Source: an optimization exercise on an open RTL-to-GDS flow (aim: small area, a short achievable clock period and few clock cycles). Production flows keep margins and buffers that such runs may drop. RTL that was checked went through simulation tests only; none was proved equivalent to the original. Some runs may be left out. An edit can pass the tests and still lose a function that they never use. The RTL of runs 2, 3 and 5 was laid out without a check of its function.

Run 1, cell placement:
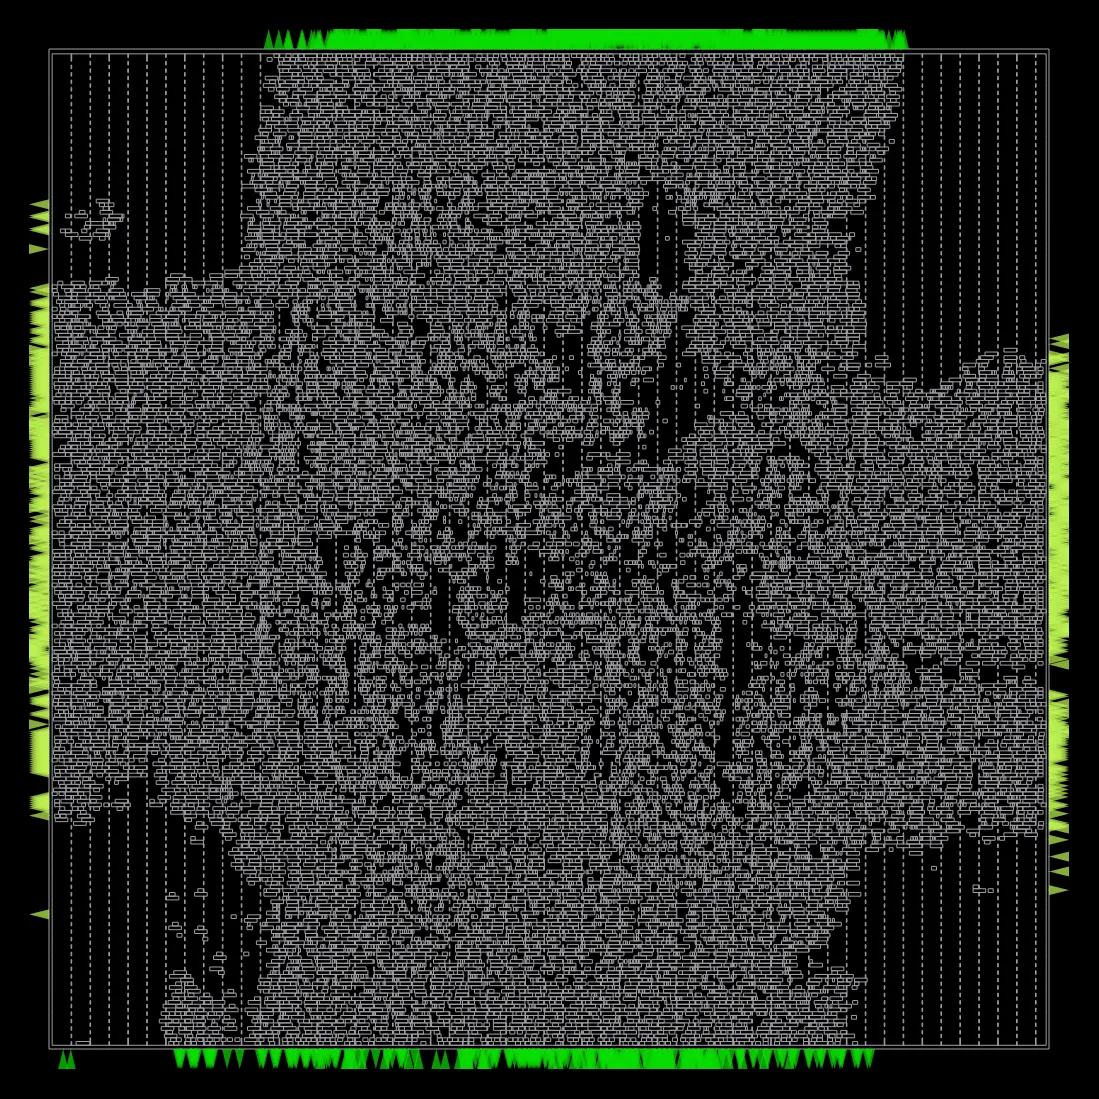
Run 1, cell area per tile:
Bar = 200 um. 36 x 36 tiles, from dark blue (low) to red (high), 0 to 100% covered.
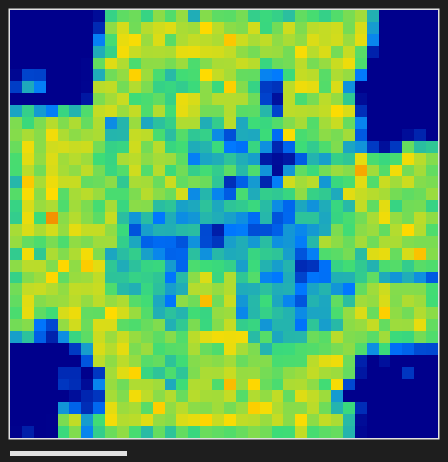
Run 1, signal metal coverage by tile:
36 x 36 tiles, from dark blue (low) to red (high), scaled to the fullest tile. Values are wire area over tile area, all layers added.
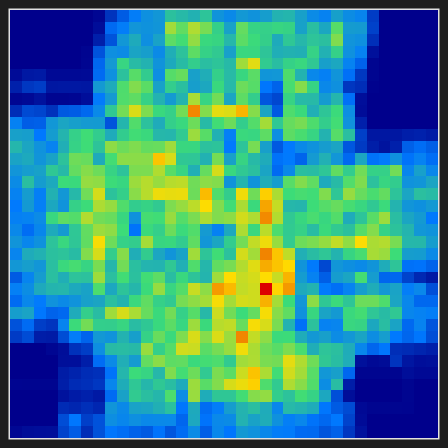
$ cat config.mk
export PLATFORM = sky130hd
export DESIGN_NAME = solver
export DESIGN_NICKNAME = solver
export VERILOG_FILES = /design/flow/design.v
export SDC_FILE = /design/flow/constraint.sdc
export NUM_CORES = 4
export LEC_CHECK = 0
export CAP_MARGIN = 20
export CORE_MARGIN = 2
export CORE_UTILIZATION = 40
export SLEW_MARGIN = 20
$ cat constraint.sdc
create_clock -name core_clock -period 22.0 [get_ports {clk}]
set_input_delay 4.4000 -clock core_clock [delete_from_list [all_inputs] [get_ports {clk}]]
set_output_delay 4.4000 -clock core_clock [all_outputs]
set_load 0.01 [all_outputs]
$ cat design.v
module solver (
    input  logic        clk,
    input  logic        resetN,
    input  logic        start_enable,
    input  logic [31:0]  seq1_in,                     
    input  logic [31:0]  seq2_in,                     
    input  logic [127:0] above_row_score,             
    input  logic [127:0] left_col_score,              
    input  logic [3:0]   tile_row,                    
    input  logic [3:0]   tile_col,
    output logic         solver_done,
    output logic [511:0] arrow_matrix,                
    output logic [127:0] last_row_score,              
    output logic [127:0] last_col_score,              
    output logic [7:0]   max_score,                   
    output logic [7:0]   max_pos,                     
    output logic [3:0]   out_tile_row,                
    output logic [3:0]   out_tile_col                 
);
    logic [2047:0] score_matrix;        
    logic [511:0]  temp_arrow_matrix;   
    logic [7:0] current_max_score;
    logic [3:0] max_score_row, max_score_col;
    logic [4:0] current_diag;
    logic [1:0] seq1_chars [15:0];
    logic [1:0] seq2_chars [15:0];
    typedef enum logic [2:0] {IDLE, INIT, PROCESS_DIAG, UPDATE_SCORES, FINALIZE} state_t;
    state_t current_state, next_state;
    always_comb begin
        for(int i = 0; i < 16; i++) begin
            seq1_chars[i] = seq1_in[2*i +: 2];
            seq2_chars[i] = seq2_in[2*i +: 2];
        end
    end
    always_ff @(posedge clk or negedge resetN) begin
        if (!resetN)
            current_state <= IDLE;
        else
            current_state <= next_state;
    end
    always_comb begin
        next_state = current_state;
        case (current_state)
            IDLE: begin
                if (start_enable)
                    next_state = INIT;
            end
            INIT: begin
                next_state = PROCESS_DIAG;
            end
            PROCESS_DIAG: begin
                if (current_diag == 30)  
                    next_state = FINALIZE;
            end
            FINALIZE: begin
                next_state = IDLE;
            end
            default: next_state = IDLE;
        endcase
    end
    logic [15:0]  cell_valid;
    logic [63:0]  cell_col;      
    logic [127:0] cell_val;      
    logic [31:0]  cell_arrow;    
    logic [7:0]   diag_max;
    logic [3:0]   diag_max_row;
    logic [135:0] ext_row [16:0];    
    always_comb begin
        ext_row[0] = {above_row_score, 8'd0};
        for (int r = 0; r < 16; r++)
            ext_row[r+1] = {score_matrix[16*8*r +: 128], left_col_score[8*r +: 8]};
    end
    logic [127:0] lvl0_v;
    logic [63:0]  lvl0_r;
    logic [63:0]  lvl1_v;
    logic [31:0]  lvl1_r;
    logic [31:0]  lvl2_v;
    logic [15:0]  lvl2_r;
    logic [15:0]  lvl3_v;
    logic [7:0]   lvl3_r;
    always_comb begin
        for (int i = 0; i < 16; i++) begin
            logic [4:0] col;
            logic [7:0] h_diag, h_up, h_left;
            logic signed [9:0] diag_score, up_score, left_score;
            logic signed [9:0] max_val;
            logic [1:0] arrow;
            col = current_diag - 5'(i);
            cell_valid[i] = (current_diag >= 5'(i)) && (col < 5'd16);
            cell_col[4*i +: 4] = col[3:0];
            h_left = ext_row[i+1][8*col[3:0] +: 8];
            h_diag = ext_row[i][8*col[3:0] +: 8];
            h_up   = ext_row[i][8*({1'b0, col[3:0]} + 5'd1) +: 8];
            diag_score = $signed({2'b00, h_diag}) + ((seq1_chars[i] == seq2_chars[col[3:0]]) ? 10'sd1 : -10'sd1);
            up_score   = $signed({2'b00, h_up})   - 10'sd2;
            left_score = $signed({2'b00, h_left}) - 10'sd2;
            if (diag_score >= up_score && diag_score >= left_score && diag_score > 0) begin
                max_val = diag_score;
                arrow = 2'b01;  
            end
            else if (up_score >= left_score && up_score > 0) begin
                max_val = up_score;
                arrow = 2'b10;  
            end
            else if (left_score > 0) begin
                max_val = left_score;
                arrow = 2'b11;  
            end
            else begin
                max_val = '0;
                arrow = 2'b00;  
            end
            if (max_val > 10'sd255)
                max_val = 10'sd255;
            cell_val[8*i +: 8] = max_val[7:0];
            cell_arrow[2*i +: 2] = arrow;
        end
        for (int i = 0; i < 16; i++) begin
            lvl0_v[8*i +: 8] = cell_valid[i] ? cell_val[8*i +: 8] : 8'd0;
            lvl0_r[4*i +: 4] = 4'(i);
        end
        for (int i = 0; i < 8; i++) begin
            if (lvl0_v[16*i+8 +: 8] > lvl0_v[16*i +: 8]) begin
                lvl1_v[8*i +: 8] = lvl0_v[16*i+8 +: 8]; lvl1_r[4*i +: 4] = lvl0_r[8*i+4 +: 4];
            end else begin
                lvl1_v[8*i +: 8] = lvl0_v[16*i +: 8];   lvl1_r[4*i +: 4] = lvl0_r[8*i +: 4];
            end
        end
        for (int i = 0; i < 4; i++) begin
            if (lvl1_v[16*i+8 +: 8] > lvl1_v[16*i +: 8]) begin
                lvl2_v[8*i +: 8] = lvl1_v[16*i+8 +: 8]; lvl2_r[4*i +: 4] = lvl1_r[8*i+4 +: 4];
            end else begin
                lvl2_v[8*i +: 8] = lvl1_v[16*i +: 8];   lvl2_r[4*i +: 4] = lvl1_r[8*i +: 4];
            end
        end
        for (int i = 0; i < 2; i++) begin
            if (lvl2_v[16*i+8 +: 8] > lvl2_v[16*i +: 8]) begin
                lvl3_v[8*i +: 8] = lvl2_v[16*i+8 +: 8]; lvl3_r[4*i +: 4] = lvl2_r[8*i+4 +: 4];
            end else begin
                lvl3_v[8*i +: 8] = lvl2_v[16*i +: 8];   lvl3_r[4*i +: 4] = lvl2_r[8*i +: 4];
            end
        end
        if (lvl3_v[15:8] > lvl3_v[7:0]) begin
            diag_max = lvl3_v[15:8]; diag_max_row = lvl3_r[7:4];
        end else begin
            diag_max = lvl3_v[7:0];  diag_max_row = lvl3_r[3:0];
        end
    end
    always_ff @(posedge clk or negedge resetN) begin
        if (!resetN) begin
            current_diag <= '0;
            solver_done <= 0;
            max_score <= '0;
            max_pos <= '0;
            current_max_score <= '0;
            max_score_row <= '0;
            max_score_col <= '0;
            out_tile_row <= '0;
            out_tile_col <= '0;
            score_matrix <= '0;
            temp_arrow_matrix <= '0;
            arrow_matrix <= '0;
            last_row_score <= '0;
            last_col_score <= '0;
        end
        else begin
            case (current_state)
                IDLE: begin
                    if (start_enable)
                        solver_done <= 0;
                end
                INIT: begin
                    current_diag <= '0;
                    current_max_score <= '0;
                    max_score_row <= '0;
                    max_score_col <= '0;
                end
                PROCESS_DIAG: begin
                    for (int i = 0; i < 16; i++) begin
                        for (int j = 0; j < 16; j++) begin
                            if (cell_valid[i] && cell_col[4*i +: 4] == 4'(j)) begin
                                score_matrix[(16*i+j)*8 +: 8] <= cell_val[8*i +: 8];
                                temp_arrow_matrix[(16*i+j)*2 +: 2] <= cell_arrow[2*i +: 2];
                            end
                        end
                    end
                    if (diag_max > current_max_score) begin
                        current_max_score <= diag_max;
                        max_score_row <= diag_max_row;
                        max_score_col <= cell_col[4*diag_max_row +: 4];
                    end
                    current_diag <= current_diag + 1;
                end
                FINALIZE: begin
                    for (int i = 0; i < 16; i++) begin
                        for (int j = 0; j < 16; j++) begin
                            arrow_matrix[32*i + 2*j +: 2] <= temp_arrow_matrix[(16*i+j)*2 +: 2];
                        end
                        last_row_score[8*i +: 8] <= score_matrix[(16*15+i)*8 +: 8];
                        last_col_score[8*i +: 8] <= score_matrix[(16*i+15)*8 +: 8];
                    end
                    max_score <= current_max_score;
                    max_pos <= {max_score_row, max_score_col};
                    out_tile_row <= tile_row;
                    out_tile_col <= tile_col;
                    solver_done <= 1;
                end
                default: ;
            endcase
        end
    end
endmodule
$ cat run.sh
#!/bin/bash
# synth_recipe.tcl (not shown) runs the flow's synth.tcl, then flattens the netlist and writes it again
# the make line also repeats each setting of config.mk as NAME=value (left out here)
make -C /OpenROAD-flow-scripts/flow DESIGN_CONFIG=/design/flow/config.mk WORK_HOME=/design/flow/orfs CLKGATE_MAP_FILE= SYNTH_SCRIPT=/design/flow/synth_recipe.tcl finish
==> implementation parameters, run 1 <==
Parameter                              Value

Final layout
  Most common library cell in the layout ignoring fill and taps ... sky130_fd_sc_hd__dfrtp_1
  Fraction of layout cells with a size suffix above 1 ... 25.9%
  Commonest cells after routing, fill and taps aside ... 3,364 x sky130_fd_sc_hd__dfrtp_1, 2,040 x sky130_fd_sc_hd__nand2_1, 1,880 x sky130_fd_sc_hd__mux2_2, 1,539 x sky130_fd_sc_hd__mux4_2, 1,340 x sky130_fd_sc_hd__o21ai_0
  Net count reported at finish ... ~20,000
  Layout overhead on the synthesized area ... 15.6%

Critical path
  Setup crit start kind ... primary input
  Data arrival, critical path ... 22.09 ns
  Setup CP Type ... in -> reg
  Worst Path Buf+Inv ... 6
  Worst path slowest cell ... sky130_fd_sc_hd__clkdlybuf4s50_1

Synth
  Yosys warning total ... 4
  Synthesized flop and latch total ... approximately 3,400
  Most frequently used flop master after synthesis ... sky130_fd_sc_hd__dfrtp_1
  Number of different library cells in the post-synthesis netlist ... about 160
  Mean instance size in the synthesized netlist ... 11.5 sq um
  Count of flip-flops with a built-in enable after synthesis ... 0
  Async set-or-reset flop fraction in the synthesized netlist ... 100%

Min path
  Min-Delay Startpoint ... temp_arrow_matrix[425]

CTS
  Number of buffers on the longest clock path ... 4
  Number of H-tree levels ... 5
  Clock sink count ... 3,369

STA
  Max-slew violation total from the final report ... 0
  Slew at the pin with the worst max-slew slack ... 1.35 ns
  Total Negative Setup Slacks ... 0 ns

Detailed routing
  Violation count after the first detailed-routing iteration ... 18,200

Placed design
  Weighted congestion at the end of routability-driven global placement ... 0.972
  Dpl hpwl ... 596,000 um

Status
  Run status ... no timing/DRC/antenna violations

Floorplan
  Number of top-level pins ... approximately 1,100
  Number of rows in the core area ... 266

Global routing
  Largest net degree at the start of global routing ... 178
Testbench counts for the RTL of run 1, summed over its fixed seeds: cycles 26,112.
Notes on 'cell placement' above:
FFs & Latches: 3,369
sequential cell area share: 34.6%
number of tap cells inserted: 6,968

Notes on 'cell area per tile' above:
nearly empty tiles: 15%
emptiest ninth of the die: upper right
tiles over 75% full: 1.7%
mean over tiles: 44%
fullest tile: 83%
starting density of the core: 40.1%
core footprint: 525,000 sq um
share of the core filled with cells in the final layout: 46.4%

Notes on 'signal metal coverage by tile' above:
fullest tile: 0.73
nearly empty tiles: 13%
tiles over half the peak: 26%
densest ninth of the die: centre
emptiest ninth of the die: upper right
mean over tiles: 0.26
count of vias placed by the detailed router: 164,000
Avg WL per Cell: 30.9 um

## run 1: synth_stat cells, types with 160 or more instances
| master | count | share of area [%] |
|---|---|---|
| sky130_fd_sc_hd__nor3_1 | 160 | 0.38 |
| sky130_fd_sc_hd__mux4_2 | 1539 | 16 |
| sky130_fd_sc_hd__ha_1 | 788 | 4.7 |
| sky130_fd_sc_hd__inv_1 | 451 | 0.80 |
| sky130_fd_sc_hd__mux2i_1 | 560 | 2.7 |
| sky130_fd_sc_hd__a21oi_1 | 822 | 2.0 |
| sky130_fd_sc_hd__nand3_1 | 307 | 0.73 |
| sky130_fd_sc_hd__mux2_2 | 1880 | 10 |
| sky130_fd_sc_hd__xnor2_1 | 167 | 0.69 |
| sky130_fd_sc_hd__nor2_1 | 1111 | 2.0 |
| sky130_fd_sc_hd__o21ai_0 | 1344 | 3.2 |
| sky130_fd_sc_hd__clkbuf_1 | 758 | 1.4 |
| sky130_fd_sc_hd__dfrtp_1 | 3369 | 40 |
| sky130_fd_sc_hd__buf_2 | 182 | 0.43 |
| sky130_fd_sc_hd__nand2_1 | 2042 | 3.6 |
## run 1: metrics by stage
step / std cells / instance area, sq um / worst slack (ns)
2_1_floorplan: 18300 / 211000 / 1.94
3_3_place_gp: 25700 / 230000 / 0.395
3_5_place_dp: 25700 / 230000 / 0.402
4_1_cts: 26400 / 243000 / 1.41
5_1_grt: 26400 / 243000 / 0.0216
6_report: 26500 / 244000 / 0.845
## run 1: worst register-to-register path, delay by kind of cell (launching register included)
kind                       cells  cell delay, ns
muxes                          1            0.66
DFF                            1            0.99
buffers and inverters          9            2.90
xor gates and xnor gates       2            1.12
adders and majority gates      8            3.01
AOI/OAI and AO/OA             39            7.27
and+or+nand+nor               19            4.00
## run 1: layout make-up
cell class / instances / area, sq um
well taps: 6968 / 8720
inverters: 460 / 1740
clock inverters: 162 / 2380
clock buffers: 528 / 11000
repair buffers: 1688 / 15900
diodes: 95 / 238
fillers: 47900 / 281000
multi-input cells: 13200 / 119000
flip-flops and latches: 3369 / 84300
## run 1: flip-flops by register name, summed over array words and instances, names as in the netlist, 8 cells and up
signal and flops:
arrow_matrix 512, current_max_score 8, last_col_score 120, last_row_score 128, max_pos 8, max_score 8
score_matrix 2048, temp_arrow_matrix 512
## run 1: path summary, 6_finish.rpt
path                       slack (ns)                     end  depth (start not counted)
max reg2reg                      1.93    current_max_score[1]                         78
max                              0.85    current_max_score[1]                         75
min reg2reg                      0.46       arrow_matrix[425]                          1
min in group asynchronous        3.22  temp_arrow_matrix[131]                          1
max in group asynchronous       14.24       score_matrix[898]                          6
min                              0.46       arrow_matrix[425]                          1
## run 1: metal layers
layer  vias up  wire [um]  track usage [%]
li1      70100          -                -
met1     84000     333000             40.8
met2      8050     358000             44.7
met3      1604      82300             8.10
met4        76      44000             14.2
met5         -        531                0
## run 1: cells by family (layout without fill, tap and decap cells)
| logic type | Yosys count | in the layout | share of synthesized area [%] |
|---|---|---|---|
| multiplexers | 4043 | 4043 | 29.9 |
| other | 0 | 95 | 0 |
| XOR/XNOR | 296 | 296 | 1.30 |
| AO/OA/AOI/OAI | 3567 | 3567 | 10.6 |
| adder cells (fa/ha/maj) | 804 | 804 | 4.83 |
| flip-flops | 3369 | 3369 | 40.0 |
| AND/OR/NAND/NOR | 4480 | 4480 | 9.60 |
| buffers and inverters | 1725 | 2838 | 3.80 |
## run 1: timing repair
action / in CTS / in global routing
setup endpoints to repair: 0 / 2
buffers inserted: 0 / 2
resized for setup: 0 / 4
## Run 2: files that changed since run 1, shown whole
removed: run.sh
==> design.v <==
module solver (
    input  logic         clk,
    input  logic         resetN,
    input  logic         start_enable,
    input  logic [31:0]  seq1_in,
    input  logic [31:0]  seq2_in,
    input  logic [127:0] above_row_score,
    input  logic [127:0] left_col_score,
    input  logic [3:0]   tile_row,
    input  logic [3:0]   tile_col,
    output logic         solver_done,
    output logic [511:0] arrow_matrix,
    output logic [127:0] last_row_score,
    output logic [127:0] last_col_score,
    output logic [7:0]   max_score,
    output logic [7:0]   max_pos,
    output logic [3:0]   out_tile_row,
    output logic [3:0]   out_tile_col
);
    logic        busy;
    logic [4:0]  tc;                     
    logic [30:0] oh;                     
    always_ff @(posedge clk or negedge resetN) begin
        if (!resetN) begin
            busy        <= 1'b0;
            tc          <= '0;
            solver_done <= 1'b0;
        end else if (!busy) begin
            if (start_enable) begin
                busy        <= 1'b1;
                solver_done <= 1'b0;
            end
        end else if (tc == 5'd30) begin
            busy        <= 1'b0;
            tc          <= '0;
            solver_done <= 1'b1;
        end else begin
            tc <= tc + 5'd1;
        end
    end
    always_comb
        for (int t = 0; t < 31; t++) oh[t] = busy && (tc == 5'(t));
    always_ff @(posedge clk) begin
        if (start_enable) begin
            out_tile_row <= tile_row;
            out_tile_col <= tile_col;
        end
    end
    logic [31:0]  s1;                    
    logic [33:0]  cq;                    
    logic [33:0]  cqn;                   
    logic [15:0]  mr;                    
    logic [15:0]  w;                     
    logic [127:0] p1;                    
    logic [127:0] p2;                    
    logic [1:0] nq;
    logic [7:0] na;
    always_comb begin
        nq = 2'b00; na = 8'd0;
        for (int u = 0; u < 15; u++) begin
            if (tc == 5'(u)) na = above_row_score[8*(u+1) +: 8];
            if (tc == 5'(u) && u < 14) nq = seq2_in[2*(u+2) +: 2];
        end
    end
    always_comb begin
        if (!busy)
            cqn[3:0] = {seq2_in[1:0], seq2_in[3:2]};
        else
            cqn[3:0] = {cq[1:0], nq};
        cqn[33:4] = cq[31:2];
    end
    always_ff @(posedge clk) begin
        if (!busy) begin
            s1 <= seq1_in;
            w <= {above_row_score[7:0], 8'd0};
        end else begin
            w <= {na, w[15:8]};
        end
        cq <= cqn;
        for (int i = 0; i < 16; i++)
            mr[i] <= ((busy ? s1[2*i +: 2] : seq1_in[2*i +: 2]) == cqn[2*(i+1) +: 2]);
    end
    logic [127:0] hv;                    
    logic [31:0]  av;                    
    function automatic logic ge8(input logic [7:0] a, input logic [7:0] b);
        logic [7:0] g, p;
        logic [3:0] g1, p1;
        logic [1:0] g2, p2;
        g = a & ~b;
        p = a | ~b;
        for (int n = 0; n < 4; n++) begin
            g1[n] = g[2*n+1] | (p[2*n+1] & g[2*n]);
            p1[n] = p[2*n+1] & p[2*n];
        end
        for (int n = 0; n < 2; n++) begin
            g2[n] = g1[2*n+1] | (p1[2*n+1] & g1[2*n]);
            p2[n] = p1[2*n+1] & p1[2*n];
        end
        ge8 = g2[1] | (p2[1] & (g2[0] | p2[0]));
    endfunction
    function automatic logic [7:0] pand8(input logic [7:0] v);
        logic [7:0] a1, a2;
        for (int n = 0; n < 8; n++) a1[n] = (n >= 1) ? v[n] & v[n-1] : v[n];
        for (int n = 0; n < 8; n++) a2[n] = (n >= 2) ? a1[n] & a1[n-2] : a1[n];
        for (int n = 0; n < 8; n++) pand8[n] = (n >= 4) ? a2[n] & a2[n-4] : a2[n];
    endfunction
    function automatic logic [9:0] sw_cell(input logic [7:0] hd, input logic [7:0] hu,
                                           input logic [7:0] hl, input logic match);
        logic [8:0] x;
        logic [7:0] d, u, l, pd1, pd0, pu, pl, ph;
        logic       c2, dpos, upos, lpos, c_du, c_dl, c_ul, diag;
        pd1 = pand8(hd);                         
        pd0 = pand8(~hd);                        
        pu  = pand8(~{hu[7:1], 1'b0});           
        pl  = pand8(~{hl[7:1], 1'b0});
        ph  = pand8({hd[7:2], 2'b11});           
        x[0] = ~hd[0];
        x[1] = hd[1] ^ hd[0] ^ match;
        c2   = match ? (hd[1] | hd[0]) : (hd[1] & hd[0]);
        x[2] = hd[2] ^ c2;
        for (int n = 3; n < 8; n++) x[n] = hd[n] ^ (c2 & ph[n-1]);
        x[8] = c2 & ph[7];
        d[0] = ~hd[0];
        for (int n = 1; n < 8; n++) d[n] = hd[n] ^ (match ? pd1[n-1] : pd0[n-1]);
        if (match && pd1[7]) d = 8'd255;
        u[0] = hu[0];
        l[0] = hl[0];
        u[1] = ~hu[1];
        l[1] = ~hl[1];
        for (int n = 2; n < 8; n++) begin
            u[n] = hu[n] ^ pu[n-1];
            l[n] = hl[n] ^ pl[n-1];
        end
        dpos = match | (|hd[7:1]);
        upos = (|hu[7:2]) | (&hu[1:0]);
        lpos = (|hl[7:2]) | (&hl[1:0]);
        c_du = x[8] | ge8(x[7:0], hu);
        c_dl = x[8] | ge8(x[7:0], hl);
        c_ul = !lpos | ge8(hu, hl);           
        diag = dpos & c_du & c_dl;
        if (diag)              sw_cell = {2'b01, d};
        else if (!c_ul)        sw_cell = {2'b11, l};
        else if (upos)         sw_cell = {2'b10, u};
        else                   sw_cell = {2'b00, 8'd0};
    endfunction
    genvar gi;
    generate
        for (gi = 0; gi < 16; gi++) begin : pe
            logic [7:0] hl, hu, hd;
            logic [9:0] r;
            assign hl = p1[8*gi +: 8];
            if (gi == 0) begin
                assign hu = w[15:8];
                assign hd = w[7:0];
            end else begin
                assign hu = p1[8*(gi-1) +: 8];
                assign hd = p2[8*(gi-1) +: 8];
            end
            assign r = sw_cell(hd, hu, hl, mr[gi]);
            assign hv[8*gi +: 8] = r[7:0];
            assign av[2*gi +: 2] = r[9:8];
        end
    endgenerate
    logic [7:0] lc0;
    always_ff @(posedge clk) begin
        for (int i = 0; i < 16; i++) begin
            if (i == 0 ? !busy : oh[i-1])
                p1[8*i +: 8] <= left_col_score[8*i +: 8];
            else if (i == 0 || (busy && tc <= 5'(i+15)))
                p1[8*i +: 8] <= hv[8*i +: 8];
        end
        p2 <= p1;
        if (oh[15]) lc0 <= hv[7:0];
    end
    always_comb begin
        last_col_score = p1;
        last_col_score[7:0] = lc0;
    end
    always_ff @(posedge clk) begin
        for (int i = 0; i < 16; i++) begin
            for (int j = 0; j < 16; j++) begin
                if (oh[i+j])
                    arrow_matrix[32*i + 2*j +: 2] <= av[2*i +: 2];
            end
            if (oh[15+i])
                last_row_score[8*i +: 8] <= hv[8*15 +: 8];
        end
    end
    logic [15:0] vr;
    always_ff @(posedge clk)
        for (int i = 0; i < 16; i++) begin
            vr[i] <= 1'b0;
            for (int t = 0; t < 31; t++)
                if (t - i >= 0 && t - i <= 15 && oh[t]) vr[i] <= 1'b1;
        end
    logic [1:0]  c_ok;                   
    logic [15:0] c_v;                    
    logic [7:0]  c_r;                    
    logic [3:0]  c_b;                    
    logic [4:0]  tcd;                    
    logic [1:0]  n_ok;
    logic [15:0] n_v;
    logic [7:0]  n_r;
    always_ff @(posedge clk) tcd <= tc;
    always_comb begin
        for (int h = 0; h < 2; h++) begin
            logic       o0 [8];
            logic [7:0] v0 [8];
            logic [2:0] r0 [8];
            logic       o1 [4];
            logic [7:0] v1 [4];
            logic [2:0] r1 [4];
            logic       o2 [2];
            logic [7:0] v2 [2];
            logic [2:0] r2 [2];
            for (int q = 0; q < 8; q++) begin
                o0[q] = vr[8*h+q];
                v0[q] = p1[8*(8*h+q) +: 8];
                r0[q] = 3'(q);
            end
            for (int q = 0; q < 4; q++) begin
                if (o0[2*q+1] && (!o0[2*q] || !ge8(v0[2*q], v0[2*q+1])))
                     begin v1[q] = v0[2*q+1]; r1[q] = r0[2*q+1]; end
                else begin v1[q] = v0[2*q];   r1[q] = r0[2*q];   end
                o1[q] = o0[2*q] | o0[2*q+1];
            end
            for (int q = 0; q < 2; q++) begin
                if (o1[2*q+1] && (!o1[2*q] || !ge8(v1[2*q], v1[2*q+1])))
                     begin v2[q] = v1[2*q+1]; r2[q] = r1[2*q+1]; end
                else begin v2[q] = v1[2*q];   r2[q] = r1[2*q];   end
                o2[q] = o1[2*q] | o1[2*q+1];
            end
            if (o2[1] && (!o2[0] || !ge8(v2[0], v2[1])))
                 begin n_v[8*h +: 8] = v2[1]; n_r[4*h +: 4] = {1'(h), r2[1]}; end
            else begin n_v[8*h +: 8] = v2[0]; n_r[4*h +: 4] = {1'(h), r2[0]}; end
            n_ok[h] = o2[0] | o2[1];
        end
    end
    always_ff @(posedge clk) begin
        c_ok <= n_ok;
        c_v <= n_v;
        c_r <= n_r;
        c_b <= tcd[3:0];
    end
    logic [7:0] m_v, m_p;
    always_comb begin
        logic [7:0] s_v, s_p, y_v, y_p, d15;
        logic [3:0] c0, c1;
        c0 = c_b - c_r[3:0];
        c1 = c_b - c_r[7:4];
        if (c_ok[1] && (!c_ok[0] || !ge8(c_v[7:0], c_v[15:8])))
             begin s_v = c_v[15:8]; s_p = {c_r[7:4], c1}; end
        else begin s_v = c_v[7:0];  s_p = {c_r[3:0], c0}; end
        if ((c_ok[0] | c_ok[1]) && !ge8(max_score, s_v))
             begin m_v = s_v;       m_p = s_p;     end
        else begin m_v = max_score; m_p = max_pos; end
        if (ge8(p1[8*14 +: 8], p1[8*15 +: 8])) begin y_v = p1[8*14 +: 8]; y_p = {4'd14, 4'd15}; end
        else                                    begin y_v = p1[8*15 +: 8]; y_p = {4'd15, 4'd14}; end
        d15 = p2[8*14 +: 8] + 8'd1;
        if (tc == 5'd30) begin
            if (!ge8(m_v, y_v)) begin m_v = y_v; m_p = y_p; end
            if (mr[15] && m_v == p2[8*14 +: 8] && m_v != 8'd255) begin
                m_v = d15; m_p = 8'hFF;
            end
        end
    end
    always_ff @(posedge clk) begin
        if (busy) begin
            if (tc == 5'd0) begin
                max_score <= '0;
                max_pos   <= '0;
            end else begin
                max_score <= m_v;
                max_pos   <= m_p;
            end
        end
    end
endmodule
==> flow/run.sh <==
#!/bin/bash
# The standard layout (standard.sh, unchanged synthesis) with two
# changes to how it is optimised:
#  - timing repair after CTS and global routing aims for 16.5 ns of setup
#    slack at the design's clock period, so it upsizes and buffers the
#    critical paths instead of stopping at 0 ns of slack;
set -o pipefail
export SETUP_SLACK_MARGIN=16.5
export BUFFER_PORTS_ARGS="-buffer_cell sky130_fd_sc_hd__buf_4"
bash standard.sh finish > standard.log 2>&1
==> standard.sh <==
#!/bin/bash
# synth_recipe.tcl (not shown) runs the flow's synth.tcl, then flattens the netlist and writes it again
# the make line also repeats each setting of config.mk as NAME=value (left out here)
make -C /OpenROAD-flow-scripts/flow DESIGN_CONFIG=/design/flow/config.mk WORK_HOME=/design/flow/orfs CLKGATE_MAP_FILE= SYNTH_SCRIPT=/design/flow/synth_recipe.tcl "${@:-finish}"
Run 2, signal metal coverage by tile:
38 x 38 tiles, from dark blue (low) to red (high), scaled to the fullest tile. Values are wire area over tile area, all layers added.
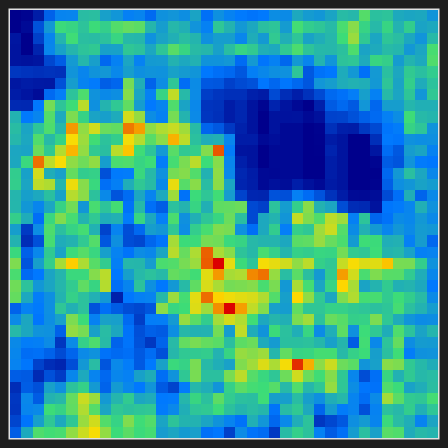
mean over tiles: 0.27
tiles over half the peak: 22%
nearly empty tiles: 3.7%
fullest tile: 0.72
count of vias placed by the detailed router: 49,400
Avg WL per Cell: 26.8 um
drt total wl: 233,000 um

Run 2, cell placement:
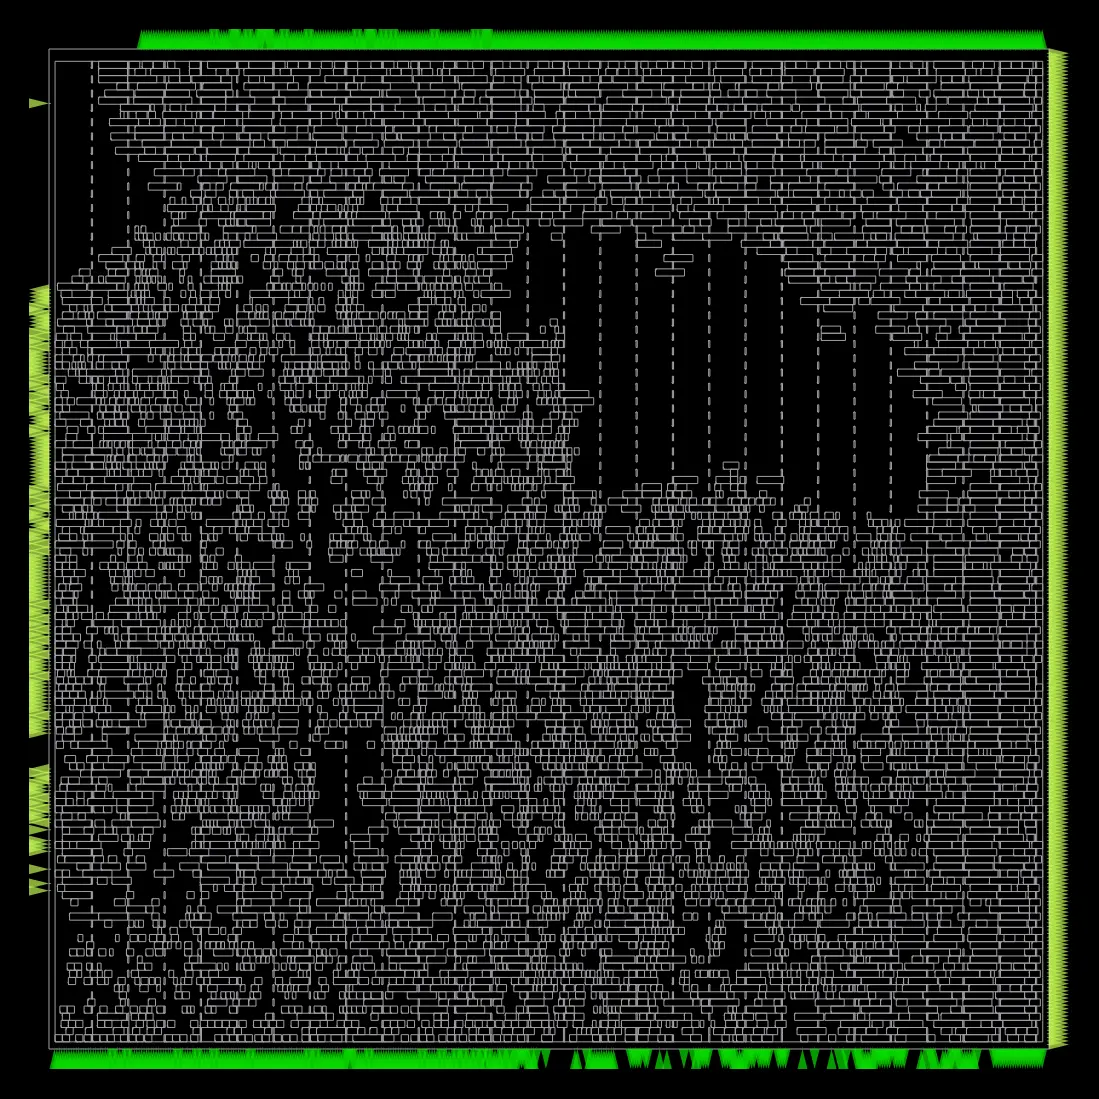
number of standard cells in the final layout excluding fillers: 8,712
sequential cell area share: 39.1%

Run 2, clock distribution:
Bar = 100 um.
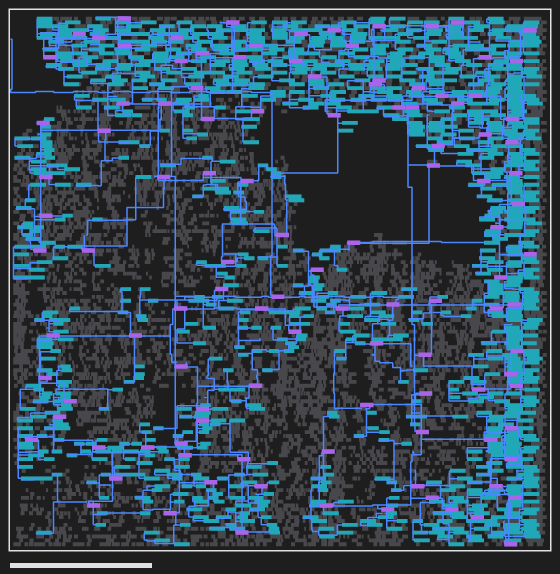
[clock wires] blue | length: 14,300 um
[flip-flops] cyan | count: 1,071
[cells driving clock nets] purple | count: 113
flops lie: widely spread
routed clock nets: 114
clock latency on the worst-skew pair: 0.76 ns
Post-Route Skew: 0.0409 ns

Run 2, cell area per tile:
Bar = 100 um. 38 x 38 tiles, from dark blue (low) to red (high), 0 to 100% covered.
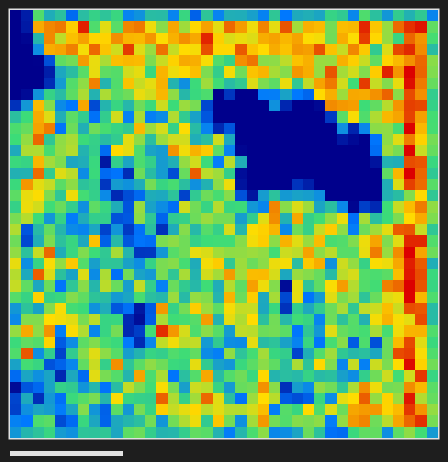
nearly empty tiles: 7.5%
fullest tile: 100%
tiles over 75% full: 18%
mean over tiles: 51%
starting density of the core: 40.4%
share of the core filled with cells in the final layout: 54.3%
core footprint: 140,000 sq um

==> run 2 against run 1 <==
Against the previous run: critical endpoint is now last_col_score[64]; first-iteration DRC count fell by 71%; count of clock-buffer cells in the layout fell by 385; synthesized cell count fell by 70%; non-clock buffer count fell by 175; highest routed layer unchanged; routed wire length fell by 72%; register-to-register slack improved by 15 ns; area after synthesis fell by 73%.
==> implementation parameters, run 2 <==
Parameter                              Value

Final layout
  Most common library cell in the layout ignoring fill and taps ... sky130_fd_sc_hd__edfxtp_1
  Fraction of layout cells with a size suffix above 1 ... between 20% and 30%
  Number of flip-flops under the largest register name ... 512
  Biggest registers after layout ... arrow_matrix (512), last_row_score (128), p1 (128)
  Most flops, register ... arrow_matrix
  Area of all placed cells without fillers ... 76,000 sq um
  Layout overhead on the synthesized area ... 34.3%
  Net count reported at finish ... 7,134

Critical path
  Worst path slowest cell ... sky130_fd_sc_hd__edfxtp_1
  Data arrival, critical path ... 1.47 ns
  Crit path depth ... 1
  Number of cells on the worst reg-to-reg path ... 25
  Crit Reg-Reg Endpoint ... c_v[14]
  Worst Path Buf+Inv ... 1
  Setup CP Type ... reg -> out
  FF-to-FF setup slack ... 16.57 ns
  Setup crit start kind ... flip-flop
  Last element of the critical path ... last_col_score[64]

Synth
  Async set-or-reset flop fraction in the synthesized netlist ... less than 1%
  Mean instance size in the synthesized netlist ... 10.2 sq um
  Synthesized flop and latch total ... 1,071
  Yosys warning total ... 20
  Cell with the most instances after synthesis ... sky130_fd_sc_hd__edfxtp_1
  Portion of synthesized cell area occupied by the leading cell type ... 43.7%
  Post-synth top cells ... 824 x sky130_fd_sc_hd__edfxtp_1, 542 x sky130_fd_sc_hd__nand2_1, 467 x sky130_fd_sc_hd__o21ai_0
  Count of flip-flops with a built-in enable after synthesis ... 824
  Cells taking the most area after synthesis ... sky130_fd_sc_hd__edfxtp_1 44%, sky130_fd_sc_hd__dfxtp_1 8.5%, sky130_fd_sc_hd__o21ai_0 4.1%
  Number of different library cells in the post-synthesis netlist ... 103
  Yosys top cell by area ... sky130_fd_sc_hd__edfxtp_1

CTS
  Total clock buffers created by CTS ... 113
  Number of H-tree levels ... 3
  Clock sink count ... 1,071
  CTS clock-pin slew for the worst setup and hold paths ... about 0.060 ns

STA
  Slew at the pin with the worst max-slew slack ... 1.14 ns
  Max-slew violation total from the final report ... 0
  Total Negative Setup Slacks ... 0 ns

Min path
  Hold Crit Depth ... 0
  Hold/Removal Path Class ... reg -> reg

Placed design
  Area after detailed placement ... 66,000 sq um
  Dpl hpwl ... 168,000 um
  Weighted congestion at the end of routability-driven global placement ... 0.965

Global routing
  Largest net degree at the start of global routing ... 65
  Antenna violations before repair ... 18

Status
  Run status ... no timing/DRC/antenna violations

Floorplan
  Number of top-level pins ... roughly 1,100
  Number of rows in the core area ... 137
run 2: kinds of logic after synthesis:
family	count (synthesis)	synth area share (%)
simple gates	1689	13.9
mux	187	3.42
flops	1071	52.6
buf+inv	682	5.46
compound gates	1388	15.6
xor+xnor	291	4.51
fa+ha+maj	241	4.61
run 2: what timing repair did:
| action | CTS | global route |
|---|---|---|
| pin swaps | 28 | 53 |
| buffers inserted | 229 | 81 |
| gates cloned | 1 | 1 |
| setup endpoints to repair | 987 | 996 |
| gates resized for setup | 625 | 285 |
run 2: worst min-delay path by stage:
stage          startpoint     end  slack [ns]
2_1_floorplan      tcd[0]  c_b[0]        0.31
3_3_place_gp       cq[17]  cq[19]        0.35
3_5_place_dp       tcd[0]  c_b[0]        0.34
4_1_cts            tcd[0]  c_b[0]        0.35
5_1_grt            tcd[0]  c_b[0]        0.35
6_report           tcd[0]  c_b[0]        0.36
run 2: area by class of cell:
type                    count  area [sq um]
clock inverters            70           825
multi-input cells        3798         24800
flip-flops and latches   1071         29700
inverters                 232           876
well taps                1876          2350
fillers                 12200         63900
repair buffers           1513         14300
diodes                      9          22.5
clock buffers             143          3070
run 2: metal layers:
metal | part of all wire [%] | track usage, % | up-vias
li1 | - | - | 22600
met1 | 39 | 38.4 | 24200
met2 | 49 | 52.0 | 2288
met3 | 7.9 | 5.73 | 397
met4 | 4.1 | 12.4 | 4
met5 | 0.012 | 0 | -
run 2: per-stage QoR:
stage,util (%),std cells,setup slack [ns],hold slack [ns]
CTS,52.9,8619,16.09,0.352
floorplan,-,5549,16.07,0.310
finish,54.3,8712,16.13,0.358
detailed placement,47.2,8176,15.17,0.336
global placement,47.1,8175,15.11,0.352
global route,54.3,8712,16.05,0.352
## Run 3: files that changed since run 2, shown whole
==> design.v <==
module solver (
    input  logic         clk,
    input  logic         resetN,
    input  logic         start_enable,
    input  logic [31:0]  seq1_in,
    input  logic [31:0]  seq2_in,
    input  logic [127:0] above_row_score,
    input  logic [127:0] left_col_score,
    input  logic [3:0]   tile_row,
    input  logic [3:0]   tile_col,
    output logic         solver_done,
    output logic [511:0] arrow_matrix,
    output logic [127:0] last_row_score,
    output logic [127:0] last_col_score,
    output logic [7:0]   max_score,
    output logic [7:0]   max_pos,
    output logic [3:0]   out_tile_row,
    output logic [3:0]   out_tile_col
);
    logic       busy;
    logic [3:0] tc;                      
    logic [15:0] oh;                     
    always_ff @(posedge clk or negedge resetN) begin
        if (!resetN) begin
            busy        <= 1'b0;
            tc          <= '0;
            solver_done <= 1'b0;
        end else if (!busy) begin
            if (start_enable) begin
                busy        <= 1'b1;
                solver_done <= 1'b0;
            end
        end else begin
            tc <= tc + 4'd1;
            if (tc == 4'd15) begin
                busy        <= 1'b0;
                solver_done <= 1'b1;
            end
        end
    end
    always_comb
        for (int t = 0; t < 16; t++) oh[t] = busy && (tc == 4'(t));
    always_ff @(posedge clk) begin
        if (start_enable) begin
            out_tile_row <= tile_row;
            out_tile_col <= tile_col;
        end
    end
    logic [31:0]  s1;                    
    logic [37:0]  cq;                    
    logic [37:0]  cqn;                   
    logic [31:0]  mr;                    
    logic [23:0]  w;                     
    logic [127:0] p1;                    
    logic [127:0] p2;                    
    logic [1:0] nq_hi, nq_lo;
    logic [7:0] na_hi, na_lo;
    always_comb begin
        nq_hi = 2'b00; nq_lo = 2'b00; na_hi = 8'd0; na_lo = 8'd0;
        for (int u = 0; u < 7; u++) begin
            if (tc == 4'(u)) begin
                na_hi = above_row_score[8*(2*u+3) +: 8];
                na_lo = above_row_score[8*(2*u+2) +: 8];
            end
            if (tc == 4'(u) && u < 6) begin
                nq_hi = seq2_in[2*(2*u+5) +: 2];
                nq_lo = seq2_in[2*(2*u+4) +: 2];
            end
        end
    end
    always_comb begin
        if (!busy)
            cqn[7:0] = {seq2_in[1:0], seq2_in[3:2], seq2_in[5:4], seq2_in[7:6]};
        else
            cqn[7:0] = {cq[3:0], nq_lo, nq_hi};
        cqn[37:8] = cq[33:4];
    end
    always_ff @(posedge clk) begin
        if (!busy) begin
            s1 <= seq1_in;
            w <= {above_row_score[15:0], 8'd0};
        end else begin
            w <= {na_hi, na_lo, w[23:16]};
        end
        cq <= cqn;
        for (int i = 0; i < 16; i++)
            for (int k = 0; k < 2; k++)
                mr[2*i+k] <= ((busy ? s1[2*i +: 2] : seq1_in[2*i +: 2]) == cqn[2*(i-k+3) +: 2]);
    end
    logic [255:0] hv;                    
    logic [63:0]  av;                    
    function automatic logic ge8(input logic [7:0] a, input logic [7:0] b);
        logic [7:0] g, p;
        logic [3:0] g1, p1;
        logic [1:0] g2, p2;
        g = a & ~b;
        p = a | ~b;
        for (int n = 0; n < 4; n++) begin
            g1[n] = g[2*n+1] | (p[2*n+1] & g[2*n]);
            p1[n] = p[2*n+1] & p[2*n];
        end
        for (int n = 0; n < 2; n++) begin
            g2[n] = g1[2*n+1] | (p1[2*n+1] & g1[2*n]);
            p2[n] = p1[2*n+1] & p1[2*n];
        end
        ge8 = g2[1] | (p2[1] & (g2[0] | p2[0]));
    endfunction
    function automatic logic [7:0] pand8(input logic [7:0] v);
        logic [7:0] a1, a2;
        for (int n = 0; n < 8; n++) a1[n] = (n >= 1) ? v[n] & v[n-1] : v[n];
        for (int n = 0; n < 8; n++) a2[n] = (n >= 2) ? a1[n] & a1[n-2] : a1[n];
        for (int n = 0; n < 8; n++) pand8[n] = (n >= 4) ? a2[n] & a2[n-4] : a2[n];
    endfunction
    function automatic logic [9:0] sw_cell(input logic [7:0] hd, input logic [7:0] hu,
                                           input logic [7:0] hl, input logic match);
        logic [8:0] x;
        logic [7:0] d, u, l, pd1, pd0, pu, pl, ph;
        logic       c2, dpos, upos, lpos, c_du, c_dl, c_ul, diag;
        pd1 = pand8(hd);                         
        pd0 = pand8(~hd);                        
        pu  = pand8(~{hu[7:1], 1'b0});           
        pl  = pand8(~{hl[7:1], 1'b0});
        ph  = pand8({hd[7:2], 2'b11});           
        x[0] = ~hd[0];
        x[1] = hd[1] ^ hd[0] ^ match;
        c2   = match ? (hd[1] | hd[0]) : (hd[1] & hd[0]);
        x[2] = hd[2] ^ c2;
        for (int n = 3; n < 8; n++) x[n] = hd[n] ^ (c2 & ph[n-1]);
        x[8] = c2 & ph[7];
        d[0] = ~hd[0];
        for (int n = 1; n < 8; n++) d[n] = hd[n] ^ (match ? pd1[n-1] : pd0[n-1]);
        if (match && pd1[7]) d = 8'd255;
        u[0] = hu[0];
        l[0] = hl[0];
        u[1] = ~hu[1];
        l[1] = ~hl[1];
        for (int n = 2; n < 8; n++) begin
            u[n] = hu[n] ^ pu[n-1];
            l[n] = hl[n] ^ pl[n-1];
        end
        dpos = match | (|hd[7:1]);
        upos = (|hu[7:2]) | (&hu[1:0]);
        lpos = (|hl[7:2]) | (&hl[1:0]);
        c_du = x[8] | ge8(x[7:0], hu);
        c_dl = x[8] | ge8(x[7:0], hl);
        c_ul = !lpos | ge8(hu, hl);           
        diag = dpos & c_du & c_dl;
        if (diag)              sw_cell = {2'b01, d};
        else if (!c_ul)        sw_cell = {2'b11, l};
        else if (upos)         sw_cell = {2'b10, u};
        else                   sw_cell = {2'b00, 8'd0};
    endfunction
    genvar gi, gk;
    generate
        for (gi = 0; gi < 16; gi++) begin : pe
            for (gk = 0; gk < 2; gk++) begin : ce
                logic [7:0] hl, hu, hd;
                logic [9:0] r;
                if (gk == 0)
                    assign hl = p1[8*gi +: 8];
                else if (gi % 2 == 1)
                    assign hl = (tc == 4'((gi-1) / 2)) ? p1[8*gi +: 8] : hv[(2*gi)*8 +: 8];
                else
                    assign hl = hv[(2*gi)*8 +: 8];
                if (gi == 0) begin
                    assign hu = w[8*(gk+1) +: 8];
                    assign hd = w[8*gk +: 8];
                end else if (gk == 0) begin
                    assign hu = p1[8*(gi-1) +: 8];
                    assign hd = p2[8*(gi-1) +: 8];
                end else begin
                    assign hu = hv[(2*gi-2)*8 +: 8];
                    assign hd = p1[8*(gi-1) +: 8];
                end
                assign r = sw_cell(hd, hu, hl, mr[2*gi+gk]);
                assign hv[(2*gi+gk)*8 +: 8] = r[7:0];
                assign av[(2*gi+gk)*2 +: 2] = r[9:8];
            end
        end
    endgenerate
    logic [7:0] lc0;
    always_ff @(posedge clk) begin
        for (int i = 0; i < 16; i++) begin
            if (i == 0 ? !busy :
                i % 2 == 1 ? ((i-1)/2 == 0 ? !busy : oh[(i-1)/2 - 1]) :
                             oh[(i-2)/2])
                p1[8*i +: 8] <= left_col_score[8*i +: 8];
            else if (i % 2 == 1 || i == 0 || (busy && tc <= 4'((15+i)/2)))
                p1[8*i +: 8] <= hv[(2*i+1)*8 +: 8];
            if (i % 2 == 1 && oh[(i-1)/2])
                p2[8*i +: 8] <= p1[8*i +: 8];
            else if (i % 2 == 0 || (busy && tc <= 4'((15+i)/2)))
                p2[8*i +: 8] <= hv[(2*i)*8 +: 8];
        end
        if (oh[7]) lc0 <= hv[(2*0+1)*8 +: 8];
    end
    always_comb begin
        for (int i = 0; i < 16; i++) begin
            if (i == 0)          last_col_score[8*i +: 8] = lc0;
            else if (i % 2 == 1) last_col_score[8*i +: 8] = p2[8*i +: 8];
            else                 last_col_score[8*i +: 8] = p1[8*i +: 8];
        end
    end
    always_ff @(posedge clk) begin
        for (int i = 0; i < 16; i++) begin
            for (int j = 0; j < 16; j++) begin
                if (oh[(i+j) / 2])
                    arrow_matrix[32*i + 2*j +: 2] <= av[(2*i + (i+j) % 2)*2 +: 2];
            end
            if (oh[(15+i) / 2])
                last_row_score[8*i +: 8] <= hv[(2*15 + (15+i) % 2)*8 +: 8];
        end
    end
    logic [31:0] vr;
    always_ff @(posedge clk)
        for (int i = 0; i < 16; i++)
            for (int k = 0; k < 2; k++) begin
                vr[2*i+k] <= 1'b0;
                for (int t = 0; t < 16; t++)
                    if (2*t + k - i >= 0 && 2*t + k - i <= 15 && oh[t])
                        vr[2*i+k] <= 1'b1;
            end
    logic [3:0]  c_ok;                   
    logic [31:0] c_v;                    
    logic [15:0] c_r;                    
    logic [2:0]  c_b;                    
    logic [3:0]  n_ok;
    logic [31:0] n_v;
    logic [15:0] n_r;
    logic [3:0]  tcd;                    
    always_ff @(posedge clk) tcd <= tc;
    always_comb begin
        for (int k = 0; k < 2; k++) begin
            for (int h = 0; h < 2; h++) begin
                logic       o0 [8];
                logic [7:0] v0 [8];
                logic [2:0] r0 [8];
                logic       o1 [4];
                logic [7:0] v1 [4];
                logic [2:0] r1 [4];
                logic       o2 [2];
                logic [7:0] v2 [2];
                logic [2:0] r2 [2];
                for (int q = 0; q < 8; q++) begin
                    o0[q] = vr[2*(8*h+q)+k];
                    v0[q] = (k == 1) ? p1[8*(8*h+q) +: 8] : p2[8*(8*h+q) +: 8];
                    r0[q] = 3'(q);
                end
                for (int q = 0; q < 4; q++) begin
                    if (o0[2*q+1] && (!o0[2*q] || !ge8(v0[2*q], v0[2*q+1])))
                         begin v1[q] = v0[2*q+1]; r1[q] = r0[2*q+1]; end
                    else begin v1[q] = v0[2*q];   r1[q] = r0[2*q];   end
                    o1[q] = o0[2*q] | o0[2*q+1];
                end
                for (int q = 0; q < 2; q++) begin
                    if (o1[2*q+1] && (!o1[2*q] || !ge8(v1[2*q], v1[2*q+1])))
                         begin v2[q] = v1[2*q+1]; r2[q] = r1[2*q+1]; end
                    else begin v2[q] = v1[2*q];   r2[q] = r1[2*q];   end
                    o2[q] = o1[2*q] | o1[2*q+1];
                end
                if (o2[1] && (!o2[0] || !ge8(v2[0], v2[1])))
                     begin n_v[(2*k+h)*8 +: 8] = v2[1]; n_r[(2*k+h)*4 +: 4] = {1'(h), r2[1]}; end
                else begin n_v[(2*k+h)*8 +: 8] = v2[0]; n_r[(2*k+h)*4 +: 4] = {1'(h), r2[0]}; end
                n_ok[2*k+h] = o2[0] | o2[1];
            end
        end
    end
    always_ff @(posedge clk) begin
        c_ok <= n_ok;
        c_v <= n_v;
        c_r <= n_r;
        c_b <= tcd[2:0];
    end
    logic [7:0] m_v, m_p;
    always_comb begin
        logic [7:0] a_v, a_p, b_v, b_p, s_v, s_p;
        logic       a_ok, b_ok, s_ok;
        logic [7:0] t_v [5];
        logic [7:0] t_p [5];
        logic [7:0] u_v, u_p, x_v, x_p, y_v, y_p, d15;
        logic [15:0] c_c;
        for (int c = 0; c < 4; c++)
            c_c[4*c +: 4] = {c_b, 1'(c / 2)} - c_r[4*c +: 4];
        if (c_ok[1] && (!c_ok[0] || !ge8(c_v[7:0], c_v[15:8])))
             begin a_v = c_v[15:8];  a_p = {c_r[7:4], c_c[7:4]};   end
        else begin a_v = c_v[7:0];   a_p = {c_r[3:0], c_c[3:0]};   end
        a_ok = c_ok[0] | c_ok[1];
        if (c_ok[3] && (!c_ok[2] || !ge8(c_v[23:16], c_v[31:24])))
             begin b_v = c_v[31:24]; b_p = {c_r[15:12], c_c[15:12]}; end
        else begin b_v = c_v[23:16]; b_p = {c_r[11:8], c_c[11:8]};   end
        b_ok = c_ok[2] | c_ok[3];
        if (b_ok && (!a_ok || !ge8(a_v, b_v)))
             begin s_v = b_v; s_p = b_p; end
        else begin s_v = a_v; s_p = a_p; end
        s_ok = a_ok | b_ok;
        if (s_ok && !ge8(max_score, s_v))
             begin m_v = s_v;       m_p = s_p;     end
        else begin m_v = max_score; m_p = max_pos; end
        t_v[0] = p2[8*13 +: 8]; t_p[0] = {4'd13, 4'd15};
        t_v[1] = p2[8*14 +: 8]; t_p[1] = {4'd14, 4'd14};
        t_v[2] = p2[8*15 +: 8]; t_p[2] = {4'd15, 4'd13};
        t_v[3] = p1[8*14 +: 8]; t_p[3] = {4'd14, 4'd15};
        t_v[4] = p1[8*15 +: 8]; t_p[4] = {4'd15, 4'd14};
        if (ge8(t_v[0], t_v[1])) begin u_v = t_v[0]; u_p = t_p[0]; end
        else                     begin u_v = t_v[1]; u_p = t_p[1]; end
        if (ge8(t_v[2], t_v[3])) begin x_v = t_v[2]; x_p = t_p[2]; end
        else                     begin x_v = t_v[3]; x_p = t_p[3]; end
        if (ge8(u_v, x_v)) begin y_v = u_v; y_p = u_p; end
        else               begin y_v = x_v; y_p = x_p; end
        if (!ge8(y_v, t_v[4])) begin y_v = t_v[4]; y_p = t_p[4]; end
        d15 = p2[8*14 +: 8] + 8'd1;
        if (tc == 4'd15) begin
            if (!ge8(m_v, y_v)) begin m_v = y_v; m_p = y_p; end
            if (mr[30] && m_v == p2[8*14 +: 8] && m_v != 8'd255) begin
                m_v = d15; m_p = 8'hFF;
            end
        end
    end
    always_ff @(posedge clk) begin
        if (busy) begin
            if (tc == 4'd0) begin
                max_score <= '0;
                max_pos   <= '0;
            end else begin
                max_score <= m_v;
                max_pos   <= m_p;
            end
        end
    end
endmodule
==> flow/run.sh <==
#!/bin/bash
# The standard layout (standard.sh, unchanged synthesis) with two
# changes to how it is optimised:
#  - timing repair after CTS and global routing aims for 16 ns of setup
#    slack at the design's clock period, so it upsizes and buffers the
#    critical paths instead of stopping at 0 ns of slack;
set -o pipefail
export SETUP_SLACK_MARGIN=16
export BUFFER_PORTS_ARGS="-buffer_cell sky130_fd_sc_hd__buf_4"
bash standard.sh finish > standard.log 2>&1
Run 3, signal metal coverage by tile:
23 x 23 tiles, from dark blue (low) to red (high), scaled to the fullest tile. Values are wire area over tile area, all layers added.
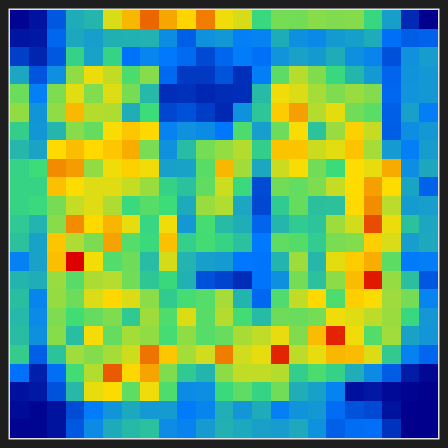
mean over tiles: 0.31
tiles over half the peak: 46%
fullest tile: 0.67
total global-route track usage: 33.5%
Avg WL per Cell: 26.9 um
drt total wl: 377,000 um

Run 3, met4 routing:
Bar = 100 um. Supply wires on this layer in grey. Cells faint in the background.
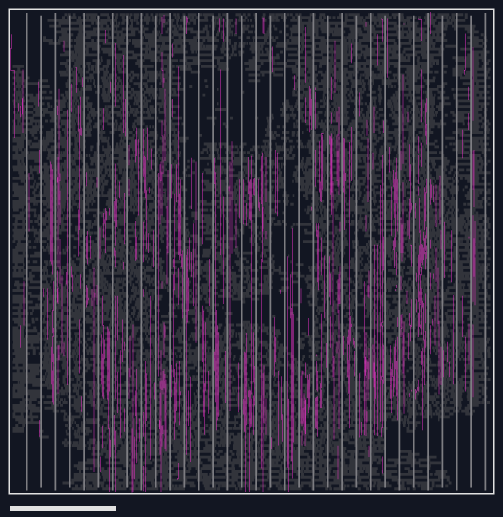
main direction: vertical
longest straight run: 271 um
share of all routed wire: 5.7%
nets with wire on the layer: 407
wire length on this layer: 21.4 mm
count of vias placed by the detailed router: 86,800

Run 3, clock distribution:
Bar = 100 um.
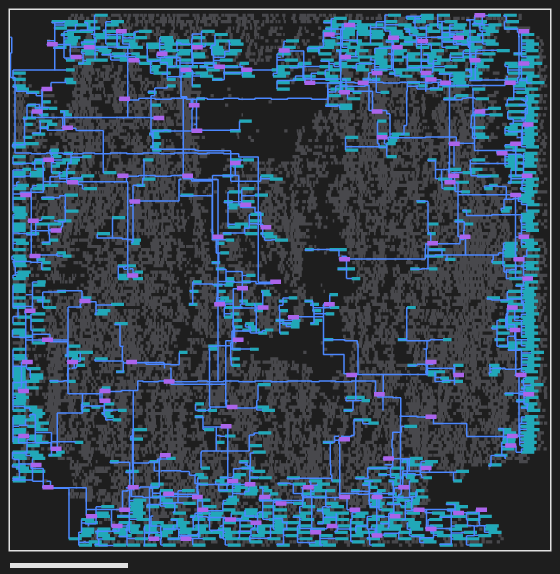
[cells driving clock nets] purple | count: 134
[flip-flops] cyan | count: 1,119
[clock wires] blue | length: 16,700 um
flops lie: widely spread
Post-Route Skew: 0.0364 ns
clock latency on the worst-skew pair: 0.85 ns

Run 3, cell placement:
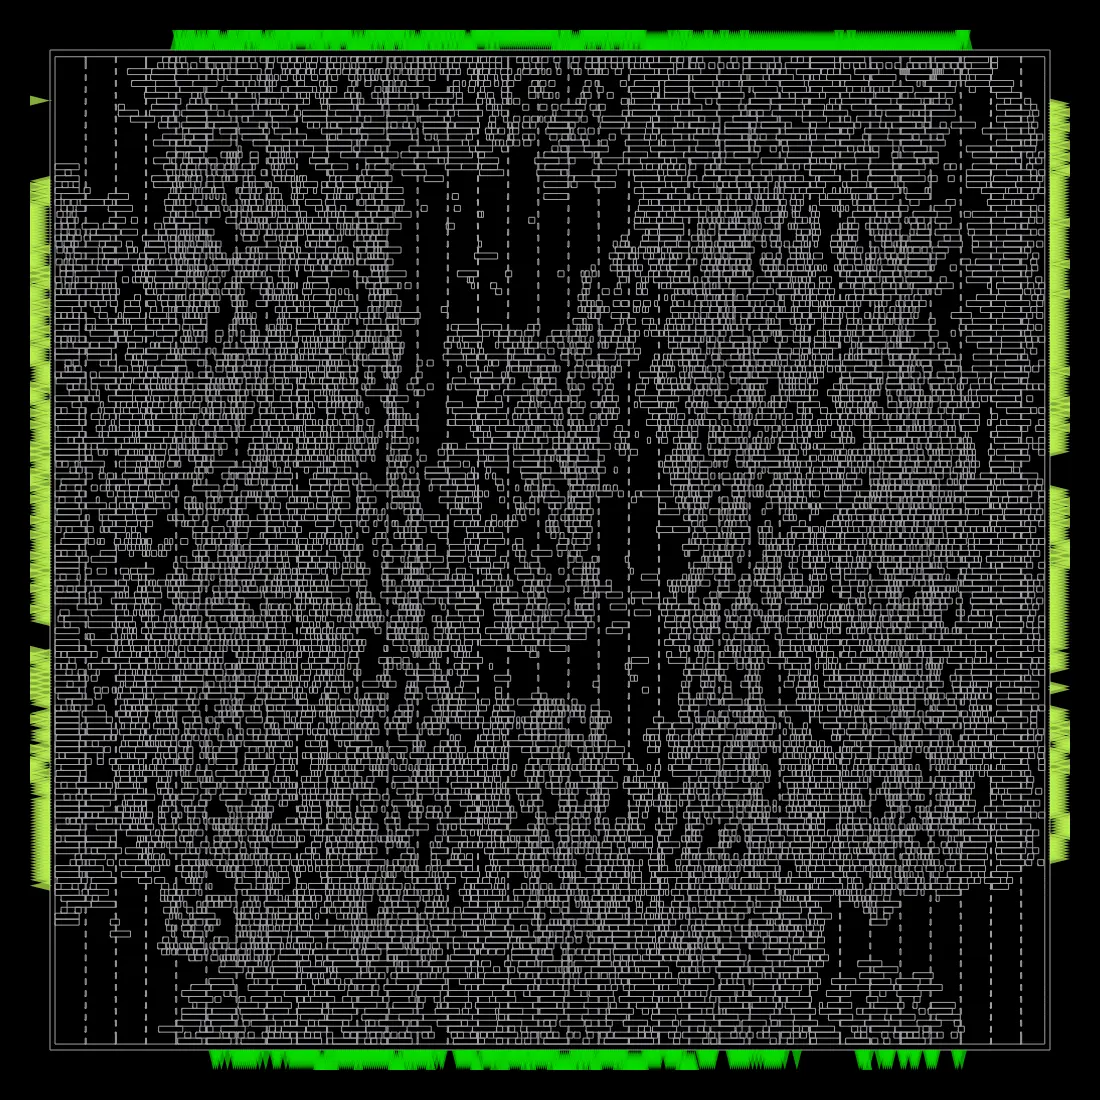
core footprint: 204,000 sq um
share of the core filled with cells in the final layout: 55.9%
number of tap cells inserted: 2,688
FILL cells: 18,100

==> run 3 against run 2 <==
Against the previous run: routed wire length grew 62%; non-clock buffer count is 783 higher; utilization increased by 1.6 points; count of clock-buffer cells in the layout grew 28; via count up 76%; global-route usage up 2.9 points; synthesized cell count increased by 71%; setup slack worse by 0.77 ns; sequential share of layout area fell by 12 points; critical endpoint is now max_score[4]; largest cell class is now multi-input combinational cells.
==> implementation parameters, run 3 <==
Parameter                              Value

CTS
  Total clock buffers created by CTS ... 134
  Number of H-tree levels ... 4
  Number of buffers on the longest clock path ... 3
  Clock sink count ... 1,119

Final layout
  Number of standard cells in the final layout excluding fillers ... 14,000
  Most flops, register ... arrow_matrix
  Layout overhead on the synthesized area ... 39.0%
  Number of flip-flops under the largest register name ... 512
  Fraction of layout cells with a size suffix above 1 ... 35.5%
  Net count reported at finish ... 11,700
  Most common library cell in the layout ignoring fill and taps ... sky130_fd_sc_hd__buf_4
  Commonest cells after routing, fill and taps aside ... 1,981 x sky130_fd_sc_hd__buf_4, 914 x sky130_fd_sc_hd__nor2_1, 824 x sky130_fd_sc_hd__edfxtp_1, 792 x sky130_fd_sc_hd__nand2_1, 479 x sky130_fd_sc_hd__xnor2_1

Critical path
  Crit path depth ... 25
  Data arrival, critical path ... 7.15 ns
  Worst path slowest cell ... sky130_fd_sc_hd__dfxtp_2
  Setup crit start kind ... flip-flop
  Number of cells on the worst reg-to-reg path ... 25
  Worst Path Buf+Inv ... 3

Min path
  Hold/Removal Path Class ... reg -> reg
  Hold Crit Depth ... 0

Synth
  Mean instance size in the synthesized netlist ... 8.67 sq um
  Async set-or-reset flop fraction in the synthesized netlist ... less than 1%
  Synthesized flop and latch total ... 1,119
  Yosys warning total ... 41
  Portion of synthesized cell area occupied by the leading cell type ... 30.1%
  Yosys top cell by area ... sky130_fd_sc_hd__edfxtp_1
  Number of different library cells in the post-synthesis netlist ... 120
  Cells taking the most area after synthesis ... sky130_fd_sc_hd__edfxtp_1 30%, sky130_fd_sc_hd__dfxtp_1 7.0%, sky130_fd_sc_hd__xnor2_1 5.2%
  Most frequently used flop master after synthesis ... sky130_fd_sc_hd__edfxtp_1
  Cell with the most instances after synthesis ... sky130_fd_sc_hd__nor2_1
  Count of flip-flops with a built-in enable after synthesis ... 824

Floorplan
  Number of top-level pins ... 1,124
  Number of rows in the core area ... approximately 170

Detailed routing
  Violation count after the first detailed-routing iteration ... 10,400

Global routing
  Antenna violations before repair ... 18
  Largest net degree at the start of global routing ... 50

Placed design
  DP Cell Count ... 12,800
  Dpl hpwl ... 261,000 um
  Weighted congestion at the end of routability-driven global placement ... 0.990

STA
  Max-slew violation total from the final report ... 0
  Total Negative Setup Slacks ... 0 ns
  Hold_ws ... between 0.3 and 0.4 ns

Status
  Run status ... no timing/DRC/antenna violations
-- run 3: cell count changes in the layout (fill, tap and decap cells not counted), moves of 184 or more --
cell and delta:
sky130_fd_sc_hd__a21oi_1 +184, sky130_fd_sc_hd__buf_4 +1224, sky130_fd_sc_hd__buf_6 -516, sky130_fd_sc_hd__nand2_1 +254, sky130_fd_sc_hd__nor2_1 +486, sky130_fd_sc_hd__xnor2_1 +270
-- run 3: layout make-up --
class | count | area (sq um)
Tap cell | 2688 | 3360
Antenna cell | 26 | 65.1
Timing Repair Buffer | 2296 | 19200
Fill cell | 18100 | 90200
Clock inverter | 76 | 982
Sequential cell | 1119 | 30800
Clock buffer | 171 | 3660
Inverter | 479 | 1970
Multi-Input combinational cell | 7190 | 54200
-- run 3: final timing paths --
path	from	end	slack, ns
hold / removal	tcd[2]	c_b[2]	0.33
hold reg to reg	tcd[2]	c_b[2]	0.33
max in group asynchronous	resetN	busy	18.47
setup / recovery	p2[119]	max_score[4]	15.36
setup reg to reg	p2[119]	max_score[4]	15.36
min in group asynchronous	resetN	tc[3]	3.37
-- run 3: stage by stage --
stage                     area [sq um]  setup slack (ns)
final                           114000             15.36
after floorplan                  83000             15.85
after global placement           93000             13.25
after global routing            114000             15.08
after detailed placement         93000             13.18
after CTS                       108000             15.58
-- run 3: what timing repair did --
action	CTS	global route
pin swaps	344	393
buffers inserted	704	273
endpoints found under the setup margin	638	557
gates resized for setup	1168	778
gates cloned	22	7
-- run 3: metal layers --
layer / track usage [%] / up-vias / share of wire, %
met3: 8.65 / 1122 / 10
li1: - / 38500 / -
met5: 0 / - / 0.097
met4: 16.5 / 14 / 5.7
met1: 42.6 / 42000 / 39
met2: 52.8 / 5086 / 45
-- run 3: cell families after synthesis --
family / share of synthesized area [%]
XOR/XNOR: 6.40
AO/OA/AOI/OAI: 20.6
AND/OR/NAND/NOR: 18.1
multiplexers: 5.94
buffers and inverters: 6.08
flip-flops: 37.3
adder cells (fa/ha/maj): 5.53
## Run 4: files that changed since run 3, shown whole
removed: flow/run.sh
removed: standard.sh
==> design.v <==
module solver (
    input  logic         clk,
    input  logic         resetN,
    input  logic         start_enable,
    input  logic [31:0]  seq1_in,
    input  logic [31:0]  seq2_in,
    input  logic [127:0] above_row_score,
    input  logic [127:0] left_col_score,
    input  logic [3:0]   tile_row,
    input  logic [3:0]   tile_col,
    output logic         solver_done,
    output logic [511:0] arrow_matrix,
    output logic [127:0] last_row_score,
    output logic [127:0] last_col_score,
    output logic [7:0]   max_score,
    output logic [7:0]   max_pos,
    output logic [3:0]   out_tile_row,
    output logic [3:0]   out_tile_col
);
    logic       busy;
    logic [3:0] tc;                      
    logic [15:0] oh;                     
    always_ff @(posedge clk or negedge resetN) begin
        if (!resetN) begin
            busy        <= 1'b0;
            tc          <= '0;
            solver_done <= 1'b0;
        end else if (!busy) begin
            if (start_enable) begin
                busy        <= 1'b1;
                solver_done <= 1'b0;
            end
        end else begin
            tc <= tc + 4'd1;
            if (tc == 4'd15) begin
                busy        <= 1'b0;
                solver_done <= 1'b1;
            end
        end
    end
    always_comb
        for (int t = 0; t < 16; t++) oh[t] = busy && (tc == 4'(t));
    always_ff @(posedge clk) begin
        if (start_enable) begin
            out_tile_row <= tile_row;
            out_tile_col <= tile_col;
        end
    end
    logic [31:0]  s1;                    
    logic [33:0]  cq;                    
    logic [23:0]  w;                     
    logic [127:0] p1;                    
    logic [127:0] p2;                    
    logic [1:0] nq_hi, nq_lo;
    logic [7:0] na_hi, na_lo;
    always_comb begin
        nq_hi = 2'b00; nq_lo = 2'b00; na_hi = 8'd0; na_lo = 8'd0;
        for (int u = 0; u < 7; u++) begin
            if (tc == 4'(u)) begin
                nq_hi = seq2_in[2*(2*u+3) +: 2];
                nq_lo = seq2_in[2*(2*u+2) +: 2];
                na_hi = above_row_score[8*(2*u+3) +: 8];
                na_lo = above_row_score[8*(2*u+2) +: 8];
            end
        end
    end
    always_ff @(posedge clk) begin
        if (!busy) begin
            s1 <= seq1_in;
            cq[3:0] <= {seq2_in[1:0], seq2_in[3:2]};
            w <= {above_row_score[15:0], 8'd0};
        end else begin
            cq[3:0] <= {nq_lo, nq_hi};
            w <= {na_hi, na_lo, w[23:16]};
        end
        cq[33:4] <= cq[29:0];
    end
    logic [255:0] hv;                    
    logic [63:0]  av;                    
    function automatic logic ge8(input logic [7:0] a, input logic [7:0] b);
        logic [7:0] g, p;
        logic [3:0] g1, p1;
        logic [1:0] g2, p2;
        g = a & ~b;
        p = a | ~b;
        for (int n = 0; n < 4; n++) begin
            g1[n] = g[2*n+1] | (p[2*n+1] & g[2*n]);
            p1[n] = p[2*n+1] & p[2*n];
        end
        for (int n = 0; n < 2; n++) begin
            g2[n] = g1[2*n+1] | (p1[2*n+1] & g1[2*n]);
            p2[n] = p1[2*n+1] & p1[2*n];
        end
        ge8 = g2[1] | (p2[1] & (g2[0] | p2[0]));
    endfunction
    function automatic logic [7:0] pand8(input logic [7:0] v);
        logic [7:0] a1, a2;
        for (int n = 0; n < 8; n++) a1[n] = (n >= 1) ? v[n] & v[n-1] : v[n];
        for (int n = 0; n < 8; n++) a2[n] = (n >= 2) ? a1[n] & a1[n-2] : a1[n];
        for (int n = 0; n < 8; n++) pand8[n] = (n >= 4) ? a2[n] & a2[n-4] : a2[n];
    endfunction
    function automatic logic [9:0] sw_cell(input logic [7:0] hd, input logic [7:0] hu,
                                           input logic [7:0] hl, input logic match);
        logic [8:0] x;
        logic [7:0] d, u, l, pd1, pd0, pu, pl, ph;
        logic       c2, dpos, upos, lpos, c_du, c_dl, c_ul, diag;
        pd1 = pand8(hd);                         
        pd0 = pand8(~hd);                        
        pu  = pand8(~{hu[7:1], 1'b0});           
        pl  = pand8(~{hl[7:1], 1'b0});
        ph  = pand8({hd[7:2], 2'b11});           
        x[0] = ~hd[0];
        x[1] = hd[1] ^ hd[0] ^ match;
        c2   = match ? (hd[1] | hd[0]) : (hd[1] & hd[0]);
        x[2] = hd[2] ^ c2;
        for (int n = 3; n < 8; n++) x[n] = hd[n] ^ (c2 & ph[n-1]);
        x[8] = c2 & ph[7];
        d[0] = ~hd[0];
        for (int n = 1; n < 8; n++) d[n] = hd[n] ^ (match ? pd1[n-1] : pd0[n-1]);
        if (match && pd1[7]) d = 8'd255;
        u[0] = hu[0];
        l[0] = hl[0];
        u[1] = ~hu[1];
        l[1] = ~hl[1];
        for (int n = 2; n < 8; n++) begin
            u[n] = hu[n] ^ pu[n-1];
            l[n] = hl[n] ^ pl[n-1];
        end
        dpos = match | (|hd[7:1]);
        upos = (|hu[7:2]) | (&hu[1:0]);
        lpos = (|hl[7:2]) | (&hl[1:0]);
        c_du = x[8] | ge8(x[7:0], hu);
        c_dl = x[8] | ge8(x[7:0], hl);
        c_ul = !lpos | ge8(hu, hl);           
        diag = dpos & c_du & c_dl;
        if (diag)              sw_cell = {2'b01, d};
        else if (!c_ul)        sw_cell = {2'b11, l};
        else if (upos)         sw_cell = {2'b10, u};
        else                   sw_cell = {2'b00, 8'd0};
    endfunction
    genvar gi, gk;
    generate
        for (gi = 0; gi < 16; gi++) begin : pe
            for (gk = 0; gk < 2; gk++) begin : ce
                logic [7:0] hl, hu, hd;
                logic       mt, force_l;
                logic [9:0] r;
                if (gk == 0) assign hl = p1[8*gi +: 8];
                else         assign hl = hv[(2*gi)*8 +: 8];
                if (gi == 0) begin
                    assign hu = w[8*(gk+1) +: 8];
                    assign hd = w[8*gk +: 8];
                end else if (gk == 0) begin
                    assign hu = p1[8*(gi-1) +: 8];
                    assign hd = p2[8*(gi-1) +: 8];
                end else begin
                    assign hu = hv[(2*gi-2)*8 +: 8];
                    assign hd = p1[8*(gi-1) +: 8];
                end
                assign mt = (s1[2*gi +: 2] == cq[2*(gi-gk+1) +: 2]);
                if (gi >= 1 && ((gi-1) % 2) == gk)
                    assign force_l = (tc == 4'((gi-1) / 2));
                else
                    assign force_l = 1'b0;
                assign r = sw_cell(hd, hu, hl, mt);
                assign hv[(2*gi+gk)*8 +: 8] = force_l ? p1[8*gi +: 8] : r[7:0];
                assign av[(2*gi+gk)*2 +: 2] = r[9:8];
            end
        end
    endgenerate
    logic [15:0] lc_02;
    always_ff @(posedge clk) begin
        for (int i = 0; i < 16; i++) begin
            if (i <= 2 ? !busy : oh[(i-1)/2 - 1])
                p1[8*i +: 8] <= left_col_score[8*i +: 8];
            else if (i % 2 == 1 || i <= 2 || (busy && tc <= 4'((15+i)/2)))
                p1[8*i +: 8] <= hv[(2*i+1)*8 +: 8];
            if (i % 2 == 0 || (busy && tc <= 4'((15+i)/2)))
                p2[8*i +: 8] <= hv[(2*i)*8 +: 8];
        end
        if (oh[7]) lc_02[7:0]  <= hv[(2*0+1)*8 +: 8];
        if (oh[8]) lc_02[15:8] <= hv[(2*2+1)*8 +: 8];
    end
    always_comb begin
        for (int i = 0; i < 16; i++) begin
            if (i == 0)          last_col_score[8*i +: 8] = lc_02[7:0];
            else if (i == 2)     last_col_score[8*i +: 8] = lc_02[15:8];
            else if (i % 2 == 1) last_col_score[8*i +: 8] = p2[8*i +: 8];
            else                 last_col_score[8*i +: 8] = p1[8*i +: 8];
        end
    end
    always_ff @(posedge clk) begin
        for (int i = 0; i < 16; i++) begin
            for (int j = 0; j < 16; j++) begin
                if (oh[(i+j) / 2])
                    arrow_matrix[32*i + 2*j +: 2] <= av[(2*i + (i+j) % 2)*2 +: 2];
            end
            if (oh[(15+i) / 2])
                last_row_score[8*i +: 8] <= hv[(2*15 + (15+i) % 2)*8 +: 8];
        end
    end
    logic [31:0] c_v;                    
    logic [15:0] c_r, c_c;               
    logic [31:0] n_v;
    logic [15:0] n_r, n_c;
    logic [31:0] cval;
    always_comb
        for (int i = 0; i < 16; i++)
            for (int k = 0; k < 2; k++) begin
                cval[2*i+k] = 1'b0;
                for (int t = 0; t < 16; t++)
                    if (2*t + k - i >= 0 && 2*t + k - i <= 15 && t + 1 < 16)
                        cval[2*i+k] = cval[2*i+k] | oh[t+1];
            end
    always_comb begin
        for (int k = 0; k < 2; k++) begin
            for (int h = 0; h < 2; h++) begin
                logic [7:0] v0 [8];
                logic [2:0] r0 [8];
                logic [7:0] v1 [4];
                logic [2:0] r1 [4];
                logic [7:0] v2 [2];
                logic [2:0] r2 [2];
                logic [7:0] v3;
                logic [2:0] r3;
                for (int q = 0; q < 8; q++) begin
                    v0[q] = cval[2*(8*h+q)+k] ? (k == 1 ? p1[8*(8*h+q) +: 8] : p2[8*(8*h+q) +: 8]) : 8'd0;
                    r0[q] = 3'(q);
                end
                for (int q = 0; q < 4; q++) begin
                    if (ge8(v0[2*q], v0[2*q+1])) begin v1[q] = v0[2*q];   r1[q] = r0[2*q];   end
                    else                         begin v1[q] = v0[2*q+1]; r1[q] = r0[2*q+1]; end
                end
                for (int q = 0; q < 2; q++) begin
                    if (ge8(v1[2*q], v1[2*q+1])) begin v2[q] = v1[2*q];   r2[q] = r1[2*q];   end
                    else                         begin v2[q] = v1[2*q+1]; r2[q] = r1[2*q+1]; end
                end
                if (ge8(v2[0], v2[1])) begin v3 = v2[0]; r3 = r2[0]; end
                else                   begin v3 = v2[1]; r3 = r2[1]; end
                n_v[(2*k+h)*8 +: 8] = v3;
                n_r[(2*k+h)*4 +: 4] = {1'(h), r3};
                n_c[(2*k+h)*4 +: 4] = {tc[2:0] - 3'd1, 1'(k)} - {1'(h), r3};
            end
        end
    end
    always_ff @(posedge clk) begin
        c_v <= n_v;
        c_r <= n_r;
        c_c <= n_c;
    end
    logic [7:0] m_v, m_p;
    always_comb begin
        logic [7:0] a_v, a_p, b_v, b_p, s_v, s_p;
        logic [7:0] t_v [5];
        logic [7:0] t_p [5];
        logic [7:0] u_v, u_p, x_v, x_p, y_v, y_p;
        if (ge8(c_v[7:0], c_v[15:8])) begin a_v = c_v[7:0];   a_p = {c_r[3:0], c_c[3:0]};   end
        else                          begin a_v = c_v[15:8];  a_p = {c_r[7:4], c_c[7:4]};   end
        if (ge8(c_v[23:16], c_v[31:24])) begin b_v = c_v[23:16]; b_p = {c_r[11:8], c_c[11:8]};   end
        else                             begin b_v = c_v[31:24]; b_p = {c_r[15:12], c_c[15:12]}; end
        if (ge8(a_v, b_v)) begin s_v = a_v; s_p = a_p; end
        else               begin s_v = b_v; s_p = b_p; end
        if (ge8(max_score, s_v)) begin m_v = max_score; m_p = max_pos; end
        else                     begin m_v = s_v;       m_p = s_p;     end
        t_v[0] = p2[8*13 +: 8]; t_p[0] = {4'd13, 4'd15};
        t_v[1] = p2[8*14 +: 8]; t_p[1] = {4'd14, 4'd14};
        t_v[2] = p2[8*15 +: 8]; t_p[2] = {4'd15, 4'd13};
        t_v[3] = p1[8*14 +: 8]; t_p[3] = {4'd14, 4'd15};
        t_v[4] = p1[8*15 +: 8]; t_p[4] = {4'd15, 4'd14};
        if (ge8(t_v[0], t_v[1])) begin u_v = t_v[0]; u_p = t_p[0]; end
        else                     begin u_v = t_v[1]; u_p = t_p[1]; end
        if (ge8(t_v[2], t_v[3])) begin x_v = t_v[2]; x_p = t_p[2]; end
        else                     begin x_v = t_v[3]; x_p = t_p[3]; end
        if (ge8(u_v, x_v)) begin y_v = u_v; y_p = u_p; end
        else               begin y_v = x_v; y_p = x_p; end
        if (!ge8(y_v, t_v[4])) begin y_v = t_v[4]; y_p = t_p[4]; end
        if (tc == 4'd15) begin
            if (!ge8(m_v, y_v)) begin m_v = y_v; m_p = y_p; end
            if (!ge8(m_v, hv[(2*15)*8 +: 8])) begin m_v = hv[(2*15)*8 +: 8]; m_p = 8'hFF; end
        end
    end
    always_ff @(posedge clk) begin
        if (busy) begin
            if (tc == 4'd0) begin
                max_score <= '0;
                max_pos   <= '0;
            end else begin
                max_score <= m_v;
                max_pos   <= m_p;
            end
        end
    end
endmodule
==> run.sh <==
#!/bin/bash
# synth_recipe.tcl (not shown) runs the flow's synth.tcl, then flattens the netlist and writes it again
# the make line also repeats each setting of config.mk as NAME=value (left out here)
make -C /OpenROAD-flow-scripts/flow DESIGN_CONFIG=/design/flow/config.mk WORK_HOME=/design/flow/orfs CLKGATE_MAP_FILE= SYNTH_SCRIPT=/design/flow/synth_recipe.tcl finish
Run 4, signal metal coverage by tile:
23 x 23 tiles, from dark blue (low) to red (high), scaled to the fullest tile. Values are wire area over tile area, all layers added.
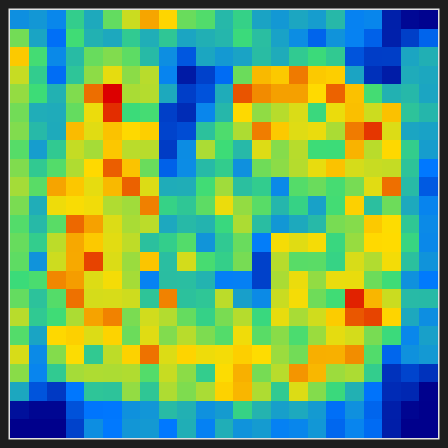
nearly empty tiles: 2.3%
fullest tile: 0.57
densest ninth of the die: middle left
tiles over half the peak: 53%
mean over tiles: 0.29
Avg WL per Cell: 27.4 um
total global-route track usage: 32.6%
drt total wl: 363,000 um

Run 4, cell area per tile:
Bar = 100 um. 23 x 23 tiles, from dark blue (low) to red (high), 0 to 100% covered.
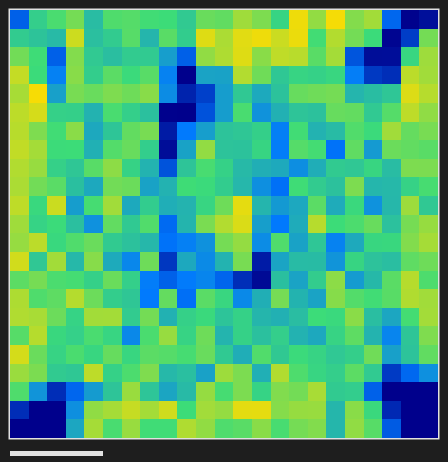
fullest tile: 74%
mean over tiles: 46%
nearly empty tiles: 3.4%
share of the core filled with cells in the final layout: 48.7%
starting density of the core: 40.1%

Run 4, clock distribution:
Bar = 100 um.
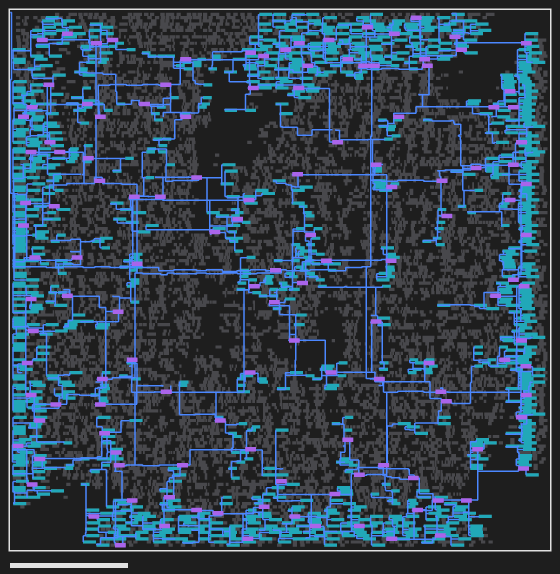
[flip-flops] cyan | count: 1,090
[cells driving clock nets] purple | count: 134
[clock wires] blue | length: 16,400 um
routed clock nets: 135
clock latency on the worst-skew pair: 0.84 ns
Post-Route Skew: 0.0258 ns

Run 4, met4 routing:
Bar = 100 um. Supply wires on this layer in grey. Cells faint in the background.
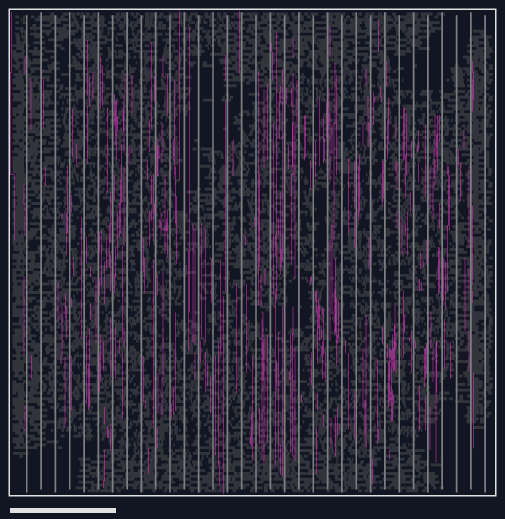
main direction: vertical
wire length on this layer: 15,500 um
longest straight run: 270 um
nets with wire on the layer: 261
share of all routed wire: 4.3%
count of vias placed by the detailed router: 83,300

==> run 4 against run 3 <==
Against the previous run: critical path type unchanged; still clean; synthesized cell count rose by 1.8%; routed wire length fell by 3.8%; utilization fell by 7.1 points; area after synthesis rose by 0.92%; worst hold slack improved by 0.070 ns; count of clock-buffer cells in the layout fell by 4; flip-flop and latch count fell by 29.
==> implementation parameters, run 4 <==
Parameter                              Value

Critical path
  Setup crit start kind ... flip-flop
  Setup CP Type ... reg -> reg
  Start of the worst register-to-register path ... busy
  Number of cells on the worst reg-to-reg path ... 26

CTS
  Number of buffers on the longest clock path ... 3
  Count of cells resized by post-cts repair ... 0
  CTS clock-pin slew for the worst setup and hold paths ... about 0.060 ns
  Postcts setup bufs ... 0
  Number of H-tree levels ... 4
  Clock sink count ... roughly 1,100

Synth
  Async set-or-reset flop fraction in the synthesized netlist ... 0.550%
  Number of different library cells in the post-synthesis netlist ... 142
  Yosys warning total ... 27
  Yosys top cell by area ... sky130_fd_sc_hd__edfxtp_1
  Cell with the most instances after synthesis ... sky130_fd_sc_hd__nor2_1
  Cells taking the most area after synthesis ... sky130_fd_sc_hd__edfxtp_1 30%, sky130_fd_sc_hd__dfxtp_1 6.3%, sky130_fd_sc_hd__xnor2_1 4.5%
  Mean instance size in the synthesized netlist ... 8.60 sq um
  Count of flip-flops with a built-in enable after synthesis ... 824

Final layout
  Fraction of layout cells with a size suffix above 1 ... under 10%
  Net count reported at finish ... 10,900
  Most common library cell in the layout ignoring fill and taps ... sky130_fd_sc_hd__clkdlybuf4s50_1
  Area of all placed cells without fillers ... 101,000 sq um
  Number of standard cells in the final layout excluding fillers ... 13,200

Floorplan
  Core footprint ... ~210,000 sq um
  Number of top-level pins ... about 1,100

Placed design
  DP Cell Count ... 13,000

Min path
  Min-Delay Startpoint ... cq[27]
  Hold Crit Depth ... 0

Global routing
  Antenna violations before repair ... 4

Detailed routing
  Violation count after the first detailed-routing iteration ... about 10,000

STA
  Slew at the pin with the worst max-slew slack ... between 1 and 1.5 ns
  Max-slew violation total from the final report ... 0

Status
  Run status ... no timing/DRC/antenna violations
Testbench counts for the RTL of run 4, summed over its fixed seeds: cycles 13,056.
[run 4: changes by cell type after synthesis, moves of 31 or more]
cell | before | now
sky130_fd_sc_hd__clkbuf_1 | 506 | 428
sky130_fd_sc_hd__a21oi_1 | 565 | 626
sky130_fd_sc_hd__xnor2_1 | 491 | 429
sky130_fd_sc_hd__buf_2 | 35 | 84
sky130_fd_sc_hd__mux2i_1 | 324 | 259
sky130_fd_sc_hd__mux2_2 | 140 | 109
sky130_fd_sc_hd__nand2_1 | 826 | 885
sky130_fd_sc_hd__nor3_1 | 224 | 289
sky130_fd_sc_hd__maj3_1 | 238 | 160
sky130_fd_sc_hd__nor2_1 | 998 | 945
sky130_fd_sc_hd__o31ai_1 | 65 | 107
sky130_fd_sc_hd__o22ai_1 | 129 | 160
[run 4: critical path, cell delays in order (launching register included)]
cell and delay [ns]:
sky130_fd_sc_hd__dfrtp_4 0.70, sky130_fd_sc_hd__buf_4 0.45, sky130_fd_sc_hd__clkinv_2 0.70, sky130_fd_sc_hd__buf_4 0.59, sky130_fd_sc_hd__a211oi_2 0.53, sky130_fd_sc_hd__or3_1 0.74, sky130_fd_sc_hd__nand2_1 0.19, sky130_fd_sc_hd__a2111oi_0 0.52
sky130_fd_sc_hd__a211oi_2 0.35, sky130_fd_sc_hd__mux2i_2 0.32, sky130_fd_sc_hd__nor4b_1 0.38, sky130_fd_sc_hd__a211o_1 0.17, sky130_fd_sc_hd__o211ai_2 0.13, sky130_fd_sc_hd__o21ai_2 0.55, sky130_fd_sc_hd__mux2_2 0.44, sky130_fd_sc_hd__o32ai_1 0.35
sky130_fd_sc_hd__nor4_2 0.08, sky130_fd_sc_hd__o31ai_1 0.24, sky130_fd_sc_hd__a21oi_1 0.13, sky130_fd_sc_hd__o21ai_1 0.23, sky130_fd_sc_hd__a32oi_4 0.27, sky130_fd_sc_hd__nor2_1 0.18, sky130_fd_sc_hd__a21o_1 0.12, sky130_fd_sc_hd__inv_1 0.07
sky130_fd_sc_hd__ha_1 0.21, sky130_fd_sc_hd__or4_1 0.52, sky130_fd_sc_hd__nand3_1 0.08
[run 4: cell families (layout without fill, tap and decap cells)]
kind of cell / count (synthesis) / count (layout) / share of synthesized area (%)
AND/OR/NAND/NOR: 3235 / 3235 / 18.4
AO/OA/AOI/OAI: 2876 / 2876 / 23.9
buffers and inverters: 1172 / 2052 / 6.10
flip-flops: 1090 / 1090 / 36.3
XOR/XNOR: 553 / 553 / 5.84
multiplexers: 378 / 378 / 4.80
adder cells (fa/ha/maj): 342 / 342 / 4.68
other: 0 / 4 / 0
[run 4: worst max path at each step]
stage,slack [ns],cells after the start,to,from
6_report,12.59,26,c_c[3],busy
5_1_grt,11.99,26,c_c[3],busy
4_1_cts,12.71,26,c_c[3],busy
3_5_place_dp,12.75,26,c_c[3],busy
3_3_place_gp,12.70,26,c_c[3],busy
2_1_floorplan,11.98,28,c_c[7],busy
[run 4: final cells by class]
type | count | area, sq um
multi-input combinational | 7384 | 48000
tap | 2704 | 3380
timing repair buffer | 1326 | 12800
clock inverter | 78 | 1060
fill | 19600 | 106000
antenna | 4 | 10.0
sequential | 1090 | 30100
inverter | 481 | 1810
clock buffer | 167 | 3590
[run 4: routing by layer]
metal,vias up,wire length (um)
met1,40300,149000
met2,4664,162000
met5,-,13
met4,2,15500
met3,765,36500
li1,37600,-
[run 4: through the flow]
stage          hold slack, ns  utilization, %  worst slack (ns)
4_1_cts                 0.403            48.7             12.71
6_report                0.401            48.7             12.59
5_1_grt                 0.406            48.7             11.99
3_5_place_dp            0.392            46.5             12.75
3_3_place_gp            0.400            46.4             12.70
2_1_floorplan           0.350               -             11.98
==> run 5: a larger rewrite; changed files in full <==
removed: run.sh
==> design.v <==
module solver (
    input  logic         clk,
    input  logic         resetN,
    input  logic         start_enable,
    input  logic [31:0]  seq1_in,
    input  logic [31:0]  seq2_in,
    input  logic [127:0] above_row_score,
    input  logic [127:0] left_col_score,
    input  logic [3:0]   tile_row,
    input  logic [3:0]   tile_col,
    output logic         solver_done,
    output logic [511:0] arrow_matrix,
    output logic [127:0] last_row_score,
    output logic [127:0] last_col_score,
    output logic [7:0]   max_score,
    output logic [7:0]   max_pos,
    output logic [3:0]   out_tile_row,
    output logic [3:0]   out_tile_col
);
    logic        busy;
    logic [3:0]  tc;                     
    logic [14:0] oh;                     
    always_ff @(posedge clk or negedge resetN) begin
        if (!resetN) begin
            busy        <= 1'b0;
            tc          <= '0;
            solver_done <= 1'b0;
        end else if (!busy) begin
            if (start_enable) begin
                busy        <= 1'b1;
                solver_done <= 1'b0;
            end
        end else if (tc == 4'd14) begin
            busy        <= 1'b0;
            tc          <= '0;
            solver_done <= 1'b1;
        end else begin
            tc <= tc + 4'd1;
        end
    end
    always_comb
        for (int t = 0; t < 15; t++) oh[t] = busy && (tc == 4'(t));
    always_ff @(posedge clk) begin
        if (start_enable) begin
            out_tile_row <= tile_row;
            out_tile_col <= tile_col;
        end
    end
    function automatic logic ge8(input logic [7:0] a, input logic [7:0] b);
        logic [7:0] g, p;
        logic [3:0] g1, p1;
        logic [1:0] g2, p2;
        g = a & ~b;
        p = a | ~b;
        for (int n = 0; n < 4; n++) begin
            g1[n] = g[2*n+1] | (p[2*n+1] & g[2*n]);
            p1[n] = p[2*n+1] & p[2*n];
        end
        for (int n = 0; n < 2; n++) begin
            g2[n] = g1[2*n+1] | (p1[2*n+1] & g1[2*n]);
            p2[n] = p1[2*n+1] & p1[2*n];
        end
        ge8 = g2[1] | (p2[1] & (g2[0] | p2[0]));
    endfunction
    function automatic logic [7:0] pand8(input logic [7:0] v);
        logic [7:0] a1, a2;
        for (int n = 0; n < 8; n++) a1[n] = (n >= 1) ? v[n] & v[n-1] : v[n];
        for (int n = 0; n < 8; n++) a2[n] = (n >= 2) ? a1[n] & a1[n-2] : a1[n];
        for (int n = 0; n < 8; n++) pand8[n] = (n >= 4) ? a2[n] & a2[n-4] : a2[n];
    endfunction
    function automatic logic [9:0] sw_cell(input logic [7:0] hd, input logic [7:0] hu,
                                           input logic [7:0] hl, input logic match);
        logic [8:0] x;
        logic [7:0] d, u, l, pd1, pd0, pu, pl, ph;
        logic       c2, dpos, upos, lpos, c_du, c_dl, c_ul, diag;
        pd1 = pand8(hd);                         
        pd0 = pand8(~hd);                        
        pu  = pand8(~{hu[7:1], 1'b0});           
        pl  = pand8(~{hl[7:1], 1'b0});
        ph  = pand8({hd[7:2], 2'b11});           
        x[0] = ~hd[0];
        x[1] = hd[1] ^ hd[0] ^ match;
        c2   = match ? (hd[1] | hd[0]) : (hd[1] & hd[0]);
        x[2] = hd[2] ^ c2;
        for (int n = 3; n < 8; n++) x[n] = hd[n] ^ (c2 & ph[n-1]);
        x[8] = c2 & ph[7];
        d[0] = ~hd[0];
        for (int n = 1; n < 8; n++) d[n] = hd[n] ^ (match ? pd1[n-1] : pd0[n-1]);
        if (match && pd1[7]) d = 8'd255;
        u[0] = hu[0];
        l[0] = hl[0];
        u[1] = ~hu[1];
        l[1] = ~hl[1];
        for (int n = 2; n < 8; n++) begin
            u[n] = hu[n] ^ pu[n-1];
            l[n] = hl[n] ^ pl[n-1];
        end
        dpos = match | (|hd[7:1]);
        upos = (|hu[7:2]) | (&hu[1:0]);
        lpos = (|hl[7:2]) | (&hl[1:0]);
        c_du = x[8] | ge8(x[7:0], hu);
        c_dl = x[8] | ge8(x[7:0], hl);
        c_ul = !lpos | ge8(hu, hl);           
        diag = dpos & c_du & c_dl;
        if (diag)              sw_cell = {2'b01, d};
        else if (!c_ul)        sw_cell = {2'b11, l};
        else if (upos)         sw_cell = {2'b10, u};
        else                   sw_cell = {2'b00, 8'd0};
    endfunction
    function automatic logic [8:0] xinc(input logic [7:0] h, input logic match);
        logic [7:0] ph;
        logic       c2;
        ph = pand8({h[7:2], 2'b11});           
        xinc[0] = ~h[0];
        xinc[1] = h[1] ^ h[0] ^ match;
        c2 = match ? (h[1] | h[0]) : (h[1] & h[0]);
        xinc[2] = h[2] ^ c2;
        for (int n = 3; n < 8; n++) xinc[n] = h[n] ^ (c2 & ph[n-1]);
        xinc[8] = c2 & ph[7];
    endfunction
    function automatic logic [9:0] sw_cell_x(input logic [8:0] x, input logic [7:0] hu,
                                             input logic [7:0] hl);
        logic [7:0] d, u, l, px, pu, pl;
        logic       dpos, upos, lpos, c_du, c_dl, c_ul, diag;
        px = pand8(~{x[7:1], 1'b0});             
        d[0] = x[0];
        d[1] = ~x[1];
        for (int n = 2; n < 8; n++) d[n] = x[n] ^ px[n-1];
        if (x[8] && x[1]) d = 8'd255;
        pu = pand8(~{hu[7:1], 1'b0});
        pl = pand8(~{hl[7:1], 1'b0});
        u[0] = hu[0];
        l[0] = hl[0];
        u[1] = ~hu[1];
        l[1] = ~hl[1];
        for (int n = 2; n < 8; n++) begin
            u[n] = hu[n] ^ pu[n-1];
            l[n] = hl[n] ^ pl[n-1];
        end
        dpos = (|x[8:2]) | (&x[1:0]);
        upos = (|hu[7:2]) | (&hu[1:0]);
        lpos = (|hl[7:2]) | (&hl[1:0]);
        c_du = x[8] | ge8(x[7:0], hu);
        c_dl = x[8] | ge8(x[7:0], hl);
        c_ul = !lpos | ge8(hu, hl);
        diag = dpos & c_du & c_dl;
        if (diag)              sw_cell_x = {2'b01, d};
        else if (!c_ul)        sw_cell_x = {2'b11, l};
        else if (upos)         sw_cell_x = {2'b10, u};
        else                   sw_cell_x = {2'b00, 8'd0};
    endfunction
    logic [37:0]  cq;                    
    logic [37:0]  cqn;                   
    logic [31:0]  mr;                    
    logic [23:0]  w;                     
    logic [127:0] p1;                    
    logic [127:0] p2;                    
    logic [143:0] xr;                    
    logic [31:0]  mrn;                   
    logic [23:0]  wn;                    
    logic [127:0] p2n;                   
    logic [7:0]   h00;                   
    logic [1:0]   a00;                   
    logic [1:0] nq_hi, nq_lo;
    logic [7:0] na_hi, na_lo;
    always_comb begin
        nq_hi = 2'b00; nq_lo = 2'b00; na_hi = 8'd0; na_lo = 8'd0;
        for (int u = 0; u < 7; u++) begin
            if (2*u+4 < 16) na_hi = na_hi | ({8{tc == 4'(u)}} & above_row_score[8*(2*u+4) +: 8]);
            na_lo = na_lo | ({8{tc == 4'(u)}} & above_row_score[8*(2*u+3) +: 8]);
            if (2*u+6 < 16) nq_hi = nq_hi | ({2{tc == 4'(u)}} & seq2_in[2*(2*u+6) +: 2]);
            if (2*u+5 < 16) nq_lo = nq_lo | ({2{tc == 4'(u)}} & seq2_in[2*(2*u+5) +: 2]);
        end
    end
    always_comb begin
        if (!busy)
            cqn[9:0] = {seq2_in[1:0], seq2_in[3:2], seq2_in[5:4], seq2_in[7:6], seq2_in[9:8]};
        else
            cqn[9:0] = {cq[5:0], nq_lo, nq_hi};
        cqn[37:10] = cq[33:6];
    end
    logic [9:0] r00;
    assign r00 = sw_cell(8'd0, above_row_score[7:0], left_col_score[7:0],
                         seq1_in[1:0] == seq2_in[1:0]);
    always_comb begin
        wn = busy ? {na_hi, na_lo, w[23:16]} : above_row_score[23:0];
        for (int i = 0; i < 16; i++)
            for (int k = 0; k < 2; k++)
                mrn[2*i+k] = (seq1_in[2*i +: 2] == cqn[2*(i-k+3) +: 2]);
    end
    always_ff @(posedge clk) begin
        if (!busy) begin
            h00 <= r00[7:0];
            a00 <= r00[9:8];
        end
        w  <= wn;
        cq <= cqn;
        mr <= mrn;
        xr[8:0] <= xinc(wn[7:0], mrn[0]);
        for (int i = 1; i < 16; i++)
            xr[9*i +: 9] <= xinc(p2n[8*(i-1) +: 8], mrn[2*i]);
    end
    logic [255:0] hv;                    
    logic [63:0]  av;                    
    genvar gi, gk;
    generate
        for (gi = 0; gi < 16; gi++) begin : pe
            for (gk = 0; gk < 2; gk++) begin : ce
                logic [7:0] hl, hu, hd;
                logic [9:0] r;
                if (gk == 0) begin
                    if (gi == 0)
                        assign hl = (tc == 4'd0) ? h00 : p1[8*gi +: 8];
                    else if (gi % 2 == 1)
                        assign hl = (tc == 4'((gi-1) / 2)) ? p2[8*gi +: 8] : p1[8*gi +: 8];
                    else
                        assign hl = p1[8*gi +: 8];
                end else begin
                    if (gi % 2 == 0 && gi >= 2)
                        assign hl = (tc == 4'((gi-2) / 2)) ? p2[8*gi +: 8] : hv[(2*gi)*8 +: 8];
                    else
                        assign hl = hv[(2*gi)*8 +: 8];
                end
                if (gi == 0) begin
                    assign hu = w[8*(gk+1) +: 8];
                    assign hd = w[8*gk +: 8];
                end else if (gk == 0) begin
                    if (gi == 1)
                        assign hu = (tc == 4'd0) ? h00 : p1[8*(gi-1) +: 8];
                    else
                        assign hu = p1[8*(gi-1) +: 8];
                    assign hd = p2[8*(gi-1) +: 8];
                end else begin
                    assign hu = hv[(2*gi-2)*8 +: 8];
                    if (gi == 1)
                        assign hd = (tc == 4'd0) ? h00 : p1[8*(gi-1) +: 8];
                    else if ((gi-1) % 2 == 1)
                        assign hd = (tc == 4'((gi-2) / 2)) ? p2[8*(gi-1) +: 8] : p1[8*(gi-1) +: 8];
                    else
                        assign hd = p1[8*(gi-1) +: 8];
                end
                if (gk == 0) assign r = sw_cell_x(xr[9*gi +: 9], hu, hl);
                else         assign r = sw_cell(hd, hu, hl, mr[2*gi+gk]);
                assign hv[(2*gi+gk)*8 +: 8] = r[7:0];
                assign av[(2*gi+gk)*2 +: 2] = r[9:8];
            end
        end
    endgenerate
    logic [23:0] lc;
    always_comb begin
        for (int i = 0; i < 16; i++) begin
            p2n[8*i +: 8] = p2[8*i +: 8];
            if (i == 0 ? !busy :
                i % 2 == 1 ? (i == 1 ? !busy : oh[(i-3)/2]) :
                             ((i == 2 ? !busy : oh[(i-4)/2]) || oh[(i-2)/2]))
                p2n[8*i +: 8] = left_col_score[8*i +: 8];
            else if (i <= 2 || (busy && tc <= 4'((14+i)/2)))
                p2n[8*i +: 8] = hv[(2*i)*8 +: 8];
            else if (i % 2 == 1 && busy && tc == 4'((14+i)/2 + 1))
                p2n[8*i +: 8] = p1[8*i +: 8];
        end
    end
    always_ff @(posedge clk) begin
        p1 <= {hv[255:248], hv[239:232], hv[223:216], hv[207:200], hv[191:184], hv[175:168], hv[159:152], hv[143:136],
               hv[127:120], hv[111:104], hv[95:88], hv[79:72], hv[63:56], hv[47:40], hv[31:24], hv[15:8]};
        p2 <= p2n;
        if (oh[7]) lc[7:0]   <= hv[(2*0)*8 +: 8];
        if (oh[7]) lc[15:8]  <= hv[(2*1+1)*8 +: 8];
        if (oh[8]) lc[23:16] <= hv[(2*2)*8 +: 8];
    end
    always_comb begin
        last_col_score = p2;
        last_col_score[23:0] = lc;
        last_col_score[127:120] = last_row_score[127:120];
    end
    always_ff @(posedge clk) begin
        if (oh[0]) arrow_matrix[1:0] <= a00;
        for (int i = 0; i < 16; i++) begin
            for (int j = 0; j < 16; j++) begin
                if (i + j >= 1 && oh[(i+j-1) / 2])
                    arrow_matrix[32*i + 2*j +: 2] <= av[(2*i + (i+j-1) % 2)*2 +: 2];
            end
            if (oh[(14+i) / 2])
                last_row_score[8*i +: 8] <= hv[(2*15 + i % 2)*8 +: 8];
        end
    end
    logic [31:0] vr;
    always_ff @(posedge clk)
        for (int i = 0; i < 16; i++)
            for (int k = 0; k < 2; k++) begin
                vr[2*i+k] <= 1'b0;
                for (int t = 0; t < 15; t++)
                    if (2*t + 1 + k - i >= 0 && 2*t + 1 + k - i <= 15 && oh[t])
                        vr[2*i+k] <= 1'b1;
            end
    logic [3:0]  c_ok;                   
    logic [31:0] c_v;                    
    logic [15:0] c_r;                    
    logic [3:0]  c_b;                    
    logic [3:0]  n_ok;
    logic [31:0] n_v;
    logic [15:0] n_r;
    always_comb begin
        for (int k = 0; k < 2; k++) begin
            for (int h = 0; h < 2; h++) begin
                logic       o0 [8];
                logic [7:0] v0 [8];
                logic [2:0] r0 [8];
                logic       o1 [4];
                logic [7:0] v1 [4];
                logic [2:0] r1 [4];
                logic       o2 [2];
                logic [7:0] v2 [2];
                logic [2:0] r2 [2];
                for (int q = 0; q < 8; q++) begin
                    o0[q] = vr[2*(8*h+q)+k];
                    v0[q] = (k == 1) ? p1[8*(8*h+q) +: 8] : p2[8*(8*h+q) +: 8];
                    r0[q] = 3'(q);
                end
                for (int q = 0; q < 4; q++) begin
                    if (o0[2*q+1] && (!o0[2*q] || !ge8(v0[2*q], v0[2*q+1])))
                         begin v1[q] = v0[2*q+1]; r1[q] = r0[2*q+1]; end
                    else begin v1[q] = v0[2*q];   r1[q] = r0[2*q];   end
                    o1[q] = o0[2*q] | o0[2*q+1];
                end
                for (int q = 0; q < 2; q++) begin
                    if (o1[2*q+1] && (!o1[2*q] || !ge8(v1[2*q], v1[2*q+1])))
                         begin v2[q] = v1[2*q+1]; r2[q] = r1[2*q+1]; end
                    else begin v2[q] = v1[2*q];   r2[q] = r1[2*q];   end
                    o2[q] = o1[2*q] | o1[2*q+1];
                end
                if (o2[1] && (!o2[0] || !ge8(v2[0], v2[1])))
                     begin n_v[(2*k+h)*8 +: 8] = v2[1]; n_r[(2*k+h)*4 +: 4] = {1'(h), r2[1]}; end
                else begin n_v[(2*k+h)*8 +: 8] = v2[0]; n_r[(2*k+h)*4 +: 4] = {1'(h), r2[0]}; end
                n_ok[2*k+h] = o2[0] | o2[1];
            end
        end
    end
    always_ff @(posedge clk) begin
        c_ok <= n_ok;
        c_v <= n_v;
        c_r <= n_r;
        c_b <= {tc[2:0] - 3'd1, 1'b1};       
    end
    logic [7:0] m_v, m_p;
    always_comb begin
        logic [7:0] a_v, a_p, b_v, b_p, s_v, s_p;
        logic       a_ok, b_ok, s_ok;
        logic [7:0] t_v [7];
        logic [7:0] t_p [7];
        logic [7:0] u_v [4];
        logic [7:0] u_p [4];
        logic [7:0] x_v, x_p, y_v, y_p, z_v, z_p;
        logic [15:0] c_c;
        logic q1, q2, q3;
        q1 = 1'b0; q2 = 1'b0; q3 = 1'b0;
        for (int c = 0; c < 4; c++)
            c_c[4*c +: 4] = c_b + 4'(c / 2) - c_r[4*c +: 4];
        if (c_ok[1] && (!c_ok[0] || !ge8(c_v[7:0], c_v[15:8])))
             begin a_v = c_v[15:8];  a_p = {c_r[7:4], c_c[7:4]};   end
        else begin a_v = c_v[7:0];   a_p = {c_r[3:0], c_c[3:0]};   end
        a_ok = c_ok[0] | c_ok[1];
        if (c_ok[3] && (!c_ok[2] || !ge8(c_v[23:16], c_v[31:24])))
             begin b_v = c_v[31:24]; b_p = {c_r[15:12], c_c[15:12]}; end
        else begin b_v = c_v[23:16]; b_p = {c_r[11:8], c_c[11:8]};   end
        b_ok = c_ok[2] | c_ok[3];
        if (b_ok && (!a_ok || !ge8(a_v, b_v)))
             begin s_v = b_v; s_p = b_p; end
        else begin s_v = a_v; s_p = a_p; end
        s_ok = a_ok | b_ok;
        if (s_ok && !ge8(max_score, s_v))
             begin m_v = s_v;       m_p = s_p;     end
        else begin m_v = max_score; m_p = max_pos; end
        t_v[0] = p2[8*12 +: 8]; t_p[0] = {4'd12, 4'd15};
        t_v[1] = p2[8*13 +: 8]; t_p[1] = {4'd13, 4'd14};
        t_v[2] = p2[8*14 +: 8]; t_p[2] = {4'd14, 4'd13};
        t_v[3] = p2[8*15 +: 8]; t_p[3] = {4'd15, 4'd12};
        t_v[4] = p1[8*13 +: 8]; t_p[4] = {4'd13, 4'd15};
        t_v[5] = p1[8*14 +: 8]; t_p[5] = {4'd14, 4'd14};
        t_v[6] = p1[8*15 +: 8]; t_p[6] = {4'd15, 4'd13};
        for (int q = 0; q < 3; q++) begin
            if (ge8(t_v[2*q], t_v[2*q+1])) begin u_v[q] = t_v[2*q];   u_p[q] = t_p[2*q];   end
            else                           begin u_v[q] = t_v[2*q+1]; u_p[q] = t_p[2*q+1]; end
        end
        u_v[3] = t_v[6]; u_p[3] = t_p[6];
        if (ge8(u_v[0], u_v[1])) begin x_v = u_v[0]; x_p = u_p[0]; end
        else                     begin x_v = u_v[1]; x_p = u_p[1]; end
        if (ge8(u_v[2], u_v[3])) begin y_v = u_v[2]; y_p = u_p[2]; end
        else                     begin y_v = u_v[3]; y_p = u_p[3]; end
        if (ge8(x_v, y_v)) begin z_v = x_v; z_p = x_p; end
        else               begin z_v = y_v; z_p = y_p; end
        if (tc == 4'd14) begin
            if (!ge8(m_v, z_v)) begin m_v = z_v; m_p = z_p; end
            q1 = mr[2*14] && m_v == p2[8*13 +: 8] && m_v != 8'd255;       
            q2 = mr[2*15] && m_v == p2[8*14 +: 8] && m_v != 8'd255;       
            q3 = mr[2*15+1] && m_v == p1[8*14 +: 8] && m_v != 8'd255;     
            if (q1)      begin m_v = p2[8*13 +: 8] + 8'd1; m_p = {4'd14, 4'd15}; end
            else if (q2) begin m_v = p2[8*14 +: 8] + 8'd1; m_p = {4'd15, 4'd14}; end
            else if (q3) begin m_v = p1[8*14 +: 8] + 8'd1; m_p = 8'hFF;         end
        end
    end
    always_ff @(posedge clk) begin
        if (busy) begin
            if (tc == 4'd0) begin
                max_score <= h00;
                max_pos   <= '0;
            end else begin
                max_score <= m_v;
                max_pos   <= m_p;
            end
        end
    end
endmodule
==> flow/run.sh <==
#!/bin/bash
# The standard layout (standard.sh, unchanged synthesis) with two
# changes to how it is optimised:
#  - timing repair after CTS and global routing aims for 16 ns of setup
#    slack at the design's clock period, so it upsizes and buffers the
#    critical paths instead of stopping at 0 ns of slack;
set -o pipefail
export SETUP_SLACK_MARGIN=16
export BUFFER_PORTS_ARGS="-buffer_cell sky130_fd_sc_hd__buf_4"
bash standard.sh finish > standard.log 2>&1
==> standard.sh <==
#!/bin/bash
# synth_recipe.tcl (not shown) runs the flow's synth.tcl, then flattens the netlist and writes it again
# the make line also repeats each setting of config.mk as NAME=value (left out here)
make -C /OpenROAD-flow-scripts/flow DESIGN_CONFIG=/design/flow/config.mk WORK_HOME=/design/flow/orfs CLKGATE_MAP_FILE= SYNTH_SCRIPT=/design/flow/synth_recipe.tcl "${@:-finish}"
Run 5, cell area per tile:
Bar = 100 um. 23 x 23 tiles, from dark blue (low) to red (high), 0 to 100% covered.
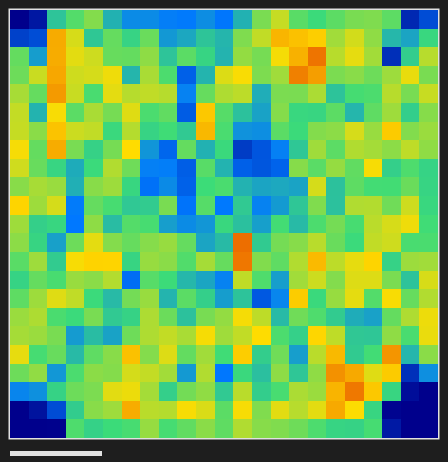
fullest tile: 88%
tiles over 75% full: 7.0%
emptiest ninth of the die: centre
nearly empty tiles: 2.1%
mean over tiles: 53%
share of the core filled with cells in the final layout: 56.2%
core footprint: 210,000 sq um
starting density of the core: 40.3%

Run 5, cell placement:
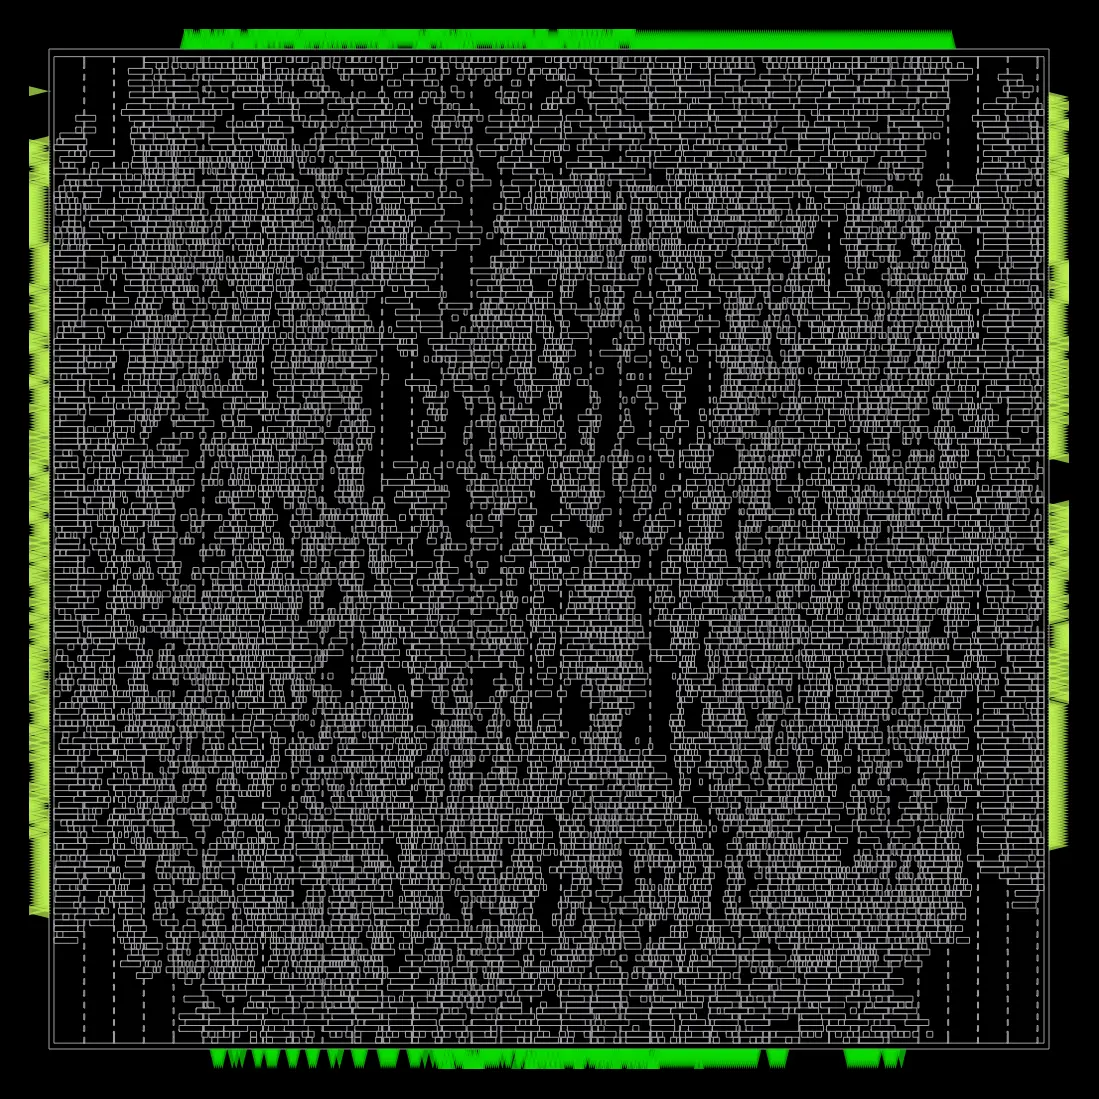
FILL cells: 18,600
number of rows in the core area: 168
sequential cell area share: 27.2%
FFs & Latches: 1,232
number of standard cells in the final layout excluding fillers: 14,500

Run 5, met4 routing:
Bar = 100 um. Supply wires on this layer in grey. Cells faint in the background.
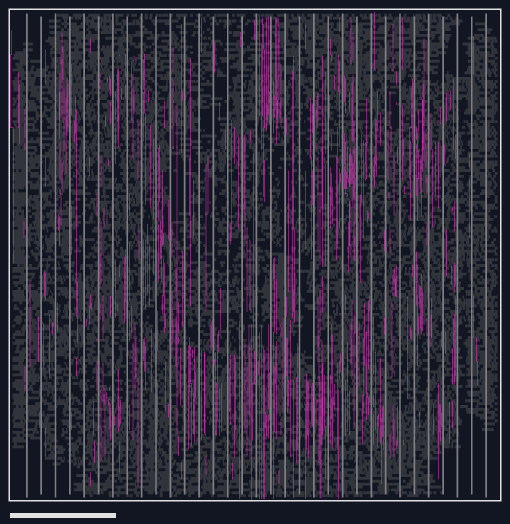
main direction: vertical
longest straight run: 310 um
wire length on this layer: 23.0 mm
nets with wire on the layer: 395
count of vias placed by the detailed router: 88,200
drt total wl: 412,000 um

Run 5, signal metal coverage by tile:
23 x 23 tiles, from dark blue (low) to red (high), scaled to the fullest tile. Values are wire area over tile area, all layers added.
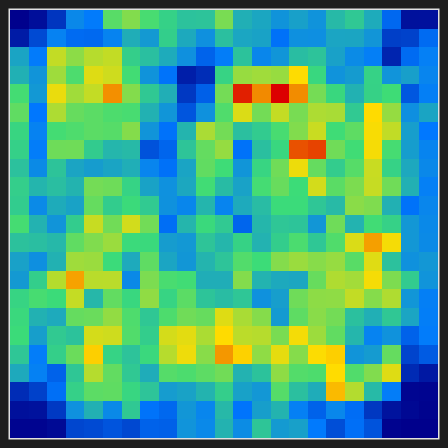
mean over tiles: 0.33
fullest tile: 0.75
tiles over half the peak: 37%
nearly empty tiles: 1.9%
total global-route track usage: 36.1%
Avg WL per Cell: 28.4 um

==> run 5 against run 4 <==
Against the previous run: still clean; synthesized cell count is 0.22% higher; non-clock buffer count up 971; setup slack improved by 2.3 ns; design area is 17% higher; first-iteration DRC count shrank 3.9%; critical path depth rose by 3; clock skew increased by 0.034 ns; sequential share of layout area decreased by 2.7 points; area after synthesis is 1.7% higher; critical path type unchanged.
==> implementation parameters, run 5 <==
Parameter                              Value

Synth
  Yosys warning total ... 42
  Count of flip-flops with a built-in enable after synthesis ... roughly 710
  Cells taking the most area after synthesis ... sky130_fd_sc_hd__edfxtp_1 25%, sky130_fd_sc_hd__dfxtp_1 12%, sky130_fd_sc_hd__mux2i_1 4.6%
  Post-synthesis instance total ... 9,667
  Mean instance size in the synthesized netlist ... 8.73 sq um
  Async set-or-reset flop fraction in the synthesized netlist ... 0.487%
  Number of different library cells in the post-synthesis netlist ... 143
  Synthesized flop and latch total ... between 1,000 and 1,500
  Cell with the most instances after synthesis ... sky130_fd_sc_hd__nor2_1
  Most frequently used flop master after synthesis ... sky130_fd_sc_hd__edfxtp_1
  Yosys top cell by area ... sky130_fd_sc_hd__edfxtp_1
  Portion of synthesized cell area occupied by the leading cell type ... 25.1%
  Post-synth top cells ... 989 x sky130_fd_sc_hd__nor2_1, 931 x sky130_fd_sc_hd__nand2_1, 706 x sky130_fd_sc_hd__edfxtp_1

Min path
  Hold/Removal Path Class ... reg -> reg
  Hold Crit Depth ... 0
  Min-Delay Startpoint ... cq[28]
  Endpoint with the worst hold slack ... cq[32]

Critical path
  Number of cells on the worst reg-to-reg path ... 29
  FF-to-FF setup slack ... 14.87 ns
  Crit Reg-Reg Endpoint ... max_pos[1]
  Cell repeated most along the worst path ... sky130_fd_sc_hd__buf_4
  Setup CP Type ... reg -> reg
  Data arrival, critical path ... ~7.7 ns
  Start of the worst register-to-register path ... p1[116]
  Worst path slowest cell ... sky130_fd_sc_hd__a222oi_1
  Setup crit start kind ... flip-flop
  Crit path largest cell delay ... 0.40 ns
  Setup crit end kind ... flip-flop

STA
  Total Negative Setup Slacks ... 0 ns
  Post-Route Skew ... 0.0595 ns
  Worst slew slack as a fraction of its limit ... around a fifth
  Achievable Freq ... 140 MHz
  Max-slew violation total from the final report ... 0
  Slew at the pin with the worst max-slew slack ... 1.15 ns
  Hold_ws ... 0.388 ns
  Setup repair after global routing missed its margin ... true

Final layout
  Most flops, register ... arrow_matrix
  Number of flip-flops under the largest register name ... 512
  Layout overhead on the synthesized area ... 39.5%
  Commonest cells after routing, fill and taps aside ... 1,930 x sky130_fd_sc_hd__buf_4, 922 x sky130_fd_sc_hd__nor2_1, 874 x sky130_fd_sc_hd__nand2_1, 706 x sky130_fd_sc_hd__edfxtp_1, 494 x sky130_fd_sc_hd__inv_1
  Biggest registers after layout ... arrow_matrix (512), xr (144)
  Fraction of layout cells with a size suffix above 1 ... 35.5%
  Net count reported at finish ... 12,100

Status
  Run status ... no timing/DRC/antenna violations

Floorplan
  Number of top-level pins ... about 1,100

Global routing
  Largest net degree at the start of global routing ... 97
  Antenna violations before repair ... 27
  Global-route wire length before repair ... 579,000 um

CTS
  Number of buffers on the longest clock path ... 3
  Total clock buffers created by CTS ... 145
  CTS clock-pin slew for the worst setup and hold paths ... 0.07 ns
  Clock sink count ... 1,232
  Clock latency on the worst-skew pair ... roughly 0.86 ns
  Number of H-tree levels ... 4

Placed design
  Weighted congestion at the end of routability-driven global placement ... 1.02
  Dpl hpwl ... between 200,000 and 300,000 um

Detailed routing
  Violation count after the first detailed-routing iteration ... 9,737
## run 5: cell types whose count changed after synthesis, moves of 44 or more
cell,delta
sky130_fd_sc_hd__inv_1,+145
sky130_fd_sc_hd__nor3_1,-65
sky130_fd_sc_hd__dfxtp_1,+260
sky130_fd_sc_hd__mux2i_1,+129
sky130_fd_sc_hd__and3_1,-70
sky130_fd_sc_hd__nand3_1,-44
sky130_fd_sc_hd__xor2_1,+81
sky130_fd_sc_hd__clkbuf_1,-88
sky130_fd_sc_hd__a211oi_1,-66
sky130_fd_sc_hd__nor2_1,+44
sky130_fd_sc_hd__maj3_1,+130
sky130_fd_sc_hd__nand2_1,+46
sky130_fd_sc_hd__edfxtp_1,-118
## run 5: worst max-delay path by stage
stage,from,end,slack [ns],cells past startpoint
after floorplan,above_row_score[0],h00[0],15.27,14
after global placement,p1[113],max_score[3],13.09,23
after detailed placement,p1[113],max_score[3],12.84,24
after CTS,p2[122],max_score[1],14.97,27
after global routing,p2[122],max_score[3],14.63,29
final,p1[116],max_pos[1],14.87,29
## run 5: kinds of logic (layout without fill, tap and decap cells)
group           count (synthesis)  count (layout)  share of synthesized area, %
compound gates               2502            2518                          19.8
simple gates                 3093            3095                          16.9
xor+xnor                      639             639                          6.63
flops                        1232            1232                          37.6
other cells                     0              10                             0
buf+inv                      1181            3175                          6.13
mux                           503             504                          6.17
fa+ha+maj                     517             518                          6.77
## run 5: metrics by stage
step / worst slack (ns) / utilization [%] / cells / area, sq um
2_1_floorplan: 15.27 / - / 9667 / 85200
3_3_place_gp: 13.09 / 45.6 / 13200 / 95700
3_5_place_dp: 12.84 / 45.7 / 13200 / 95700
4_1_cts: 14.97 / 53.9 / 14200 / 113000
5_1_grt: 14.63 / 56.2 / 14500 / 118000
6_report: 14.87 / 56.2 / 14500 / 118000
## run 5: final cells by class
type	instances	area (sq um)	area share, %
multi-input cells	7274	54900	46.6
diodes	10	25.0	0.0213
clock inverters	92	1080	0.919
repair buffers	2297	19800	16.8
flip-flops and latches	1232	32000	27.2
inverters	611	2530	2.15
well taps	2805	3510	2.98
clock buffers	175	3910	3.32
## run 5: worst max-delay path, delay by kind of cell (launching register included)
kind / cells / cell delay, ns
flip-flops: 1 / 0.39
buffers and inverters: 7 / 1.05
multiplexers: 2 / 0.56
AND/OR/NAND/NOR: 7 / 1.61
AO/OA/AOI/OAI: 12 / 3.06
XOR/XNOR: 1 / 0.18
## run 5: what timing repair did
action	CTS	global route
endpoints found under the setup margin	673	555
buffers inserted	726	239
endpoints found under the hold margin	0	0
cloned	41	2
pin swaps	430	405
gates resized for setup	1417	652
## run 5: layer usage
layer / GRT usage (%) / vias to the layer above / wire, um
met5: 0 / - / 78
met4: 17.0 / 12 / 23000
met2: 57.0 / 5054 / 184000
met1: 46.6 / 43000 / 165000
li1: - / 39000 / -
met3: 8.27 / 1098 / 39000
==> run 5 -> run 6 <==
--- a/design.v
+++ b/design.v
@@ -150,4 +150,5 @@
         else                   sw_cell_x = {2'b00, 8'd0};
     endfunction
+    logic [31:0]  s1;                    
     logic [37:0]  cq;                    
     logic [37:0]  cqn;                   
@@ -167,8 +168,12 @@
         nq_hi = 2'b00; nq_lo = 2'b00; na_hi = 8'd0; na_lo = 8'd0;
         for (int u = 0; u < 7; u++) begin
-            if (2*u+4 < 16) na_hi = na_hi | ({8{tc == 4'(u)}} & above_row_score[8*(2*u+4) +: 8]);
-            na_lo = na_lo | ({8{tc == 4'(u)}} & above_row_score[8*(2*u+3) +: 8]);
-            if (2*u+6 < 16) nq_hi = nq_hi | ({2{tc == 4'(u)}} & seq2_in[2*(2*u+6) +: 2]);
-            if (2*u+5 < 16) nq_lo = nq_lo | ({2{tc == 4'(u)}} & seq2_in[2*(2*u+5) +: 2]);
+            if (tc == 4'(u)) begin
+                if (2*u+4 < 16) na_hi = above_row_score[8*(2*u+4) +: 8];
+                na_lo = above_row_score[8*(2*u+3) +: 8];
+            end
+            if (tc == 4'(u) && u < 6) begin
+                if (2*u+6 < 16) nq_hi = seq2_in[2*(2*u+6) +: 2];
+                nq_lo = seq2_in[2*(2*u+5) +: 2];
+            end
         end
     end
@@ -187,8 +192,9 @@
         for (int i = 0; i < 16; i++)
             for (int k = 0; k < 2; k++)
-                mrn[2*i+k] = (seq1_in[2*i +: 2] == cqn[2*(i-k+3) +: 2]);
+                mrn[2*i+k] = ((busy ? s1[2*i +: 2] : seq1_in[2*i +: 2]) == cqn[2*(i-k+3) +: 2]);
     end
     always_ff @(posedge clk) begin
         if (!busy) begin
+            s1  <= seq1_in;
             h00 <= r00[7:0];
             a00 <= r00[9:8];
Run 6, cell area per tile:
Bar = 100 um. 23 x 23 tiles, from dark blue (low) to red (high), 0 to 100% covered.
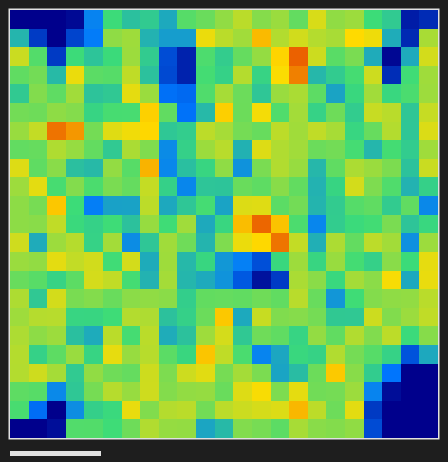
nearly empty tiles: 3.6%
fullest tile: 89%
mean over tiles: 52%
tiles over 75% full: 4.0%
core footprint: 215,000 sq um
starting density of the core: 40.2%
share of the core filled with cells in the final layout: 55.0%

Run 6, cell placement:
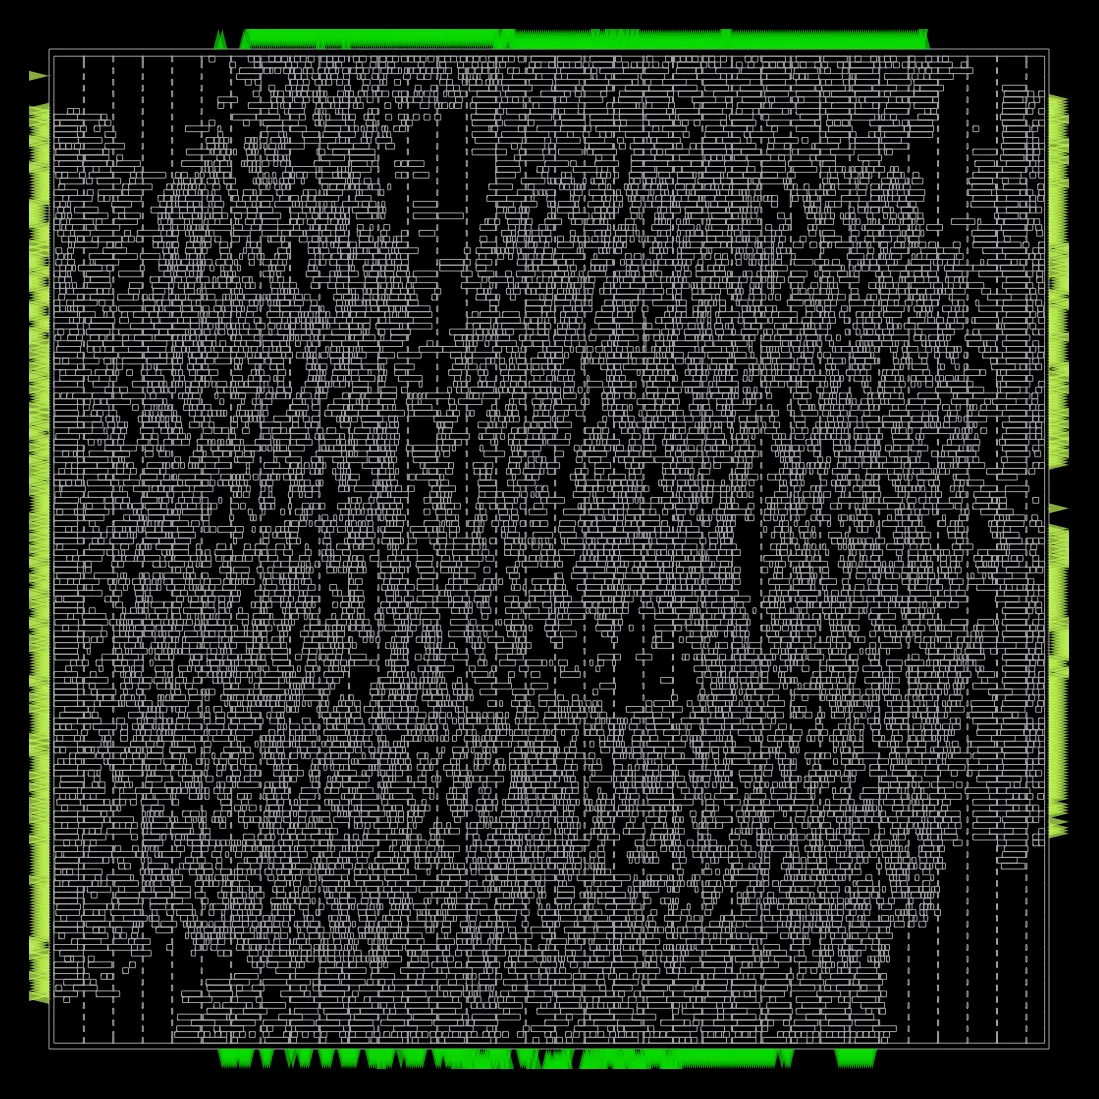
number of tap cells inserted: 2,838
number of rows in the core area: 170
sequential cell area share: 28.0%
FFs & Latches: 1,264

Run 6, clock distribution:
Bar = 100 um.
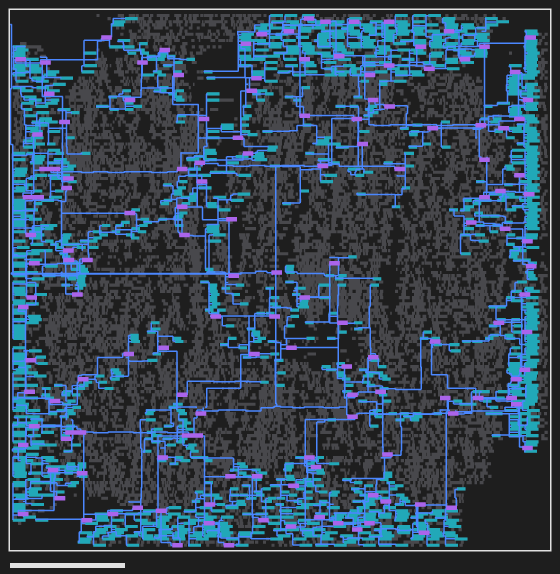
[flip-flops] cyan | count: 1,264
[clock wires] blue | length: 18,100 um
[cells driving clock nets] purple | count: 146
flops lie: widely spread
routed clock nets: 147
clock latency on the worst-skew pair: 0.82 ns
Post-Route Skew: 0.0365 ns

Run 6, met4 routing:
Bar = 100 um. Supply wires on this layer in grey. Cells faint in the background.
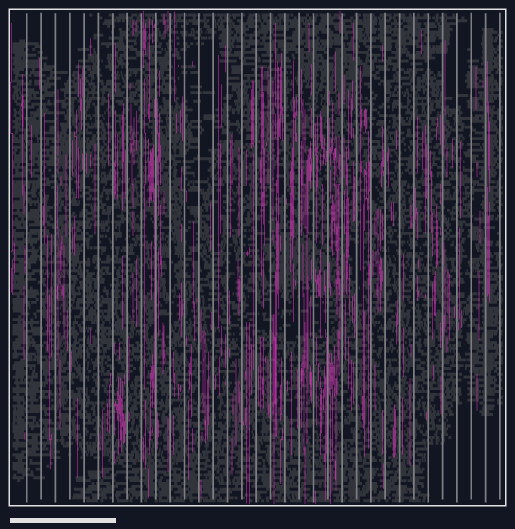
nets with wire on the layer: 380
main direction: vertical
wire length on this layer: 22.0 mm
count of vias placed by the detailed router: 88,800
drt total wl: 414,000 um

==> run 6 against run 5 <==
Against the previous run: maximum frequency is 5.7% higher; highest routed layer unchanged; final cell count rose by 0.24%; die area grew 2.3%; non-clock buffer count is 124 lower; global-route usage fell by 0.53 points; register-to-register slack gained 0.38 ns; clock skew decreased by 0.023 ns; flip-flop and latch count is 32 higher; synthesized cell count rose by 1.4%; still clean on timing, DRC and antenna.
==> implementation parameters, run 6 <==
Parameter                              Value

Status
  Run status ... no timing/DRC/antenna violations

Global routing
  Total global-route track usage ... between 30% and 40%

Final layout
  Clock buffer and inverter area fraction after layout ... 4.30%

CTS
  Clock sink count ... 1,264
  CTS clock-pin slew for the worst setup and hold paths ... around 0.07 ns

Synth
  Post-synthesis adder-cell area fraction ... 6.52%

STA
  Max-slew violation total from the final report ... 0

Detailed routing
  Avg WL per Cell ... 28.5 um
Testbench counts for the RTL of run 6, summed over its fixed seeds: cycles 12,288.
## run 6: changes by cell type in the layout (fill, tap and decap cells not counted), moves of 36 or more
cell                      change
sky130_fd_sc_hd__a21oi_1     +39
sky130_fd_sc_hd__a21oi_2     -36
sky130_fd_sc_hd__buf_6       -73
sky130_fd_sc_hd__mux2_2      +40
sky130_fd_sc_hd__mux2i_4     +36
sky130_fd_sc_hd__nor2_1      +48
sky130_fd_sc_hd__nor3_1      +44
sky130_fd_sc_hd__xnor2_1     +41
sky130_fd_sc_hd__xor2_1      -51
## run 6: how the worst min path moves through the flow
stage,from,end,slack (ns),depth (start not counted)
after floorplan,cq[6],cq[10],0.37,0
after global routing,cq[29],cq[33],0.40,0
after detailed placement,cq[26],cq[30],0.38,0
after CTS,cq[29],cq[33],0.39,0
final,cq[29],cq[33],0.39,0
after global placement,cq[26],cq[30],0.38,0

==> static timing again, ports no longer ideal <==
The results above use ideal ports. As a check the final layouts listed here were re-extracted and re-timed, cells and wires unchanged. Step 1: set_driving_cell puts a clkbuf_16 on clk and a buf_2 on each other input, an assumption about the parent block. Step 2 times the ports against the registers' clock, not the clock port: input delays grow and output delays shrink by t, the midpoint of the rising clock arrivals with the driver on. Three values: ideal, step 1, step 2; two values: the first two.
| run | t (ns) | setup WS [ns] | clock arrival spread, ns | worst register clock-pin slew, ns |
|---|---|---|---|---|
| run 1 | 1.148 | 0.845 / 0.948 / -0.200 | 0.142 / 0.142 | 0.07 / 0.07 |
| run 2 | 0.815 | 16.133 / 16.052 / 15.407 | 0.042 / 0.042 | 0.07 / 0.07 |
| run 3 | 0.923 | 15.364 / 15.364 / 15.364 | 0.038 / 0.038 | 0.07 / 0.07 |
| run 4 | 0.936 | 12.593 / 12.593 / 12.593 | 0.028 / 0.028 | 0.07 / 0.07 |
| run 5 | 0.937 | 14.874 / 14.874 / 14.822 | 0.060 / 0.060 | 0.07 / 0.07 |
| run 6 | 0.899 | 15.259 / 15.259 / 14.741 | 0.037 / 0.036 | 0.07 / 0.07 |
With both steps, setup timing fails in run 1, where it was met with ideal ports. For run 1, which loses most, drivers alone change the setup slack by +0.103 ns; drivers and shift together by -1.045 ns.
